Context: an optimization exercise on an open-source flow, tuned for small area, a short achievable clock period and few clock cycles. The choices shown serve that exercise and are no tape-out recipe.
Function was checked by simulation only, so behaviour that the tests miss may differ from the original.
Power figures rest on the tool's default switching activity, not on a simulated workload.

Clock nets:
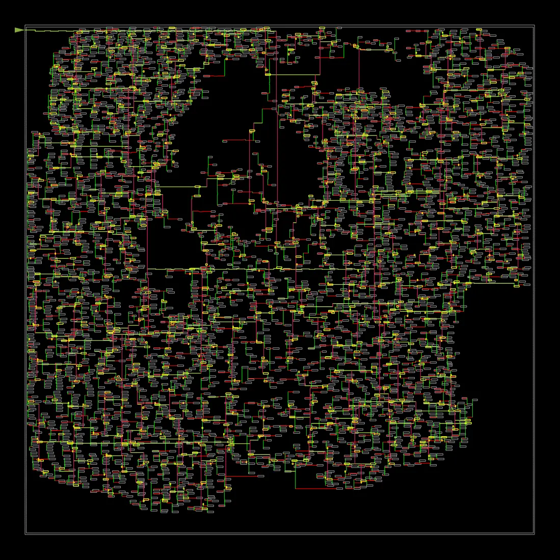
IR drop over the die:
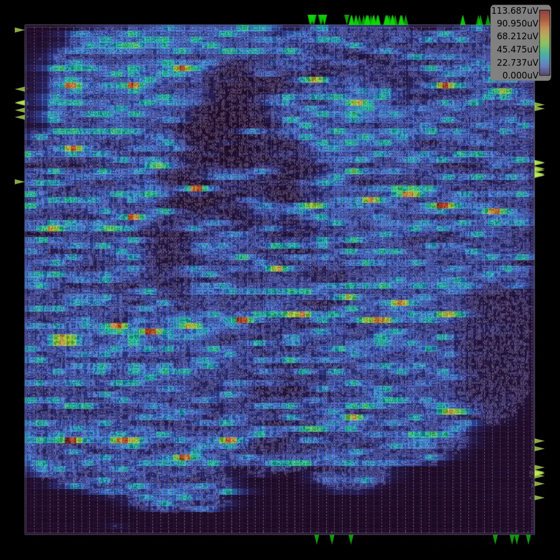
Hierarchy map of the flops:
Other sequential cells in the stronger gray, the rest of the logic in the fainter gray.
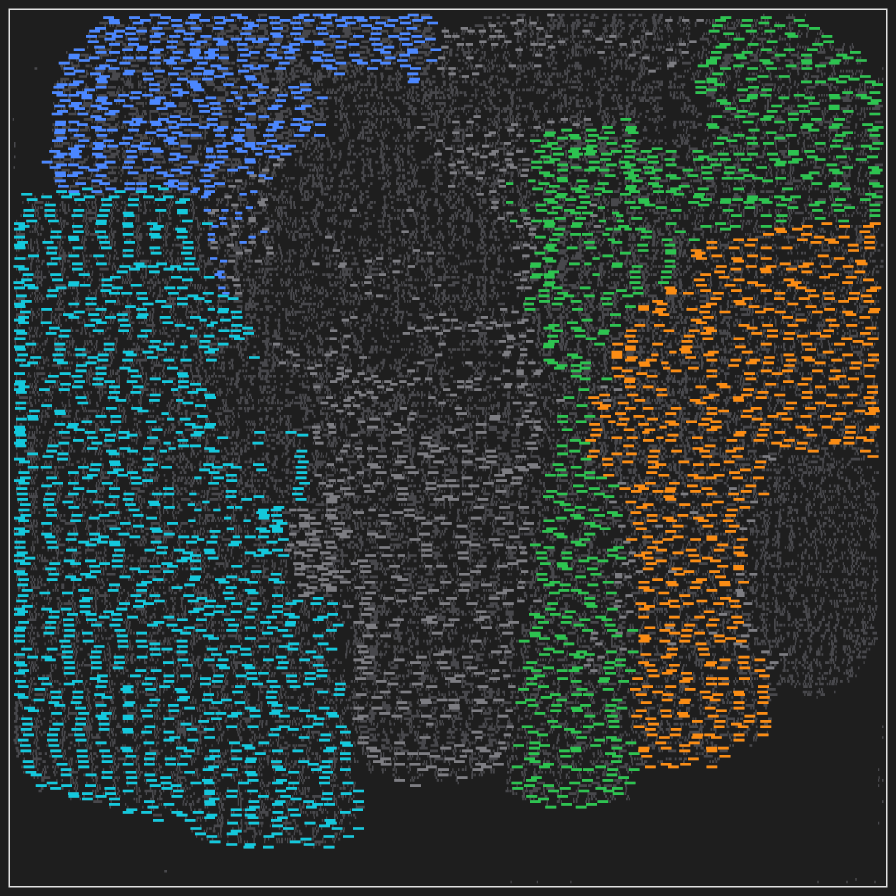
Cell classes on the final placement:
Bar = 200 um.
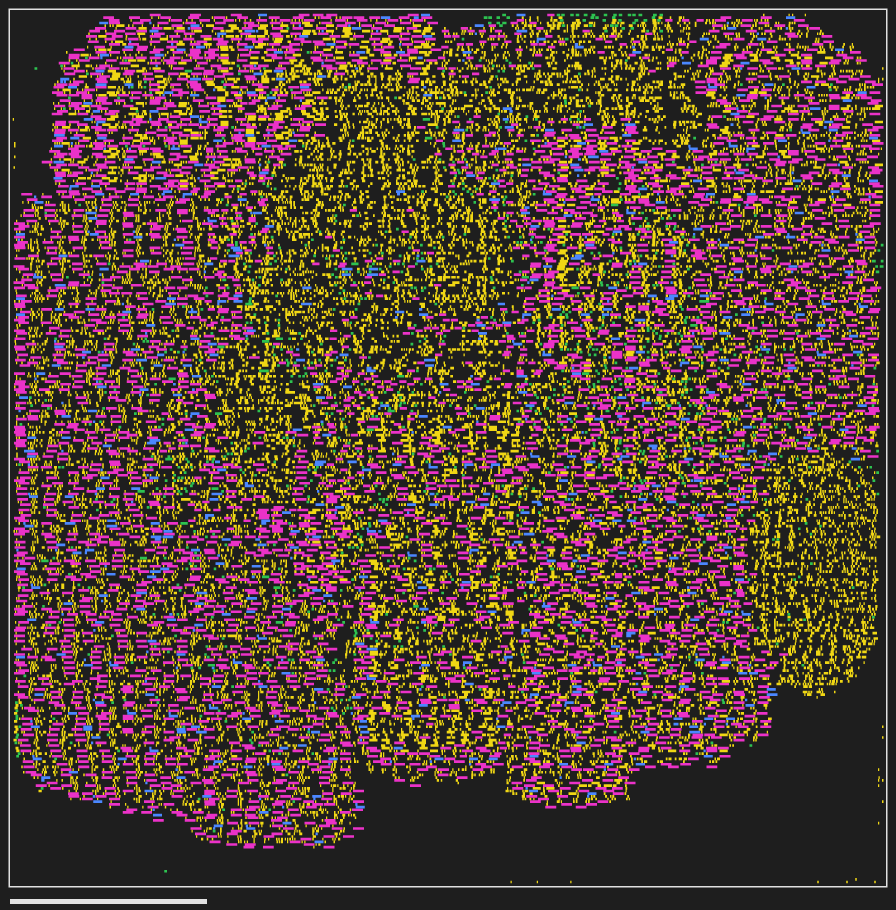
## flow/design.v

```verilog
module RegisterFile(
    input wire clk_in,        
    input wire rst_in,         
    input wire rdy_in,         
    input wire rob_clear,      
    input wire [                4 : 0] rob_set_idx,
    input wire [               31 : 0] rob_set_reg_val,
    input wire [3 - 1 : 0] rob_set_recorder,
    input  wire [                4 : 0] get_idx1,
    output wire [               31 : 0] get_reg_val1,
    output wire                         get_has_dep1,
    output wire [3 - 1 : 0] get_recorder1,
    input  wire [                4 : 0] get_idx2,
    output wire [               31 : 0] get_reg_val2,
    output wire                         get_has_dep2,
    output wire [3 - 1 : 0] get_recorder2,
    input  wire [                4 : 0] set_reg_recorder_idx,
    input  wire [3 - 1 : 0] set_reg_recorder_val
);
    reg [              31 : 0] regs    [0 : 31];
    reg [3 - 1: 0] recorder[0 : 31];
    reg                        has_dep [0 : 31];
    assign get_has_dep1 = has_dep[get_idx1] || (set_reg_recorder_idx && set_reg_recorder_idx == get_idx1);
    assign get_has_dep2 = has_dep[get_idx2] || (set_reg_recorder_idx && set_reg_recorder_idx == get_idx2);
    assign get_reg_val1 = regs[get_idx1];
    assign get_reg_val2 = regs[get_idx2];
    assign get_recorder1 = (set_reg_recorder_idx && set_reg_recorder_idx == get_idx1) ? set_reg_recorder_val : recorder[get_idx1];
    assign get_recorder2 = (set_reg_recorder_idx && set_reg_recorder_idx == get_idx2) ? set_reg_recorder_val : recorder[get_idx2];
    integer i;
    always @(posedge clk_in) begin
        if (rst_in) begin
            for (i = 0; i < 32; i = i + 1) begin
                regs[i] <= 0;
                recorder[i] <= 0;
                has_dep[i] <= 0;
            end
        end
        else if (!rdy_in) begin
        end
        else if (rob_clear) begin
            for (i = 0; i < 32; i = i + 1) begin
                recorder[i] <= 0;
                has_dep[i] <= 0;
            end
        end
        else begin
            if (rob_set_idx != 0) begin
                regs[rob_set_idx] <= rob_set_reg_val;
                if (set_reg_recorder_idx != rob_set_idx && recorder[rob_set_idx] == rob_set_recorder) begin
                    recorder[rob_set_idx] <= 0;
                    has_dep[rob_set_idx] <= 0;
                end
            end
            if (set_reg_recorder_idx != 0) begin
                recorder[set_reg_recorder_idx] <= set_reg_recorder_val;
                has_dep[set_reg_recorder_idx] <= 1;
            end
        end
    end
    wire [31 : 0] reg_zero = regs[0];   
    wire [31 : 0] reg_ra = regs[1];     
    wire [31 : 0] reg_sp = regs[2];     
    wire [31 : 0] reg_gp = regs[3];     
    wire [31 : 0] reg_tp = regs[4];     
    wire [31 : 0] reg_t0 = regs[5];     
    wire [31 : 0] reg_t1 = regs[6];     
    wire [31 : 0] reg_t2 = regs[7];     
    wire [31 : 0] reg_s0 = regs[8];     
    wire [31 : 0] reg_s1 = regs[9];     
    wire [31 : 0] reg_a0 = regs[10];    
    wire [31 : 0] reg_a1 = regs[11];    
    wire [31 : 0] reg_a2 = regs[12];    
    wire [31 : 0] reg_a3 = regs[13];    
    wire [31 : 0] reg_a4 = regs[14];    
    wire [31 : 0] reg_a5 = regs[15];    
    wire [31 : 0] reg_a6 = regs[16];    
    wire [31 : 0] reg_a7 = regs[17];    
    wire [31 : 0] reg_s2 = regs[18];    
    wire [31 : 0] reg_s3 = regs[19];    
    wire [31 : 0] reg_s4 = regs[20];    
    wire [31 : 0] reg_s5 = regs[21];    
    wire [31 : 0] reg_s6 = regs[22];    
    wire [31 : 0] reg_s7 = regs[23];    
    wire [31 : 0] reg_s8 = regs[24];    
    wire [31 : 0] reg_s9 = regs[25];    
    wire [31 : 0] reg_s10 = regs[26];   
    wire [31 : 0] reg_s11 = regs[27];   
    wire [31 : 0] reg_t3 = regs[28];    
    wire [31 : 0] reg_t4 = regs[29];    
    wire [31 : 0] reg_t5 = regs[30];    
    wire [31 : 0] reg_t6 = regs[31];    
    wire [3 - 1: 0] reg_zero_r = recorder[0];
    wire [3 - 1: 0] reg_ra_r = recorder[1];
    wire [3 - 1: 0] reg_sp_r = recorder[2];
    wire [3 - 1: 0] reg_gp_r = recorder[3];
    wire [3 - 1: 0] reg_tp_r = recorder[4];
    wire [3 - 1: 0] reg_t0_r = recorder[5];
    wire [3 - 1: 0] reg_t1_r = recorder[6];
    wire [3 - 1: 0] reg_t2_r = recorder[7];
    wire [3 - 1: 0] reg_s0_r = recorder[8];
    wire [3 - 1: 0] reg_s1_r = recorder[9];
    wire [3 - 1: 0] reg_a0_r = recorder[10];
    wire [3 - 1: 0] reg_a1_r = recorder[11];
    wire [3 - 1: 0] reg_a2_r = recorder[12];
    wire [3 - 1: 0] reg_a3_r = recorder[13];
    wire [3 - 1: 0] reg_a4_r = recorder[14];
    wire [3 - 1: 0] reg_a5_r = recorder[15];
    wire [3 - 1: 0] reg_a6_r = recorder[16];
    wire [3 - 1: 0] reg_a7_r = recorder[17];
    wire [3 - 1: 0] reg_s2_r = recorder[18];
    wire [3 - 1: 0] reg_s3_r = recorder[19];
    wire [3 - 1: 0] reg_s4_r = recorder[20];
    wire [3 - 1: 0] reg_s5_r = recorder[21];
    wire [3 - 1: 0] reg_s6_r = recorder[22];
    wire [3 - 1: 0] reg_s7_r = recorder[23];
    wire [3 - 1: 0] reg_s8_r = recorder[24];
    wire [3 - 1: 0] reg_s9_r = recorder[25];
    wire [3 - 1: 0] reg_s10_r = recorder[26];
    wire [3 - 1: 0] reg_s11_r = recorder[27];
    wire [3 - 1: 0] reg_t3_r = recorder[28];
    wire [3 - 1: 0] reg_t4_r = recorder[29];
    wire [3 - 1: 0] reg_t5_r = recorder[30];
    wire [3 - 1: 0] reg_t6_r = recorder[31];
    wire reg_zero_h = has_dep[0];
    wire reg_ra_h = has_dep[1];
    wire reg_sp_h = has_dep[2];
    wire reg_gp_h = has_dep[3];
    wire reg_tp_h = has_dep[4];
    wire reg_t0_h = has_dep[5];
    wire reg_t1_h = has_dep[6];
    wire reg_t2_h = has_dep[7];
    wire reg_s0_h = has_dep[8];
    wire reg_s1_h = has_dep[9];
    wire reg_a0_h = has_dep[10];
    wire reg_a1_h = has_dep[11];
    wire reg_a2_h = has_dep[12];
    wire reg_a3_h = has_dep[13];
    wire reg_a4_h = has_dep[14];
    wire reg_a5_h = has_dep[15];
    wire reg_a6_h = has_dep[16];
    wire reg_a7_h = has_dep[17];
    wire reg_s2_h = has_dep[18];
    wire reg_s3_h = has_dep[19];
    wire reg_s4_h = has_dep[20];
    wire reg_s5_h = has_dep[21];
    wire reg_s6_h = has_dep[22];
    wire reg_s7_h = has_dep[23];
    wire reg_s8_h = has_dep[24];
    wire reg_s9_h = has_dep[25];
    wire reg_s10_h = has_dep[26];
    wire reg_s11_h = has_dep[27];
    wire reg_t3_h = has_dep[28];
    wire reg_t4_h = has_dep[29];
    wire reg_t5_h = has_dep[30];
    wire reg_t6_h = has_dep[31];
endmodule  
module MemUnit(
    input wire clk_in,         
    input wire rst_in,         
    input wire rdy_in,         
    input  wire [ 7:0]          mem_din,		 
    output wire [ 7:0]          mem_dout,		 
    output wire [31:0]          mem_a,			 
    output wire                 mem_wr,			 
    input  wire                 io_buffer_full,  
    input  wire                 valid,    
    input  wire                 wr,       
    input  wire [31:0]          addr,     
    input  wire [ 2:0]          len,
    input  wire [31:0]          data_in,  
    output wire [31:0]          data_out,  
    output reg                  ready,
    input  wire                 rob_clear
);
    reg           cur_wr;
    reg    [31:0] cur_addr;
    reg    [2:0]  cur_len;
    reg    [31:0] cur_data_in;  
    reg    [7:0]  cur_data_to_write;  
    reg    [31:0] tmp_data;  
    reg    [1:0]  state;
    wire   is_io_mapping = addr[17 : 16]==2'b11;
    wire   need_work = valid && !(is_io_mapping && io_buffer_full && wr);
    wire   [2:0] totalbyte = len[1] ? 3'd4 : len[0] ? 3'd2 : 3'd1;
    wire   next_ready = need_work && (totalbyte - 1 == state);
    wire   direct = (state == 2'b00) && need_work;
    assign mem_a = direct ? addr : cur_addr;
    assign mem_wr = direct ? wr : cur_wr;
    assign mem_dout = direct ? data_in[7:0] : cur_data_to_write;
    always @(posedge clk_in) begin
        if (rst_in) begin
            state <= 0;
            cur_addr <= 0;
            cur_len <= 0;
            cur_wr <= 0;
            cur_data_in <= 0;
            cur_data_to_write <= 0;
            tmp_data <= 0;
            ready <= 0;
        end
        else if (rob_clear) begin
            state <= 0;
            cur_addr <= 0;
            cur_len <= 0;
            cur_wr <= 0;
            cur_data_in <= 0;
            cur_data_to_write <= 0;
            tmp_data <= 0;
            ready <= 0;
        end
        else if (rdy_in) begin
            ready <= next_ready;
            case (state)
                2'b00: begin
                    if (need_work) begin
                        cur_data_in <= data_in;
                        cur_len <= len;
                        if (len[1:0]) begin  
                            state <= 2'b01;
                            cur_wr <= wr;
                            cur_addr <= addr + 1;  
                            cur_data_to_write <= data_in[15:8];  
                        end
                        else begin  
                            state <= 2'b00;
                            cur_data_to_write <= 0;
                            cur_wr <= 0;
                            cur_addr <= 0;
                        end
                    end
                end
                2'b01: begin
                    tmp_data[7:0] <= mem_din;  
                    if (cur_len[1:0] == 2'b01) begin 
                        state <= 2'b00;
                        cur_data_to_write <= 0;
                        cur_wr <= 0;
                        cur_addr <= 0;
                    end
                    else begin  
                        state <= 2'b10;
                        cur_addr <= cur_addr + 1;  
                        cur_data_to_write <= cur_data_in[23:16];  
                    end
                end
                2'b10: begin
                    state <= 2'b11;
                    tmp_data[15:8] <= mem_din;  
                    cur_addr <= cur_addr + 1;
                    cur_data_to_write <= cur_data_in[31:24];
                end
                2'b11: begin
                    state <= 2'b00;
                    tmp_data[23:16] <= mem_din;  
                    cur_data_to_write <= 0;
                    cur_wr <= 0;
                    cur_addr <= 0;
                end
            endcase
        end
    end
    function [31:0] gen_read_data;
        input [2:0] len;
        input [31:0] tmp_data;
        input [7:0] mem_din;
        case (len)
            3'b000: gen_read_data = {{24{mem_din[7]}}, mem_din};  
            3'b100: gen_read_data = {24'b0, mem_din};  
            3'b001: gen_read_data = {{16{mem_din[7]}}, mem_din, tmp_data[7:0]};  
            3'b101: gen_read_data = {16'b0, mem_din, tmp_data[7:0]};  
            3'b010: gen_read_data = {mem_din, tmp_data[23:0]};  
            default: gen_read_data = 0;
        endcase 
    endfunction
    assign data_out = gen_read_data(cur_len, tmp_data, mem_din);
endmodule  
module MemInter(
    input  wire                 clk_in,			 
    input  wire                 rst_in,			 
	input  wire                 rdy_in,			 
    input  wire [ 7:0]          mem_din,		 
    output wire [ 7:0]          mem_dout,		 
    output wire [31:0]          mem_a,			 
    output wire                 mem_wr,			 
    input  wire                 io_buffer_full,  
    input  wire                 rob_clear,
    input  wire                 inst1_valid,
    input  wire          [31:0] inst1_addr,
    output wire          [31:0] inst1_result,
    output wire                 inst1_ready,
    input  wire                 inst2_valid,
    input  wire          [31:0] inst2_addr,
    output wire          [31:0] inst2_result,
    output wire                 inst2_ready,
    input  wire                 data_valid,
    input  wire                 data_wr,
    input  wire           [2:0] data_len,
    input  wire          [31:0] data_addr,
    input  wire          [31:0] data_value,
    output wire                 data_ready,
    output wire          [31:0] data_result
);
    wire        mu_valid;
    wire        mu_wr;
    wire [31:0] mu_addr;
    wire  [2:0] mu_len;
    wire [31:0] mu_value;
    wire [31:0] mu_result;
    wire        mu_ready;
    reg   [1:0] state;  
    localparam IDLE = 2'b00, INST1 = 2'b10, INST2 = 2'b11, DATA = 2'b01;
    MemUnit memUnit (
        .clk_in(clk_in),
        .rst_in(rst_in),
        .rdy_in(rdy_in),
        .mem_din(mem_din),
        .mem_dout(mem_dout),
        .mem_a(mem_a),
        .mem_wr(mem_wr),
        .io_buffer_full(io_buffer_full),
        .valid(mu_valid),
        .wr(mu_wr),
        .addr(mu_addr),
        .len(mu_len),
        .data_in(mu_value),
        .data_out(mu_result),
        .ready(mu_ready),
        .rob_clear(rob_clear)
    );
    wire new_work = state == IDLE || mu_ready;
    assign mu_valid = inst1_valid || inst2_valid || data_valid;
    assign mu_wr = new_work ? (data_valid && data_wr) : (state == DATA && data_wr);
    assign mu_addr = new_work ? (data_valid ? data_addr : inst1_valid ? inst1_addr : inst2_addr) 
            : (state == DATA ? data_addr : state == INST1 ? inst1_addr : inst2_addr);
    assign mu_len = new_work ? (data_valid ? data_len : 3'b010) : (state == DATA ? data_len : 3'b010);
    assign mu_value = data_value;
    assign data_result = state == DATA ? mu_result : 0;
    assign data_ready = mu_ready && state == DATA;
    assign inst1_result = state == INST1 ? mu_result : 0;
    assign inst1_ready = mu_ready && state == INST1;
    assign inst2_result = state == INST2 ? mu_result : 0;
    assign inst2_ready = mu_ready && state == INST2;
    wire [1:0] next_state = data_valid ? DATA : inst1_valid ? INST1 : inst2_valid ? INST2 : IDLE;
    always @(posedge clk_in) begin
        if (rst_in) begin
            state <= IDLE;
        end
        else if (rob_clear) begin
            state <= IDLE;
        end
        else if (rdy_in) begin
            case(state)
                IDLE: begin
                    if (data_valid) begin
                        state <= DATA;
                    end
                    else if (inst1_valid) begin
                        state <= INST1;
                    end
                    else if (inst2_valid) begin
                        state <= INST2;
                    end
                end
                INST1: begin
                    if (mu_ready) begin
                        state <= next_state;
                    end
                end
                INST2: begin
                    if (mu_ready) begin
                        state <= next_state;
                    end
                end
                DATA: begin
                    if (mu_ready) begin
                        state <= next_state;
                    end
                end
            endcase
        end
    end
endmodule
module InstuctionCache #(
    parameter SizeBit = 3
) (
    input wire clk_in,        
    input wire rst_in,         
    input wire rdy_in,         
    input  wire          inst_valid,
    input  wire [31 : 0] inst_addr,   
    output reg          inst_ready,  
    output reg [31 : 0] inst_res,    
    output wire                 q1_valid,
    output wire          [31:0] q1_addr,
    input  wire          [31:0] q1_result,
    input  wire                 q1_ready,
    output wire                 q2_valid,
    output wire          [31:0] q2_addr,
    input  wire          [31:0] q2_result,
    input  wire                 q2_ready,
    input  wire                 rob_clear
);
    localparam SIZE = 1 << SizeBit;
    localparam TagBit = 32 - SizeBit - 2;
    reg                  valid  [0 : SIZE - 1];
    reg [        31 : 0] value  [0 : SIZE - 1];
    reg [TagBit - 1 : 0] tags   [0 : SIZE - 1];
    wire [31 : 0] addr1 = inst_addr;
    wire [31 : 0] addr2 = inst_addr + 32'd2;
    wire [ TagBit - 1 : 0] tag1 = addr1[31 : SizeBit + 2];
    wire [SizeBit - 1 : 0] idx1 = addr1[SizeBit + 1 : 2];
    wire [ TagBit - 1 : 0] tag2 = addr2[31 : SizeBit + 2];
    wire [SizeBit - 1 : 0] idx2 = addr2[SizeBit + 1 : 2];
    wire inst_type = addr1[1:0] == 2'b10;
    wire hit1 = valid[idx1] && tags[idx1] == tag1;
    wire hit2 = valid[idx2] && tags[idx2] == tag2;
    wire [31 : 0] inst_res_next = (inst_type == 0) ? value[idx1] : {value[idx2][15:0], value[idx1][31:16]};
    assign q1_valid = inst_valid && !hit1 && !q1_ready;
    assign q1_addr = (inst_type == 0) ? addr1 : addr1 - 32'd2;
    assign q2_valid = inst_valid && !hit2 && inst_type == 1 && !q2_ready;
    assign q2_addr = (inst_type == 0) ? addr2 + 32'd2: addr2;
    integer i;
    always @(posedge clk_in) begin
        if (rst_in) begin
            for (i = 0; i < SIZE; i = i + 1) begin
                valid[i]  <= 0;
                value[i]  <= 0;
                tags[i] <= 0;
            end
            inst_ready <= 0;
            inst_res <= 0;
        end
        else if (rob_clear) begin
            inst_ready <= 0;
            inst_res <= 0;
        end
        else if (!rdy_in) begin
        end
        else begin
            inst_ready <= hit1 && hit2 && inst_valid;
            inst_res <= inst_res_next;
            if (q1_ready) begin
                valid[idx1] <= 1;
                tags[idx1] <= tag1;
                value[idx1] <= q1_result;
            end
            if (q2_ready) begin
                valid[idx2] <= 1;
                tags[idx2] <= tag2;
                value[idx2] <= q2_result;
            end
        end
    end
endmodule
module Fetcher(
    input wire clk_in,         
    input wire rst_in,         
    input wire rdy_in,         
    output wire           mem_valid,
    output wire  [31 : 0] mem_addr,
    input  wire  [31 : 0] mem_result,
    input  wire           mem_ready,
    input  wire           dc_ok,
    input  wire  [31 : 0] dc_next_pc,
    output wire           inst_valid,
    output wire  [31 : 0] inst_addr,
    output wire  [31 : 0] inst_result,
    input  wire           rob_clear,
    input  wire  [31 : 0] rob_next_pc
);
    reg [31 : 0] PC;
    reg  enable_fetch;
    reg [31 : 0] tmp_inst_addr;
    reg [31 : 0] tmp_inst_result;
    reg          tmp_inst_valid;
    assign mem_valid = (dc_ok || mem_ready) ? 0 : enable_fetch;
    assign mem_addr = PC;
    assign inst_valid = mem_ready || tmp_inst_valid;
    assign inst_result = mem_ready ? mem_result : tmp_inst_result;
    assign inst_addr = PC;
    always @(posedge clk_in) begin
        if (rst_in) begin
            PC <= 0;
            enable_fetch <= 1;
            tmp_inst_addr <= 0;
            tmp_inst_result <= 0;
            tmp_inst_valid <= 0;
        end
        else if (rob_clear) begin
            PC <= rob_next_pc;
            enable_fetch <= 1;
            tmp_inst_addr <= 0;
            tmp_inst_result <= 0;
            tmp_inst_valid <= 0;
        end
        else if (!rdy_in) begin 
        end
        else begin
            if (mem_ready) begin
                tmp_inst_valid <= 1;
                tmp_inst_addr <= PC;
                tmp_inst_result <= mem_result;
                enable_fetch <= 0;
            end
            if (dc_ok) begin
                PC <= dc_next_pc;
                enable_fetch <= 1;
                tmp_inst_addr <= 0;
                tmp_inst_result <= 0;
                tmp_inst_valid <= 0;
            end
        end
    end
endmodule  
module DecoderC(
    input wire clk_in,         
    input wire rst_in,         
    input wire rdy_in,         
    input wire rob_clear,
    input wire                           inst_valid,
    input wire [                 31 : 0] inst_addr,
    input wire [                 31 : 0] inst_data,
    output wire [                31 : 0] f_next_pc,
    output wire                          f_ok,
    output wire [                 4 : 0] rf_get_idx1,
    input  wire [                31 : 0] rf_get_val1,
    input  wire                          rf_has_dep1,
    input  wire [ 3 - 1 : 0] rf_get_dep1,
    output wire [                 4 : 0] rf_get_idx2,
    input  wire [                31 : 0] rf_get_val2,
    input  wire                          rf_has_dep2,
    input  wire [ 3 - 1 : 0] rf_get_dep2,
    output reg  [                 4 : 0] rf_set_idx,
    output wire [ 3 - 1 : 0] rf_set_dep,
    output wire  [3 - 1 : 0] query_rob_idx1,
    input  wire                          query_ready1,
    input  wire  [               31 : 0] query_value1,
    output wire  [3 - 1 : 0] query_rob_idx2,
    input  wire                          query_ready2,
    input  wire  [               31 : 0] query_value2,
    input  wire [ 3 - 1 : 0] rob_idx_tail,
    input  wire                          rob_full,
    output reg                           rob_inst_valid,
    output reg                           rob_inst_ready,  
    output reg  [ 2 - 1 : 0] rob_inst_type,   
    output reg  [                31 : 0] rob_inst_value,  
    output reg  [                 4 : 0] rob_inst_rd,     
    output reg  [                31 : 0] rob_inst_addr,   
    input  wire                          rs_full,
    output reg                           rs_inst_valid,
    output reg  [  5 - 1 : 0] rs_inst_type,
    output wire [ 3 - 1 : 0] rs_inst_rob_idx,
    output wire [                31 : 0] rs_inst_r1,
    output wire [                31 : 0] rs_inst_r2,
    output wire [ 3 - 1 : 0] rs_inst_dep1,
    output wire [ 3 - 1 : 0] rs_inst_dep2,
    output wire                          rs_inst_has_dep1,
    output wire                          rs_inst_has_dep2,
    input  wire                         lsb_full,
    output reg                          lsb_inst_valid,
    output reg [ 4 - 1 : 0] lsb_inst_type,
    output wire[ 3 - 1 : 0] lsb_inst_rob_idx,
    output wire[                31 : 0] lsb_inst_r1,
    output wire[                31 : 0] lsb_inst_r2,
    output wire[ 3 - 1 : 0] lsb_inst_dep1,
    output wire[ 3 - 1 : 0] lsb_inst_dep2,
    output wire                         lsb_inst_has_dep1,
    output wire                         lsb_inst_has_dep2,
    output reg [                11 : 0] lsb_inst_offset
);
    localparam OpcArithR = 7'b0110011;
    localparam OpcArithI = 7'b0010011;
    localparam OpcLoad   = 7'b0000011;
    localparam OpcStore  = 7'b0100011;
    localparam OpcBranch = 7'b1100011;
    localparam OpcJAL    = 7'b1101111;
    localparam OpcJALR   = 7'b1100111;
    localparam OpcAUIPC  = 7'b0010111;
    localparam OpcLUI    = 7'b0110111;
    wire [6 : 0] _opcode = inst_data[6 : 0];
    wire [4 : 0] _rd = inst_data[11 : 7];
    wire [4 : 0] _rs1 = inst_data[19 : 15];
    wire [4 : 0] _rs2 = inst_data[24 : 20];
    wire [2 : 0] funct3 = inst_data[14 : 12];
    wire [6 : 0] funct7 = inst_data[31 : 25];
    wire [11 : 0] immI = inst_data[31 : 20];
    wire [ 4 : 0] immIs = inst_data[24 : 20];
    wire [11 : 0] immS = {inst_data[31 : 25], inst_data[11 : 7]};
    wire [12 : 1] immB = {inst_data[31], inst_data[7], inst_data[30 : 25], inst_data[11 : 8]};
    wire [31 : 12] immU = {inst_data[31 : 12]};
    wire [20 : 1] immJ = {inst_data[31], inst_data[19 : 12], inst_data[20], inst_data[30 : 21]};
    reg [31 : 0] last_inst_addr;
    wire has_dep1;
    wire has_dep2;
    wire [31 : 0] r1_val;
    wire [31 : 0] r2_val;
    reg [4 : 0] rd, rs1, rs2;
    reg need_rs, need_lsb;
    wire need_work, need_rob, could_work;
    reg [6 : 0] opcode;
    reg use_rs1;
    reg use_rs2;
    reg use_rd;
    reg [31 : 0] next_pc;
    reg [31 : 0] next_addr;
    reg [31 : 0] jal_addr, jalr_addr, br_addr;
    reg predicate;
    reg [31 : 0] d_inst_r1, d_inst_r2;
    reg [5 - 1 : 0] d_rs_inst_type;
    reg [4 - 1 : 0] d_lsb_inst_type;
    reg [11 : 0] d_lsb_inst_offset;
    reg d_rob_inst_ready;
    reg [31 : 0] d_rob_inst_value;
    assign need_work = inst_valid && (last_inst_addr != inst_addr);
    assign need_rob = 1'b1;
    assign could_work = (!need_rob || !rob_full) && (!need_rs || !rs_full) && (!need_lsb || !lsb_full) && (opcode != OpcJALR || !has_dep1);
    assign f_ok = need_work && could_work;
    assign f_next_pc = next_pc;
    always @* begin
        rd = 0;
        rs1 = 0;
        rs2 = 0;
        need_rs = 0;
        need_lsb = 0;
        opcode = 0;
        use_rs1 = 0;
        use_rs2 = 0;
        use_rd = 0;
        next_pc = 0;
        next_addr = 0;
        jal_addr = 0;
        jalr_addr = 0;
        d_rob_inst_value = 0;
        opcode = 0;
        d_inst_r1 = 0;
        d_inst_r2 = 0;
        d_lsb_inst_offset = 0;
        d_lsb_inst_type = 0;
        d_rob_inst_ready = 0;
        d_rs_inst_type = 0;
        predicate = 0;
        br_addr = 0;
        if (inst_valid) begin
            next_addr = inst_addr + (inst_data[1 : 0] == 2'b11 ? 32'd4 : 32'd2);
            d_rob_inst_value = 0;
            d_inst_r2 = r2_val;
            case (inst_data[1 : 0])
                2'b11: begin
                    rs1 = _rs1;
                    rs2 = _rs2;
                    rd = _rd;
                    opcode = _opcode;
                    jalr_addr = (r1_val + {{20{immI[11]}}, immI}) & ~32'd1;
                    jal_addr  = inst_addr + {{11{immJ[20]}}, immJ, 1'b0};
                    d_inst_r2 = opcode == OpcArithI ? ((funct3 == 3'b001 || funct3 == 3'b101) ? immIs : {{20{immI[11]}}, immI}) : r2_val;
                    d_rs_inst_type = {(opcode == OpcBranch), (opcode == OpcArithR || (opcode == OpcArithI && funct3 == 3'b101)) && funct7[5], funct3};
                    d_lsb_inst_type = {opcode == OpcStore, funct3};
                    d_lsb_inst_offset = opcode == OpcLoad ? immI : immS;
                    predicate = immB[12];  
                    br_addr = inst_addr + {{19{immB[12]}}, immB, 1'b0};
                    d_rob_inst_value = opcode == OpcLUI ? {immU, 12'b0} :
                                        opcode == OpcAUIPC ? inst_addr + {immU, 12'b0} :
                                        opcode == OpcJAL ? next_addr :
                                        opcode == OpcJALR ? next_addr :
                                        opcode == OpcBranch ? (predicate ? next_addr : br_addr) : 0;
                end
                2'b01: begin
                    case (inst_data[15 : 13]) 
                        3'b000: begin  
                            opcode = OpcArithI;
                            rd = inst_data[11 : 7];
                            rs1 = inst_data[11 : 7];
                            d_inst_r2 = $signed({inst_data[12], inst_data[6 : 2]});
                            d_rs_inst_type = {1'b0, 1'b0, 3'b000};
                        end
                        3'b001: begin  
                            opcode = OpcJAL;
                            rd = 1;
                            jal_addr = $signed(inst_addr) + $signed({inst_data[12],inst_data[8],inst_data[10:9],inst_data[6],inst_data[7],inst_data[2],inst_data[11],inst_data[5:3],1'b0});
                            d_rob_inst_value = next_addr;
                        end
                        3'b010: begin  
                            opcode = OpcArithI;
                            rd = inst_data[11 : 7];
                            rs1 = 0;
                            d_inst_r2 = $signed({inst_data[12], inst_data[6 : 2]});
                            d_rs_inst_type = {1'b0, 1'b0, 3'b000};
                        end
                        3'b011: begin
                            if (inst_data[11 : 7] == 5'b00010) begin  
                                opcode = OpcArithI;
                                rd = 2;
                                rs1 = 2;
                                d_inst_r2 = $signed({inst_data[12],inst_data[4:3],inst_data[5],inst_data[2],inst_data[6],4'b0000});
                                d_rs_inst_type = {1'b0, 1'b0, 3'b000};
                            end
                            else begin  
                                opcode = OpcLUI;
                                rd = inst_data[11 : 7];
                                d_rob_inst_value = $signed({inst_data[12], inst_data[6 : 2], 12'b0});
                            end
                        end
                        3'b100: begin
                            case (inst_data[11 : 10]) 
                                2'b00: begin  
                                    opcode = OpcArithI;
                                    rd = inst_data[9 : 7] + 5'd8;
                                    rs1 = inst_data[9 : 7] + 5'd8;
                                    d_inst_r2 = $unsigned({inst_data[12], inst_data[6 : 2]});
                                    d_rs_inst_type = {1'b0, 1'b0, 3'b101};
                                end
                                2'b01: begin  
                                    opcode = OpcArithI;
                                    rd = inst_data[9 : 7] + 5'd8;
                                    rs1 = inst_data[9 : 7] + 5'd8;
                                    d_inst_r2 = $unsigned({inst_data[12], inst_data[6 : 2]});
                                    d_rs_inst_type = {1'b0, 1'b1, 3'b101};
                                end
                                2'b10: begin  
                                    opcode = OpcArithI;
                                    rd = inst_data[9 : 7] + 5'd8;
                                    rs1 = inst_data[9 : 7] + 5'd8;
                                    d_inst_r2 = $signed({inst_data[12], inst_data[6 : 2]});
                                    d_rs_inst_type = {1'b0, 1'b0, 3'b111};
                                end
                                2'b11: begin
                                    opcode = OpcArithR;
                                    rd = inst_data[9 : 7] + 5'd8;
                                    rs1 = inst_data[9 : 7] + 5'd8;
                                    rs2 = inst_data[4 : 2] + 5'd8;
                                    case (inst_data[6 : 5])
                                        2'b00: begin  
                                            d_rs_inst_type = {1'b0, 1'b1, 3'b000};
                                        end
                                        2'b01: begin  
                                            d_rs_inst_type = {1'b0, 1'b0, 3'b100};
                                        end
                                        2'b10: begin  
                                            d_rs_inst_type = {1'b0, 1'b0, 3'b110};
                                        end
                                        2'b11: begin  
                                            d_rs_inst_type = {1'b0, 1'b0, 3'b111};
                                        end
                                    endcase
                                end
                            endcase
                        end
                        3'b101: begin  
                            opcode = OpcJAL;
                            rd = 0;
                            jal_addr = $signed(inst_addr) + $signed({inst_data[12],inst_data[8],inst_data[10:9],inst_data[6],inst_data[7],inst_data[2],inst_data[11],inst_data[5:3],1'b0});
                            d_rob_inst_value = next_addr;
                        end
                        3'b110: begin  
                            opcode = OpcBranch;
                            rs1 = inst_data[9 : 7] + 5'd8;
                            rs2 = 0;
                            d_rs_inst_type = {1'b1, 1'b0, 3'b000};
                            predicate = inst_data[12];
                            br_addr = $signed(inst_addr) + $signed({inst_data[12],inst_data[6:5],inst_data[2],inst_data[11:10],inst_data[4:3],1'b0});
                            d_rob_inst_value = predicate ? next_addr : br_addr;
                        end
                        3'b111: begin  
                            opcode = OpcBranch;
                            rs1 = inst_data[9 : 7] + 5'd8;
                            rs2 = 0;
                            d_rs_inst_type = {1'b1, 1'b0, 3'b001};
                            predicate = inst_data[12];
                            br_addr = $signed(inst_addr) + $signed({inst_data[12],inst_data[6:5],inst_data[2],inst_data[11:10],inst_data[4:3],1'b0});
                            d_rob_inst_value = predicate ? next_addr : br_addr;
                        end
                    endcase 
                end
                2'b00: begin
                    case (inst_data[15 : 13])
                        3'b000: begin  
                            opcode = OpcArithI;
                            rd = inst_data[4 : 2] + 5'd8;
                            rs1 = 2;
                            d_inst_r2 = $unsigned({inst_data[10:7],inst_data[12:11],inst_data[5],inst_data[6],2'b00});
                            d_rs_inst_type = {1'b0, 1'b0, 3'b000};
                        end
                        3'b010: begin  
                            opcode = OpcLoad;
                            rd = inst_data[4 : 2] + 5'd8;
                            rs1 = inst_data[9 : 7] + 5'd8;
                            d_lsb_inst_type = {1'b0, 3'b010};
                            d_lsb_inst_offset = $unsigned({inst_data[5],inst_data[12:10],inst_data[6],2'b00});
                        end
                        3'b110: begin  
                            opcode = OpcStore;
                            rs1 = inst_data[9 : 7] + 5'd8;
                            rs2 = inst_data[4 : 2] + 5'd8;
                            d_lsb_inst_type = {1'b1, 3'b010};
                            d_lsb_inst_offset = $unsigned({inst_data[5],inst_data[12:10],inst_data[6],2'b00});
                        end
                    endcase
                end
                2'b10: begin
                    case (inst_data[15 : 13])
                        3'b000: begin  
                            opcode = OpcArithI;
                            rd = inst_data[11 : 7];
                            rs1 = inst_data[11 : 7];
                            d_inst_r2 = $unsigned({inst_data[12], inst_data[6 : 2]});
                            d_rs_inst_type = {1'b0, 1'b0, 3'b001};
                        end
                        3'b010: begin  
                            opcode = OpcLoad;
                            rd = inst_data[11 : 7];
                            rs1 = 2;
                            d_lsb_inst_type = {1'b0, 3'b010};
                            d_lsb_inst_offset = $unsigned({inst_data[3:2],inst_data[12],inst_data[6:4],2'b00});
                        end
                        3'b100: begin
                            if (inst_data[12] == 0) begin
                                if (inst_data[6:2] == 5'b00000) begin  
                                    opcode = OpcJALR;
                                    rd = 0;
                                    rs1 = inst_data[11 : 7];
                                    jalr_addr = r1_val;
                                    d_rob_inst_value = next_addr;
                                end
                                else begin  
                                    opcode = OpcArithR;
                                    rd = inst_data[11 : 7];
                                    rs1 = 0;
                                    rs2 = inst_data[6 : 2];
                                    d_rs_inst_type = {1'b0, 1'b0, 3'b000};
                                end
                            end
                            else begin
                                if (inst_data[6:2] == 5'b00000) begin  
                                    opcode = OpcJALR;
                                    rd = 1;
                                    rs1 = inst_data[11 : 7];
                                    jalr_addr = r1_val;
                                    d_rob_inst_value = next_addr;
                                end
                                else begin  
                                    opcode = OpcArithR;
                                    rd = inst_data[11 : 7];
                                    rs1 = inst_data[11 : 7];
                                    rs2 = inst_data[6 : 2];
                                    d_rs_inst_type = {1'b0, 1'b0, 3'b000};
                                end
                            end
                        end
                        3'b110: begin  
                            opcode = OpcStore;
                            rs1 = 2;
                            rs2 = inst_data[6 : 2];
                            d_lsb_inst_type = {1'b1, 3'b010};
                            d_lsb_inst_offset = $unsigned({inst_data[8:7],inst_data[12:9],2'b00});
                        end
                    endcase
                end
            endcase
            next_pc = opcode == OpcJALR ? jalr_addr : opcode == OpcJAL ? jal_addr : opcode == OpcBranch ? (predicate ? br_addr : next_addr) : next_addr;
            d_inst_r1 = r1_val;
            d_rob_inst_ready = opcode == OpcLUI || opcode == OpcAUIPC || opcode == OpcJAL || opcode == OpcJALR || opcode == OpcStore;
            need_rs = opcode == OpcArithR || opcode == OpcArithI  || opcode == OpcBranch;
            need_lsb = opcode == OpcLoad || opcode == OpcStore;
            use_rs1 = opcode == OpcArithR || opcode == OpcArithI || opcode == OpcLoad || opcode == OpcStore || opcode == OpcBranch || opcode == OpcJALR;
            use_rs2 = opcode == OpcArithR || opcode == OpcStore || opcode == OpcBranch;
            use_rd = opcode == OpcArithR || opcode == OpcArithI || opcode == OpcLoad || opcode == OpcJALR || opcode == OpcJAL || opcode == OpcLUI || opcode == OpcAUIPC;
        end
    end
    reg [               31 : 0] inst_r1, inst_r2;
    reg                         inst_has_dep1, inst_has_dep2;
    reg [3 - 1 : 0] inst_dep1, inst_dep2;
    assign rf_get_idx1 = rs1;
    assign rf_get_idx2 = rs2;
    assign query_rob_idx1 = rf_get_dep1;
    assign query_rob_idx2 = rf_get_dep2;
    assign has_dep1 = rf_has_dep1 && !query_ready1;
    assign has_dep2 = rf_has_dep2 && !query_ready2;
    assign r1_val = !rf_has_dep1 ? rf_get_val1 : (query_ready1 ? query_value1 : 0);
    assign r2_val = !rf_has_dep2 ? rf_get_val2 : (query_ready2 ? query_value2 : 0);
    always @(posedge clk_in) begin
        if (rst_in || rob_clear) begin
            rs_inst_valid <= 0;
            rs_inst_type <= 0;
            lsb_inst_valid <= 0;
            lsb_inst_type <= 0;
            lsb_inst_offset <= 0;
            inst_r1 <= 0;
            inst_r2 <= 0;
            inst_has_dep1 <= 0;
            inst_has_dep2 <= 0;
            inst_dep1 <= 0;
            inst_dep2 <= 0;
            last_inst_addr <= 32'hffffffff;
            rob_inst_valid <= 0;
            rob_inst_ready <= 0;
            rob_inst_type <= 0;
            rob_inst_value <= 0;
            rob_inst_rd <= 0;
            rob_inst_addr <= 0;
            rf_set_idx <= 0;
        end
        else if (!rdy_in) begin
        end
        else if (!f_ok) begin
            rob_inst_valid <= 0;
            rs_inst_valid <= 0;
            lsb_inst_valid <= 0;
            rf_set_idx <= 0;
        end
        else begin
            last_inst_addr <= inst_addr;
            rob_inst_valid <= need_rob;
            rob_inst_type <= opcode == OpcStore ? 2'b01 : 
                        opcode == OpcBranch ? (predicate ? 2'b11 : 2'b10) : 2'b00;
            rob_inst_rd <= use_rd ? rd : 0;
            rob_inst_addr <= inst_addr;
            inst_r1 <= d_inst_r1;
            inst_r2 <= d_inst_r2;
            inst_has_dep1 <= use_rs1 && has_dep1;
            inst_has_dep2 <= use_rs2 && has_dep2;
            inst_dep1 <= rf_get_dep1;
            inst_dep2 <= rf_get_dep2;
            rs_inst_valid <= need_rs;
            rs_inst_type <= d_rs_inst_type;
            lsb_inst_valid <= need_lsb;
            lsb_inst_type <= d_lsb_inst_type;
            lsb_inst_offset <= d_lsb_inst_offset;
            rob_inst_ready <= d_rob_inst_ready;
            rob_inst_value <= d_rob_inst_value;
            rf_set_idx <= use_rd ? rd : 0;
        end
    end
    assign rs_inst_r1 = inst_r1;
    assign rs_inst_r2 = inst_r2;
    assign rs_inst_has_dep1 = inst_has_dep1;
    assign rs_inst_has_dep2 = inst_has_dep2;
    assign rs_inst_dep1 = inst_dep1;
    assign rs_inst_dep2 = inst_dep2;
    assign rs_inst_rob_idx = rob_idx_tail;
    assign lsb_inst_r1 = inst_r1;
    assign lsb_inst_r2 = inst_r2;
    assign lsb_inst_has_dep1 = inst_has_dep1;
    assign lsb_inst_has_dep2 = inst_has_dep2;
    assign lsb_inst_dep1 = inst_dep1;
    assign lsb_inst_dep2 = inst_dep2;
    assign lsb_inst_rob_idx = rob_idx_tail;
    assign rf_set_dep = rob_idx_tail;
endmodule  
module ReorderBuffer (
    input wire clk_in,         
    input wire rst_in,         
    input wire rdy_in,          
    input  wire                         inst_valid,
    input  wire                         inst_ready,  
    input  wire [2 - 1 : 0] inst_type,   
    input  wire [               31 : 0] inst_value,  
    input  wire [                4 : 0] inst_rd,     
    output wire                         full,
    input  wire [               31 : 0] inst_addr,   
    input  wire [3 - 1 : 0] query_rob_idx1,
    output wire                         query_ready1,
    output wire [               31 : 0] query_value1,
    input  wire [3 - 1 : 0] query_rob_idx2,
    output wire                         query_ready2,
    output wire [               31 : 0] query_value2,
    input  wire                         alu_valid,
    input  wire [3 - 1 : 0] alu_rob_idx,
    input  wire [               31 : 0] alu_value,
    input  wire                         lsb_valid,
    input  wire [3 - 1 : 0] lsb_rob_idx,
    input  wire [               31 : 0] lsb_value,
    output wire [3 - 1 : 0] rob_idx_head,  
    output wire                         rob_head_valid,  
    input  wire                         lsb_st_ok,     
    output wire [3 - 1 : 0] rob_idx_tail,  
    output wire [                4 : 0] rob_set_idx,
    output wire [               31 : 0] rob_set_reg_val,
    output wire [3 - 1 : 0] rob_set_recorder,
    output reg          clear,  
    output reg [31 : 0] next_pc
);
    localparam ROB_SIZE = (1 << 3);
    localparam TypeRG = 2'b00;
    localparam TypeST = 2'b01;
    localparam TypeBR = 2'b10;
    localparam TypeBR1 = 2'b11;
    reg                         busy  [0 : ROB_SIZE - 1];  
    reg                         ready [0 : ROB_SIZE - 1];  
    reg [2 - 1 : 0] typ  [0 : ROB_SIZE - 1];  
    reg [               31 : 0] value [0 : ROB_SIZE - 1];  
    reg [                4 : 0] rd    [0 : ROB_SIZE - 1];  
    reg [               31 : 0] iaddr [0 : ROB_SIZE - 1];  
    reg [3 - 1 : 0] head, tail;  
    reg [3 : 0] size;
    wire [3 : 0] next_size;
    reg [31 : 0] commit_cnt;  
    wire [31 : 0] commit_addr = iaddr[head];  
    assign rob_idx_head = head;
    assign rob_idx_tail = tail;
    assign rob_head_valid = busy[head];
    assign commit_reg_flag = rdy_in && busy[head] && ready[head] && (typ[head] == TypeRG);
    assign rob_set_idx = commit_reg_flag ? rd[head] : 0;
    assign rob_set_reg_val = commit_reg_flag ? value[head] : 0;
    assign rob_set_recorder = commit_reg_flag ? head : 0;
    assign can_commit = busy[head] && ready[head] && (typ[head] != TypeST || lsb_st_ok);
    assign next_size = can_commit && !inst_valid ? size - 1 : !can_commit && inst_valid ? size + 1 : size;
    assign full = next_size >= ROB_SIZE;
    assign query_ready1 = ready[query_rob_idx1] || (alu_valid && alu_rob_idx == query_rob_idx1) 
                        || (lsb_valid && lsb_rob_idx == query_rob_idx1) || (inst_valid && tail == query_rob_idx1 && inst_ready);
    assign query_value1 = ready[query_rob_idx1] ? value[query_rob_idx1] : 
                        (alu_valid && alu_rob_idx == query_rob_idx1) ? alu_value :
                        (lsb_valid && lsb_rob_idx == query_rob_idx1) ? lsb_value :
                        (inst_valid && tail == query_rob_idx1 && inst_ready) ? inst_value : 0;
    assign query_ready2 = ready[query_rob_idx2] || (alu_valid && alu_rob_idx == query_rob_idx2) 
                        || (lsb_valid && lsb_rob_idx == query_rob_idx2) || (inst_valid && tail == query_rob_idx2 && inst_ready);
    assign query_value2 = ready[query_rob_idx2] ? value[query_rob_idx2] : 
                        (alu_valid && alu_rob_idx == query_rob_idx2) ? alu_value :
                        (lsb_valid && lsb_rob_idx == query_rob_idx2) ? lsb_value :
                        (inst_valid && tail == query_rob_idx2 && inst_ready) ? inst_value : 0;
    integer i;
    always @(posedge clk_in) begin
        if (rst_in || (clear && rdy_in)) begin
            if (rst_in) commit_cnt <= 1;
            clear <= 0;
            next_pc <= 0;
            head <= 0;
            tail <= 0;
            size <= 0;
            for (i = 0; i < ROB_SIZE; i = i + 1) begin
                busy[i] <= 0;
                ready[i] <= 0;
                typ[i] <= 0;
                value[i] <= 0;
                rd[i] <= 0;
                iaddr[i] <= 0;
            end
        end
        else if (!rdy_in) begin 
        end
        else begin
            size <= next_size;
            if (alu_valid) begin
                ready[alu_rob_idx] <= 1;
                if (typ[alu_rob_idx] == TypeRG) begin
                    value[alu_rob_idx] <= alu_value;
                end
                else if (typ[alu_rob_idx] == TypeBR || typ[alu_rob_idx] == TypeBR1) begin
                    rd[alu_rob_idx] <= {4'b0, alu_value[0]};
                end
            end
            if (lsb_valid) begin
                ready[lsb_rob_idx] <= 1;
                value[lsb_rob_idx] <= lsb_value;
            end
            if (can_commit) begin
                commit_cnt <= commit_cnt + 1;
                head <= head + 1;
                busy[head] <= 0;
                ready[head] <= 0;
                case (typ[head])
                    TypeRG: begin
                    end
                    TypeST: begin
                    end
                    TypeBR: begin
                        if (rd[head][0] == 1) begin
                            next_pc <= value[head];
                            clear <= 1;
                        end
                    end
                    TypeBR1: begin
                        if (rd[head][0] == 0) begin
                            next_pc <= value[head];
                            clear <= 1;
                        end
                    end
                endcase
            end
            if (inst_valid) begin
                tail <= tail + 1;
                busy[tail] <= 1;
                ready[tail] <= inst_ready;
                typ[tail] <= inst_type;
                value[tail] <= inst_value;
                rd[tail] <= inst_rd;
                iaddr[tail] <= inst_addr;
            end
        end
    end
endmodule  
module ReservationStation (
    input wire clk_in,         
    input wire rst_in,         
    input wire rdy_in,         
    input wire rob_clear,      
    input wire                         inst_valid,       
    input wire [ 5 - 1 : 0] inst_type,        
    input wire [3 - 1 : 0] inst_rob_idx,     
    input wire [               31 : 0] inst_r1,          
    input wire [               31 : 0] inst_r2,          
    input wire [3 - 1 : 0] inst_dep1,        
    input wire [3 - 1 : 0] inst_dep2,        
    input wire                         inst_has_dep1,    
    input wire                         inst_has_dep2,    
    output reg                         full,             
    output wire                         alu_valid,       
    output wire [               31 : 0] alu_r1,          
    output wire [               31 : 0] alu_r2,          
    output wire [ 5 - 1 : 0] alu_op,          
    output wire [3 - 1 : 0] alu_rob_idx,     
    input wire                         alu_wb_valid,     
    input wire [3 - 1 : 0] alu_wb_idx,       
    input wire [               31 : 0] alu_wb_value,     
    input wire                         lsb_wb_valid,     
    input wire [3 - 1 : 0] lsb_wb_idx,       
    input wire [               31 : 0] lsb_wb_value      
);
    reg                          busy     [0 : (1 << 3) - 1];
    reg [ 5 - 1 : 0]  optype   [0 : (1 << 3) - 1];
    reg [3 - 1 : 0]  rob_idx  [0 : (1 << 3) - 1];
    reg [               31 : 0]  r1       [0 : (1 << 3) - 1];
    reg [               31 : 0]  r2       [0 : (1 << 3) - 1];
    reg [3 - 1 : 0]  dep1     [0 : (1 << 3) - 1];
    reg [3 - 1 : 0]  dep2     [0 : (1 << 3) - 1];
    reg                          has_dep1 [0 : (1 << 3) - 1];
    reg                          has_dep2 [0 : (1 << 3) - 1];
    reg [ 3 : 0]      size;
    wire                         ready    [0 : (1 << 3) - 1];  
    generate
        genvar i;
        for (i = 0; i < (1 << 3); i = i + 1) begin
            assign ready[i] = busy[i] && (!has_dep1[i] && !has_dep2[i]);
        end
    endgenerate
    wire [3 - 1 : 0] insert_pos;
    wire [3 - 1 : 0] exe_pos;
    wire                        executable;
    generate
        wire exe_flag [1 : 2 * (1 << 3) - 1];
        wire [3 - 1 : 0] exe_idx[1 : 2 * (1 << 3) - 1];
        wire free_flag [1 : 2 * (1 << 3) - 1];
        wire [3 - 1 : 0] free_idx[1 : 2 * (1 << 3) - 1];
        for (i = (1 << 3); i < 2 * (1 << 3); i = i + 1) begin
            assign exe_flag[i] = ready[i - (1 << 3)];
            assign exe_idx[i] = i - (1 << 3);
            assign free_flag[i] = !busy[i - (1 << 3)];
            assign free_idx[i] = i - (1 << 3);
        end
        for (i = 1; i < (1 << 3); i = i + 1) begin
            assign exe_flag[i] = exe_flag[i << 1] | exe_flag[i << 1 | 1];
            assign exe_idx[i] = exe_flag[i << 1] ? exe_idx[i << 1] : exe_idx[i << 1 | 1];
            assign free_flag[i] = free_flag[i << 1] | free_flag[i << 1 | 1];
            assign free_idx[i] = free_flag[i << 1] ? free_idx[i << 1] : free_idx[i << 1 | 1];
        end
        assign insert_pos = free_idx[1];
        assign exe_pos = exe_idx[1];
        assign executable = exe_flag[1];
    endgenerate
    assign alu_valid = executable && !rob_clear;
    assign alu_r1 = r1[exe_pos];
    assign alu_r2 = r2[exe_pos];
    assign alu_op = optype[exe_pos];
    assign alu_rob_idx = rob_idx[exe_pos];
    wire next_size = executable && !inst_valid ? size - 1 : (!executable && inst_valid ? size + 1 : size);
    wire next_full = next_size == (1 << 3);
    always @(posedge clk_in) begin : Main
        integer i;
        if (rst_in || rob_clear) begin
            size <= 0;
            full <= 0;
            for (i = 0; i < (1 << 3); i = i + 1) begin
                busy[i] <= 0;
                optype[i] <= 0;
                rob_idx[i] <= 0;
                r1[i] <= 0;
                r2[i] <= 0;
                dep1[i] <= 0;
                dep2[i] <= 0;
                has_dep1[i] <= 0;
                has_dep2[i] <= 0;
            end
        end
        else if (!rdy_in) begin
        end
        else begin
            size <= next_size;
            full <= next_full;
            if (inst_valid) begin
                busy[insert_pos] <= 1;
                optype[insert_pos] <= inst_type;
                rob_idx[insert_pos] <= inst_rob_idx;
                r1[insert_pos] <= !inst_has_dep1 ? inst_r1 : (alu_wb_valid && inst_dep1 == alu_wb_idx ? alu_wb_value : 
                                  (lsb_wb_valid && inst_dep1 == lsb_wb_idx ? lsb_wb_value : 32'b0));
                r2[insert_pos] <= !inst_has_dep2 ? inst_r2 : (alu_wb_valid && inst_dep2 == alu_wb_idx ? alu_wb_value : 
                                  (lsb_wb_valid && inst_dep2 == lsb_wb_idx ? lsb_wb_value : 32'b0));
                dep1[insert_pos] <= inst_dep1;
                dep2[insert_pos] <= inst_dep2;
                has_dep1[insert_pos] <= inst_has_dep1 && !(alu_wb_valid && inst_dep1 == alu_wb_idx) && !(lsb_wb_valid && inst_dep1 == lsb_wb_idx);
                has_dep2[insert_pos] <= inst_has_dep2 && !(alu_wb_valid && inst_dep2 == alu_wb_idx) && !(lsb_wb_valid && inst_dep2 == lsb_wb_idx);
            end
            if (executable) begin
                busy[exe_pos] <= 0;
            end
            for (i = 0; i < (1 << 3); i = i + 1) begin 
                if (busy[i]) begin
                    if (alu_wb_valid) begin
                        if (has_dep1[i] && (alu_wb_valid && dep1[i] == alu_wb_idx)) begin
                            r1[i] <= alu_wb_value;
                            has_dep1[i] <= 0;
                        end
                        if (has_dep2[i] && (alu_wb_valid && dep2[i] == alu_wb_idx)) begin
                            r2[i] <= alu_wb_value;
                            has_dep2[i] <= 0;
                        end
                    end
                    if (lsb_wb_valid) begin
                        if (has_dep1[i] && (lsb_wb_valid && dep1[i] == lsb_wb_idx)) begin
                            r1[i] <= lsb_wb_value;
                            has_dep1[i] <= 0;
                        end
                        if (has_dep2[i] && (lsb_wb_valid && dep2[i] == lsb_wb_idx)) begin
                            r2[i] <= lsb_wb_value;
                            has_dep2[i] <= 0;
                        end
                    end
                end
            end
        end
    end
endmodule  
module LoadStoreBuffer (
    input wire clk_in,         
    input wire rst_in,         
    input wire rdy_in,          
    input wire rob_clear,
    input wire                         inst_valid,
    input wire [4 - 1 : 0] inst_type,
    input wire [3 - 1 : 0] inst_rob_idx,     
    input wire [               31 : 0] inst_r1,          
    input wire [               31 : 0] inst_r2,          
    input wire [3 - 1 : 0] inst_dep1,        
    input wire [3 - 1 : 0] inst_dep2,        
    input wire                         inst_has_dep1,    
    input wire                         inst_has_dep2,    
    input wire [               11 : 0] inst_offset,      
    output reg                         full,             
    input wire                         rob_head_valid,
    input wire [3 - 1 : 0] rob_head_id,
    output wire                        rob_st_ok,
    input wire                         alu_wb_valid,     
    input wire [3 - 1 : 0] alu_wb_idx,       
    input wire [               31 : 0] alu_wb_value,     
    output wire                         lsb_wb_valid,     
    output wire [3 - 1 : 0] lsb_wb_idx,       
    output wire [               31 : 0] lsb_wb_value,      
    output wire                        mem_valid,
    output wire                        mem_wr,
    output wire [2:0]                  mem_len,
    output wire [31:0]                 mem_addr,
    output wire [31:0]                 mem_value,
    input wire                         mem_ready,
    input wire [31:0]                  mem_result
);
    localparam LSB_SIZE = (1 << 3);
    reg                         busy    [0 : LSB_SIZE - 1];  
    reg [3 - 1 : 0] rob_idx [0 : LSB_SIZE - 1];  
    reg [4 - 1 : 0] typ    [0 : LSB_SIZE - 1];  
    reg [               31 : 0] r1      [0 : LSB_SIZE - 1];  
    reg [               31 : 0] r2      [0 : LSB_SIZE - 1];  
    reg [3 - 1 : 0] dep1    [0 : LSB_SIZE - 1];  
    reg [3 - 1 : 0] dep2    [0 : LSB_SIZE - 1];  
    reg                         has_dep1[0 : LSB_SIZE - 1];  
    reg                         has_dep2[0 : LSB_SIZE - 1];  
    reg [               11 : 0] offset  [0 : LSB_SIZE - 1];  
    wire                        ready   [0 : LSB_SIZE - 1];  
    reg [     3 : 0] size;
    reg [ 3 - 1 : 0] head, tail;  
    generate
        genvar i;
        for (i = 0; i < LSB_SIZE; i = i + 1) begin
            assign ready[i] = busy[i] && (!has_dep1[i] && !has_dep2[i]);
        end
    endgenerate
    wire pop_head = mem_ready;
    wire [3 : 0] next_size = pop_head && !inst_valid ? size - 1 : (!pop_head && inst_valid ? size + 1 : size);
    wire next_full = next_size == LSB_SIZE;
    assign lsb_wb_valid = !rob_clear && mem_ready && busy[head] && typ[head][3] == 1'b0;
    assign lsb_wb_idx = rob_idx[head];
    assign lsb_wb_value = mem_result;
    wire [3 - 1 : 0] head_k = mem_ready ? head + 1 : head;
    assign mem_valid = !rob_clear && ready[head_k] && (rob_head_valid && rob_head_id == rob_idx[head_k] || typ[head_k][3] == 0 && mem_addr[17 : 16] != 2'b11);
    assign mem_wr = typ[head_k][3];
    assign mem_len = typ[head_k][2:0];
    assign mem_addr = r1[head_k] + {{20{offset[head_k][11]}}, offset[head_k]};
    assign mem_value = r2[head_k];
    assign rob_st_ok = mem_ready;
    always @(posedge clk_in) begin : Main
        integer i;
        if (rst_in || rob_clear) begin
            size <= 0;
            full <= 0;
            head <= 0;
            tail <= 0;
            for (i = 0; i < LSB_SIZE; i = i + 1) begin
                busy[i] <= 0;
                rob_idx[i] <= 0;
                typ[i] <= 0;
                r1[i] <= 0;
                r2[i] <= 0;
                dep1[i] <= 0;
                dep2[i] <= 0;
                has_dep1[i] <= 0;
                has_dep2[i] <= 0;
                offset[i] <= 0;
            end
        end
        else if (!rdy_in) begin
        end
        else begin
            size <= next_size;
            full <= next_full;
            if (inst_valid) begin
                tail <= tail + 1;
                busy[tail] <= 1;
                typ[tail] <= inst_type;
                rob_idx[tail] <= inst_rob_idx;
                dep1[tail] <= inst_dep1;
                dep2[tail] <= inst_dep2;
                r1[tail] <= !inst_has_dep1 ? inst_r1 :  (alu_wb_valid && inst_dep1 == alu_wb_idx ? alu_wb_value : 
                                  (lsb_wb_valid && inst_dep1 == lsb_wb_idx ? lsb_wb_value : 32'b0));
                r2[tail] <= !inst_has_dep2 ? inst_r2 :  (alu_wb_valid && inst_dep2 == alu_wb_idx ? alu_wb_value : 
                                  (lsb_wb_valid && inst_dep2 == lsb_wb_idx ? lsb_wb_value : 32'b0));
                has_dep1[tail] <= inst_has_dep1 && !(alu_wb_valid && inst_dep1 == alu_wb_idx) && !(lsb_wb_valid && inst_dep1 == lsb_wb_idx);
                has_dep2[tail] <= inst_has_dep2 && !(alu_wb_valid && inst_dep2 == alu_wb_idx) && !(lsb_wb_valid && inst_dep2 == lsb_wb_idx);
                offset[tail] <= inst_offset;
            end
            if (pop_head) begin
                head <= head + 1;
                busy[head] <= 0;
            end
            for (i = 0; i < LSB_SIZE; i = i + 1) begin 
                if (busy[i]) begin
                    if (alu_wb_valid) begin
                        if (has_dep1[i] && (alu_wb_valid && dep1[i] == alu_wb_idx)) begin
                            r1[i] <= alu_wb_value;
                            has_dep1[i] <= 0;
                        end
                        if (has_dep2[i] && (alu_wb_valid && dep2[i] == alu_wb_idx)) begin
                            r2[i] <= alu_wb_value;
                            has_dep2[i] <= 0;
                        end
                    end
                    if (lsb_wb_valid) begin
                        if (has_dep1[i] && (lsb_wb_valid && dep1[i] == lsb_wb_idx)) begin
                            r1[i] <= lsb_wb_value;
                            has_dep1[i] <= 0;
                        end
                        if (has_dep2[i] && (lsb_wb_valid && dep2[i] == lsb_wb_idx)) begin
                            r2[i] <= lsb_wb_value;
                            has_dep2[i] <= 0;
                        end
                    end
                end
            end
        end
    end
endmodule
module ALU(
    input wire  clk_in,         
    input wire  rst_in,         
    input wire  rdy_in,         
    input wire  rob_clear,
    input wire valid,                                
    input wire [31 : 0] r1,                          
    input wire [31 : 0] r2,                          
    input wire [3 - 1 : 0] rob_idx_in,   
    input wire [5 - 1 : 0] rs_op_type,    
    output reg [31 : 0] result,                      
    output reg [3 - 1 : 0] rob_idx,      
    output reg ready                                 
);
    localparam ADDSUB = 5'b000;  
    localparam AND    = 5'b111;
    localparam OR     = 5'b110;
    localparam XOR    = 5'b100;
    localparam SLL    = 5'b001;
    localparam SRLA   = 5'b101;  
    localparam SLT    = 5'b010;
    localparam SLTU   = 5'b011;
    localparam BEQ    = 5'b000;
    localparam BNE    = 5'b001;
    localparam BLT    = 5'b100;
    localparam BGE    = 5'b101;
    localparam BLTU   = 5'b110;
    localparam BGEU   = 5'b111;
    always @(posedge clk_in) begin
        if (rst_in || rob_clear) begin
            ready <= 0;
            rob_idx <= 0;
            result <= 0;
        end
        else if (!rdy_in) begin
        end
        else if (!valid) begin
            ready <= 0;  
        end
        else begin
            ready <= 1'b1;
            rob_idx <= rob_idx_in;
            if (rs_op_type[4] == 0) begin  
                case (rs_op_type[2:0])
                    ADDSUB: result <= rs_op_type[3] ? r1 - r2 : r1 + r2;
                    AND:    result <= r1 & r2;
                    OR:     result <= r1 | r2;
                    XOR:    result <= r1 ^ r2;
                    SLL:    result <= r1 << r2[4:0];
                    SRLA:   result <= rs_op_type[3] ? $unsigned($signed(r1) >>> r2[4:0]) : r1 >> r2[4:0];
                    SLT:    result <= $signed(r1) < $signed(r2) ? 1 : 0;
                    SLTU:   result <= $unsigned(r1) < $unsigned(r2) ? 1 : 0;
                endcase
            end
            else begin  
                case (rs_op_type[2:0])
                    BEQ:  result <= r1 == r2 ? 1 : 0;
                    BNE:  result <= r1 != r2 ? 1 : 0;
                    BLT:  result <= $signed(r1) < $signed(r2) ? 1 : 0;
                    BGE:  result <= $signed(r1) >= $signed(r2) ? 1 : 0;
                    BLTU: result <= $unsigned(r1) < $unsigned(r2) ? 1 : 0;
                    BGEU: result <= $unsigned(r1) >= $unsigned(r2) ? 1 : 0;
                endcase
            end
        end
    end
endmodule  
module cpu(
    input  wire                 clk_in,             
    input  wire                 rst_in,             
    input  wire                 rdy_in,             
    input  wire [ 7:0]          mem_din,            
    output wire [ 7:0]          mem_dout,           
    output wire [31:0]          mem_a,              
    output wire                 mem_wr,             
    input  wire                 io_buffer_full,     
    output wire [31:0]          dbgreg_dout         
);
    assign dbgreg_dout = 32'd0;
    wire                        rob_clear;
    wire [31:0]                 rob_next_pc;
    wire [4:0]                  rob_set_idx;
    wire [31:0]                 rob_set_reg_val;
    wire [3 - 1:0]  rob_set_recorder;
    wire                        mem_inst_valid;
    wire [31:0]                 mem_inst_addr;
    wire [31:0]                 mem_inst_result;
    wire                        mem_inst_ready;
    wire                        mem_data_valid;
    wire                        mem_data_wr;
    wire [2:0]                  mem_data_len;
    wire [31:0]                 mem_data_addr;
    wire [31:0]                 mem_data_value;
    wire                        mem_data_ready;
    wire [31:0]                 mem_data_result;
    wire                        ic_q1_valid;
    wire [31:0]                 ic_q1_addr;
    wire [31:0]                 ic_q1_result;
    wire                        ic_q1_ready;
    wire                        ic_q2_valid;
    wire [31:0]                 ic_q2_addr;
    wire [31:0]                 ic_q2_result;
    wire                        ic_q2_ready;
     wire                        fetcher_inst_valid;
    wire [31:0]                 fetcher_inst_addr;
    wire [31:0]                 fetcher_inst_result;
    wire                        dc_ok;
    wire [31:0]                 dc_next_pc;
    wire [4:0]                  rf_get_idx1;
    wire [31:0]                 rf_get_val1;
    wire                        rf_has_dep1;
    wire [3 - 1:0]  rf_get_dep1;
    wire [4:0]                  rf_get_idx2;
    wire [31:0]                 rf_get_val2;
    wire                        rf_has_dep2;
    wire [3 - 1:0]  rf_get_dep2;
    wire [4:0]                  rf_set_idx;
    wire [3 - 1:0]  rf_set_dep;
    wire [3 - 1:0]  query_rob_idx1;
    wire                        query_ready1;
    wire [31:0]                 query_value1;
    wire [3 - 1:0]  query_rob_idx2;
    wire                        query_ready2;
    wire [31:0]                 query_value2;
    wire                        rob_full;
    wire                        rob_inst_valid;
    wire                        rob_inst_ready;
    wire [2 - 1:0]  rob_inst_type;
    wire [31:0]                 rob_inst_value;
    wire [4:0]                  rob_inst_rd;
    wire [31:0]                 rob_inst_addr;
    wire                        rs_full;
    wire                        rs_inst_valid;
    wire [5 - 1:0]   rs_inst_type;
    wire [3 - 1:0]  rs_inst_rob_idx;
    wire [31:0]                 rs_inst_r1;
    wire [31:0]                 rs_inst_r2;
    wire [3 - 1:0]  rs_inst_dep1;
    wire [3 - 1:0]  rs_inst_dep2;
    wire                        rs_inst_has_dep1;
    wire                        rs_inst_has_dep2;
    wire                        lsb_full;
    wire                        lsb_inst_valid;
    wire [4 - 1:0]  lsb_inst_type;
    wire [3 - 1:0]  lsb_inst_rob_idx;
    wire [31:0]                 lsb_inst_r1;
    wire [31:0]                 lsb_inst_r2;
    wire [3 - 1:0]  lsb_inst_dep1;
    wire [3 - 1:0]  lsb_inst_dep2;
    wire                        lsb_inst_has_dep1;
    wire                        lsb_inst_has_dep2;
    wire [11:0]                 lsb_inst_offset;
    wire                        alu_wb_valid;
    wire [3 - 1:0]  alu_wb_rob_idx;
    wire [31:0]                 alu_wb_value;
    wire                        lsb_wb_valid;
    wire [3 - 1:0]  lsb_wb_rob_idx;
    wire [31:0]                 lsb_wb_value;
    wire [3 - 1:0]  rob_idx_head;
    wire                        rob_head_valid;
    wire                        lsb_st_ok;
    wire [3 - 1:0]  rob_idx_tail;
    wire                        rs_alu_valid;
    wire [31:0]                 rs_alu_r1;
    wire [31:0]                 rs_alu_r2;
    wire [5 - 1:0]   rs_alu_op;
    wire [3 - 1:0]  rs_alu_rob_idx;
    RegisterFile register_file (
        .clk_in(clk_in),
        .rst_in(rst_in),
        .rdy_in(rdy_in),
        .rob_clear(rob_clear), 
        .rob_set_idx(rob_set_idx), 
        .rob_set_reg_val(rob_set_reg_val), 
        .rob_set_recorder(rob_set_recorder), 
        .get_idx1(rf_get_idx1), 
        .get_reg_val1(rf_get_val1), 
        .get_has_dep1(rf_has_dep1), 
        .get_recorder1(rf_get_dep1), 
        .get_idx2(rf_get_idx2), 
        .get_reg_val2(rf_get_val2), 
        .get_has_dep2(rf_has_dep2), 
        .get_recorder2(rf_get_dep2), 
        .set_reg_recorder_idx(rf_set_idx), 
        .set_reg_recorder_val(rf_set_dep) 
    );
    MemInter mem_inter (
        .clk_in(clk_in),
        .rst_in(rst_in),
        .rdy_in(rdy_in),
        .mem_din(mem_din),
        .mem_dout(mem_dout),
        .mem_a(mem_a),
        .mem_wr(mem_wr),
        .io_buffer_full(io_buffer_full),
        .rob_clear(rob_clear),
        .inst1_valid(ic_q1_valid),
        .inst1_addr(ic_q1_addr),
        .inst1_result(ic_q1_result),
        .inst1_ready(ic_q1_ready),
        .inst2_valid(ic_q2_valid),
        .inst2_addr(ic_q2_addr),
        .inst2_result(ic_q2_result),
        .inst2_ready(ic_q2_ready),
        .data_valid(mem_data_valid),
        .data_wr(mem_data_wr),
        .data_len(mem_data_len),
        .data_addr(mem_data_addr),
        .data_value(mem_data_value),
        .data_ready(mem_data_ready),
        .data_result(mem_data_result)
    );
    InstuctionCache i_cache (
        .clk_in(clk_in),
        .rst_in(rst_in),
        .rdy_in(rdy_in),
        .inst_valid(mem_inst_valid),
        .inst_addr(mem_inst_addr),
        .inst_res(mem_inst_result),
        .inst_ready(mem_inst_ready),
        .q1_valid(ic_q1_valid),
        .q1_addr(ic_q1_addr),
        .q1_result(ic_q1_result),
        .q1_ready(ic_q1_ready),
        .q2_valid(ic_q2_valid),
        .q2_addr(ic_q2_addr),
        .q2_result(ic_q2_result),
        .q2_ready(ic_q2_ready),
        .rob_clear(rob_clear)
    );
    Fetcher fetcher (
        .clk_in(clk_in),
        .rst_in(rst_in),
        .rdy_in(rdy_in),
        .mem_valid(mem_inst_valid),
        .mem_addr(mem_inst_addr),
        .mem_result(mem_inst_result),
        .mem_ready(mem_inst_ready),
        .dc_ok(dc_ok),
        .dc_next_pc(dc_next_pc),
        .inst_valid(fetcher_inst_valid),
        .inst_addr(fetcher_inst_addr),
        .inst_result(fetcher_inst_result),
        .rob_clear(rob_clear),
        .rob_next_pc(rob_next_pc)
    );
    DecoderC decoder (
        .clk_in(clk_in),
        .rst_in(rst_in),
        .rdy_in(rdy_in),
        .rob_clear(rob_clear),
        .inst_valid(fetcher_inst_valid),
        .inst_addr(fetcher_inst_addr),
        .inst_data(fetcher_inst_result),
        .f_next_pc(dc_next_pc),
        .f_ok(dc_ok),
        .rf_get_idx1(rf_get_idx1),
        .rf_get_val1(rf_get_val1),
        .rf_has_dep1(rf_has_dep1),
        .rf_get_dep1(rf_get_dep1),
        .rf_get_idx2(rf_get_idx2),
        .rf_get_val2(rf_get_val2),
        .rf_has_dep2(rf_has_dep2),
        .rf_get_dep2(rf_get_dep2),
        .rf_set_idx(rf_set_idx),
        .rf_set_dep(rf_set_dep),
        .query_rob_idx1(query_rob_idx1),
        .query_ready1(query_ready1),
        .query_value1(query_value1),
        .query_rob_idx2(query_rob_idx2),
        .query_ready2(query_ready2),
        .query_value2(query_value2),
        .rob_idx_tail(rob_idx_tail),
        .rob_full(rob_full),
        .rob_inst_valid(rob_inst_valid),
        .rob_inst_ready(rob_inst_ready),
        .rob_inst_type(rob_inst_type),
        .rob_inst_value(rob_inst_value),
        .rob_inst_rd(rob_inst_rd),
        .rob_inst_addr(rob_inst_addr),
        .rs_full(rs_full),
        .rs_inst_valid(rs_inst_valid),
        .rs_inst_type(rs_inst_type),
        .rs_inst_rob_idx(rs_inst_rob_idx),
        .rs_inst_r1(rs_inst_r1),
        .rs_inst_r2(rs_inst_r2),
        .rs_inst_dep1(rs_inst_dep1),
        .rs_inst_dep2(rs_inst_dep2),
        .rs_inst_has_dep1(rs_inst_has_dep1),
        .rs_inst_has_dep2(rs_inst_has_dep2),
        .lsb_full(lsb_full),
        .lsb_inst_valid(lsb_inst_valid),
        .lsb_inst_type(lsb_inst_type),
        .lsb_inst_rob_idx(lsb_inst_rob_idx),
        .lsb_inst_r1(lsb_inst_r1),
        .lsb_inst_r2(lsb_inst_r2),
        .lsb_inst_dep1(lsb_inst_dep1),
        .lsb_inst_dep2(lsb_inst_dep2),
        .lsb_inst_has_dep1(lsb_inst_has_dep1),
        .lsb_inst_has_dep2(lsb_inst_has_dep2),
        .lsb_inst_offset(lsb_inst_offset)
    );
    ReorderBuffer reorder_buffer (
        .clk_in(clk_in),
        .rst_in(rst_in),
        .rdy_in(rdy_in),
        .inst_valid(rob_inst_valid),
        .inst_ready(rob_inst_ready), 
        .inst_type(rob_inst_type),
        .inst_value(rob_inst_value), 
        .inst_rd(rob_inst_rd),       
        .full(rob_full),
        .inst_addr(rob_inst_addr),
        .query_rob_idx1(query_rob_idx1),
        .query_ready1(query_ready1),
        .query_value1(query_value1),
        .query_rob_idx2(query_rob_idx2),
        .query_ready2(query_ready2),
        .query_value2(query_value2),
        .alu_valid(alu_wb_valid),
        .alu_rob_idx(alu_wb_rob_idx),
        .alu_value(alu_wb_value),
        .lsb_valid(lsb_wb_valid),
        .lsb_rob_idx(lsb_wb_rob_idx),
        .lsb_value(lsb_wb_value),
        .rob_idx_head(rob_idx_head),
        .rob_head_valid(rob_head_valid),
        .lsb_st_ok(lsb_st_ok),
        .rob_idx_tail(rob_idx_tail),
        .rob_set_idx(rob_set_idx),
        .rob_set_reg_val(rob_set_reg_val), 
        .rob_set_recorder(rob_set_recorder), 
        .clear(rob_clear),
        .next_pc(rob_next_pc)
    );
    ReservationStation reservation_station (
        .clk_in(clk_in),
        .rst_in(rst_in),
        .rdy_in(rdy_in),
        .rob_clear(rob_clear),
        .inst_valid(rs_inst_valid),
        .inst_type(rs_inst_type),
        .inst_rob_idx(rs_inst_rob_idx),
        .inst_r1(rs_inst_r1),
        .inst_r2(rs_inst_r2),
        .inst_dep1(rs_inst_dep1),
        .inst_dep2(rs_inst_dep2),
        .inst_has_dep1(rs_inst_has_dep1),
        .inst_has_dep2(rs_inst_has_dep2),
        .full(rs_full),
        .alu_valid(rs_alu_valid),
        .alu_r1(rs_alu_r1),
        .alu_r2(rs_alu_r2),
        .alu_op(rs_alu_op),
        .alu_rob_idx(rs_alu_rob_idx),
        .alu_wb_valid(alu_wb_valid),
        .alu_wb_idx(alu_wb_rob_idx),
        .alu_wb_value(alu_wb_value),
        .lsb_wb_valid(lsb_wb_valid),
        .lsb_wb_idx(lsb_wb_rob_idx),
        .lsb_wb_value(lsb_wb_value)
    );
    LoadStoreBuffer load_store_buffer (
        .clk_in(clk_in),
        .rst_in(rst_in),
        .rdy_in(rdy_in),
        .rob_clear(rob_clear),
        .inst_valid(lsb_inst_valid),
        .inst_type(lsb_inst_type),
        .inst_rob_idx(lsb_inst_rob_idx),
        .inst_r1(lsb_inst_r1),
        .inst_r2(lsb_inst_r2),
        .inst_dep1(lsb_inst_dep1),
        .inst_dep2(lsb_inst_dep2),
        .inst_has_dep1(lsb_inst_has_dep1),
        .inst_has_dep2(lsb_inst_has_dep2),
        .inst_offset(lsb_inst_offset),
        .full(lsb_full),
        .rob_head_valid(rob_head_valid),
        .rob_head_id(rob_idx_head),
        .rob_st_ok(lsb_st_ok),
        .alu_wb_valid(alu_wb_valid),
        .alu_wb_idx(alu_wb_rob_idx),
        .alu_wb_value(alu_wb_value),
        .lsb_wb_valid(lsb_wb_valid),
        .lsb_wb_idx(lsb_wb_rob_idx),
        .lsb_wb_value(lsb_wb_value),
        .mem_valid(mem_data_valid),
        .mem_wr(mem_data_wr),
        .mem_len(mem_data_len),
        .mem_addr(mem_data_addr),
        .mem_value(mem_data_value),
        .mem_ready(mem_data_ready),
        .mem_result(mem_data_result)
    );
    ALU alu (
        .clk_in(clk_in),
        .rst_in(rst_in),
        .rdy_in(rdy_in),
        .rob_clear(rob_clear),
        .valid(rs_alu_valid),
        .r1(rs_alu_r1),
        .r2(rs_alu_r2),
        .rob_idx_in(rs_alu_rob_idx),
        .rs_op_type(rs_alu_op),
        .result(alu_wb_value),
        .rob_idx(alu_wb_rob_idx),
        .ready(alu_wb_valid)
    );
endmodule
```

## flow/constraint.sdc

```tcl
create_clock -name core_clock -period 14.0 [get_ports {clk_in}]
set_input_delay 2.8000 -clock core_clock [delete_from_list [all_inputs] [get_ports {clk_in}]]
set_output_delay 2.8000 -clock core_clock [all_outputs]
set_load 0.01 [all_outputs]
```

## flow/run.sh

```bash
#!/bin/bash
# synth_recipe.tcl (not shown) runs the flow's synth.tcl, then flattens the netlist and writes it again
# the make line also repeats each setting of config.mk as NAME=value (left out here)
make -C /OpenROAD-flow-scripts/flow DESIGN_CONFIG=/design/flow/config.mk WORK_HOME=/design/flow/orfs CLKGATE_MAP_FILE= SYNTH_SCRIPT=/design/flow/synth_recipe.tcl finish
```

## flow/config.mk

```make
export PLATFORM = sky130hd
export DESIGN_NAME = cpu
export DESIGN_NICKNAME = cpu
export VERILOG_FILES = /design/flow/design.v
export SDC_FILE = /design/flow/constraint.sdc
export NUM_CORES = 8
export LEC_CHECK = 0
export CAP_MARGIN = 20
export CELL_PAD_IN_SITES_DETAIL_PLACEMENT = 1
export CELL_PAD_IN_SITES_GLOBAL_PLACEMENT = 2
export CORE_MARGIN = 2
export CORE_UTILIZATION = 30
export SLEW_MARGIN = 20
```

==> summary.txt <==
Outcome
  – Outcome: no timing/DRC/antenna violations

Logic synthesis
  – Distinct cells, synth: approximately 110
  – Top FF cell, synth: edfxtp_1
  – Most frequent cell after synthesis: nand2_1
  – Mapped Area: 235700 um^2
  – Mapped Cells: 26204
  – Synth top area share: 0.4168
  – Sequential fraction of the synthesis area: 0.4620
  – Seq cells post-synth: about 3800
  – Synth cell count leaders: 4477 x nand2_1, 3320 x nor2_1, 3272 x edfxtp_1
  – Synth warn: 12
  – Biggest area consumer among synthesized cells: edfxtp_1
  – Mapped Avg Cell Area: 8.996 um^2
  – Synth top area cells: edfxtp_1 42%, nand2_1 7.1%, mux4_2 5.4%, nor2_1 5.3%, dfxtp_1 4.5%
  – Asr flop ratio synth: 0
  – Post-synth EDFFs: 3272

STA
  – F_max: 72.66 MHz
  – Actual slew at the worst max-slew pin: 1.293 ns
  – Period utilisation layout: 0.9831
  – Final hold violations: 0
  – Slew headroom: 0.1321
  – Final Setup Violations: 0
  – Fin Setup TNS: 0 ns
  – Final Critical Period: 13.76 ns
  – Slew Viols, Final: 0
  – RSZ-0062 raised after global routing: false
  – Skew final: 0.1416 ns

Cells and area
  – FF/Latch Area: 109000 um^2
  – Area delta synth->final: 12.47%
  – Area of the multi-input gates: 117800 um^2
  – Share of layout cells above drive strength 1: 0.1222
  – Non-filler cells, final: 35971
  – Commonest non-fill, non-tap cells in the layout: 4357 x nand2_1, 3273 x nor2_1, 3272 x edfxtp_1, 1944 x nand3_1, 1652 x o21ai_0
  – Post-layout nets: between 20000 and 30000
  – Non-CTS buffers: 1077
  – Most common cell after layout, fill and taps aside: nand2_1
  – # clk buffers: 627
  – Non-clock buffer share: 0.03257
  – Layout filler cell count: 89018
  – Biggest Area Class: multi-input combinational cells
  – Multi-input gate share of total cell area: 0.4443
  – Nonclk inv count: 273
  – Number of diodes: 88
  – Clock-cell share: 0.05771
  – #MultiIn Comb: 19382

Power
  – Peak supply drop: 126.9 uV
  – Switching Share: 0.2662
  – P_clk: approximately 0.013 W
  – Top Consumer: sequential cells
  – Combinational cell fraction of total power: 0.082
  – Part of the power in registers: 0.464
  – Int Pwr: slightly above 0.02 W
  – Comb. pwr: approximately 0.0023 W
  – Leak: between 80 and 90 nW
  – Clock share of power: 0.454
  – Sequential Power: between 0.01 and 0.015 W

Critical path
  – Arr. time, crit path: roughly 11 ns
  – Worst Path Required: 11.20 ns
  – Critical R2R Capture: fetcher.PC[30]
  – Worst path bufs/invs: 5
  – Reg2reg path depth: 36
  – R2r startpoint: i_cache.inst_ready
  – CP Capture Type: output port
  – CP peak stage delay: 0.67 ns
  – Crit path from: i_cache.inst_ready
  – Crit path depth: 21
  – Crit path max fanout: 49
  – Crit path to: mem_a[12]
  – Crit-path most repeated cell: buf_4
  – Worst setup SP type: flip-flop
  – Flop-to-flop setup slack: roughly 2.0 ns
  – CP cell instances: buf_4 > mux2i_4 > clkinv_1 > o21ai_1 > o31a_2 > buf_4 > nand2_1 > and3_1 > a311oi_1 > nor3_1 > o311ai_4 > nand2_1 > nor2_2 > a31o_4 > a21oi_1 > a221o_1 > o31a_1 > nand2_4 > buf_4 > mux2_2 > clkdlybuf4s50_1
  – Critical path class: reg -> out
  – Top delay family on crit path: compound AO/OA/AOI/OAI gates
  – Worst path slowest cell: dfxtp_4

Global routing
  – Initial antenna violation count: about 130
  – GRT overflow: 0
  – Met3 Use GR: 0.06951
  – Global-route wire length before repair: 1853000 um
  – Vias in the first global route: ~220k
  – Top Usage Layer GRT: met2
  – Global Route Usage Sum: 0.3293
  – Met1 Track Usage GR: 0.4259
  – Largest net degree at the start of global routing: 127
  – GR Util met2: 0.5145

Drt
  – Starting DRT DRC Count: 25435
  – Met2 wire length: 604700 um
  – Met3 WL: around 110000 um
  – Met1 WL: 554400 um
  – Vias/cell: 6.166
  – Routed Antenna Nets: 0
  – DRC violations left: 0
  – DR vias: 221798
  – Average wire per standard cell: 37.90 um
  – Drt total wl: 1363000 um
  – Top Layer Used: met5
  – DRT Pass-1 Iters: 8

Place
  – Buffers on Ports: 52
  – Routability cong.: 0.9371
  – Area post-placement: 249300 um^2
  – Inst Count DP: 34992
  – DP Wirelength: 893300 um

Clocking
  – Worst-case clock buffer depth: 4
  – Clock-pin slew on the worst setup and hold paths: approximately 0.070 ns
  – # resized after CTS: 2
  – Post-CTS setup buffers: 0
  – Cts hold-fix bufs: 0
  – Worst-Skew Late Latency: approximately 1.2 ns
  – H-tree Lvls: 5
  – Num CTS Buffers: 472
  – CTS tree: yes
  – Root buffer cell: clkbuf_16

Min path
  – Start point of the worst hold path: reorder_buffer.next_pc[14]
  – Hold crit path type: reg -> reg
  – Hold depth: 2
  – Worst hold endpoint: fetcher.PC[14]

Die
  – Initial core utilization: 0.3010
  – Die area: 792900 um^2
  – Die Wd: 890.4 um
  – Io pins: 85
  – Die height: 890.4 um
  – # Taps: 10464
  – Row cnt: 325

Job
  – Max_cap viols: 0
Testbench counts, summed over its fixed seeds: cycles 365,335.
Back to the opening pictures, 'clock nets':
Seq cells: 3804
clock sink count: 3804

Back to the opening pictures, 'IR drop over the die':
total power: 0.02788 W
Net Sw Power: 0.007423 W
pwr dens: 105.2 nW/um^2

Back to the opening pictures, 'hierarchy map of the flops':
i_cache -> blue  # flops 513, where upper left
register_file -> cyan  # flops 1152
load_store_buffer -> green  # flops 747
reservation_station -> orange  # flops 648
not colored = 744

Back to the opening pictures, 'cell classes on the final placement':
combinational and other logic -> yellow  # cells 19655, share of their area 47%
flops -> magenta  # cells 3804, share of their area 43%
clock drivers and dummy loads -> blue  # cells 883, share of their area 6.1%
other buffers and delay cells -> green  # cells 1077, share of their area 3.4%
sequential share of cell area: 0.4113
Core Region: 783200 um^2
final std cell area, no fill: 265100 um^2

[stage by stage]
step	worst slack [ns]	util	hold slack, ns	power (W)
4_1_cts	0.03566	0.3379	0.4362	0.02798
3_5_place_dp	0.7763	0.3184	0.4346	0.01541
3_3_place_gp	1.028	0.3182	0.4304	0.01539
5_1_grt	0.005177	0.3383	0.4623	0.02852
2_1_floorplan	1.881	-	0.4152	0.01420
6_report	0.2368	0.3385	0.4471	0.02788
[cell families after synthesis]
| kind of cell | synth area share |
|---|---|
| mux | 0.08244 |
| compound gates | 0.1603 |
| buf+inv | 0.05014 |
| simple gates | 0.2040 |
| flops | 0.4620 |
| fa+ha+maj | 0.01515 |
| xor+xnor | 0.02597 |
| other cells | 0.00001591 |
[state kept, by name (all words and copies together), names as in the netlist, 40 cells and up, named ones only]
name / cells
reorder_buffer.rd: 40
reservation_station.r1: 256
load_store_buffer.r1: 256
register_file.regs: 1024
load_store_buffer.r2: 256
reservation_station.r2: 256
register_file.recorder: 96
reservation_station.optype: 40
i_cache.tags: 216
load_store_buffer.offset: 96
reorder_buffer.value: 256
i_cache.value: 256

what the ideal ports hide:
In the flow no input, the clock included, has a driving cell. The finished layout below was timed again as built, in two steps. Step 1 sets driving cells, clkbuf_16 on the clock port and buf_2 on the other inputs (assumed; they add their load-dependent delay and slew). Step 2 also shifts input and output timing later by t, the mid clock arrival at the registers, as if the neighbouring blocks saw the same clock. Slacks: no drivers / after step 1 / after step 2; pairs: no drivers / after step 1.
shift t [ns]: 1.265
setup WS [ns]: 0.237 / 0.076 / 1.341
worst setup path at the end: register to output
latest minus earliest clock arrival (ns): 0.142 / 0.142
slew at the worst register clock pin (ns): 0.07 / 0.07
After both steps setup and hold are still met in this run. For this run, drivers alone change the setup slack by -0.161 ns; drivers and shift together by +1.104 ns.
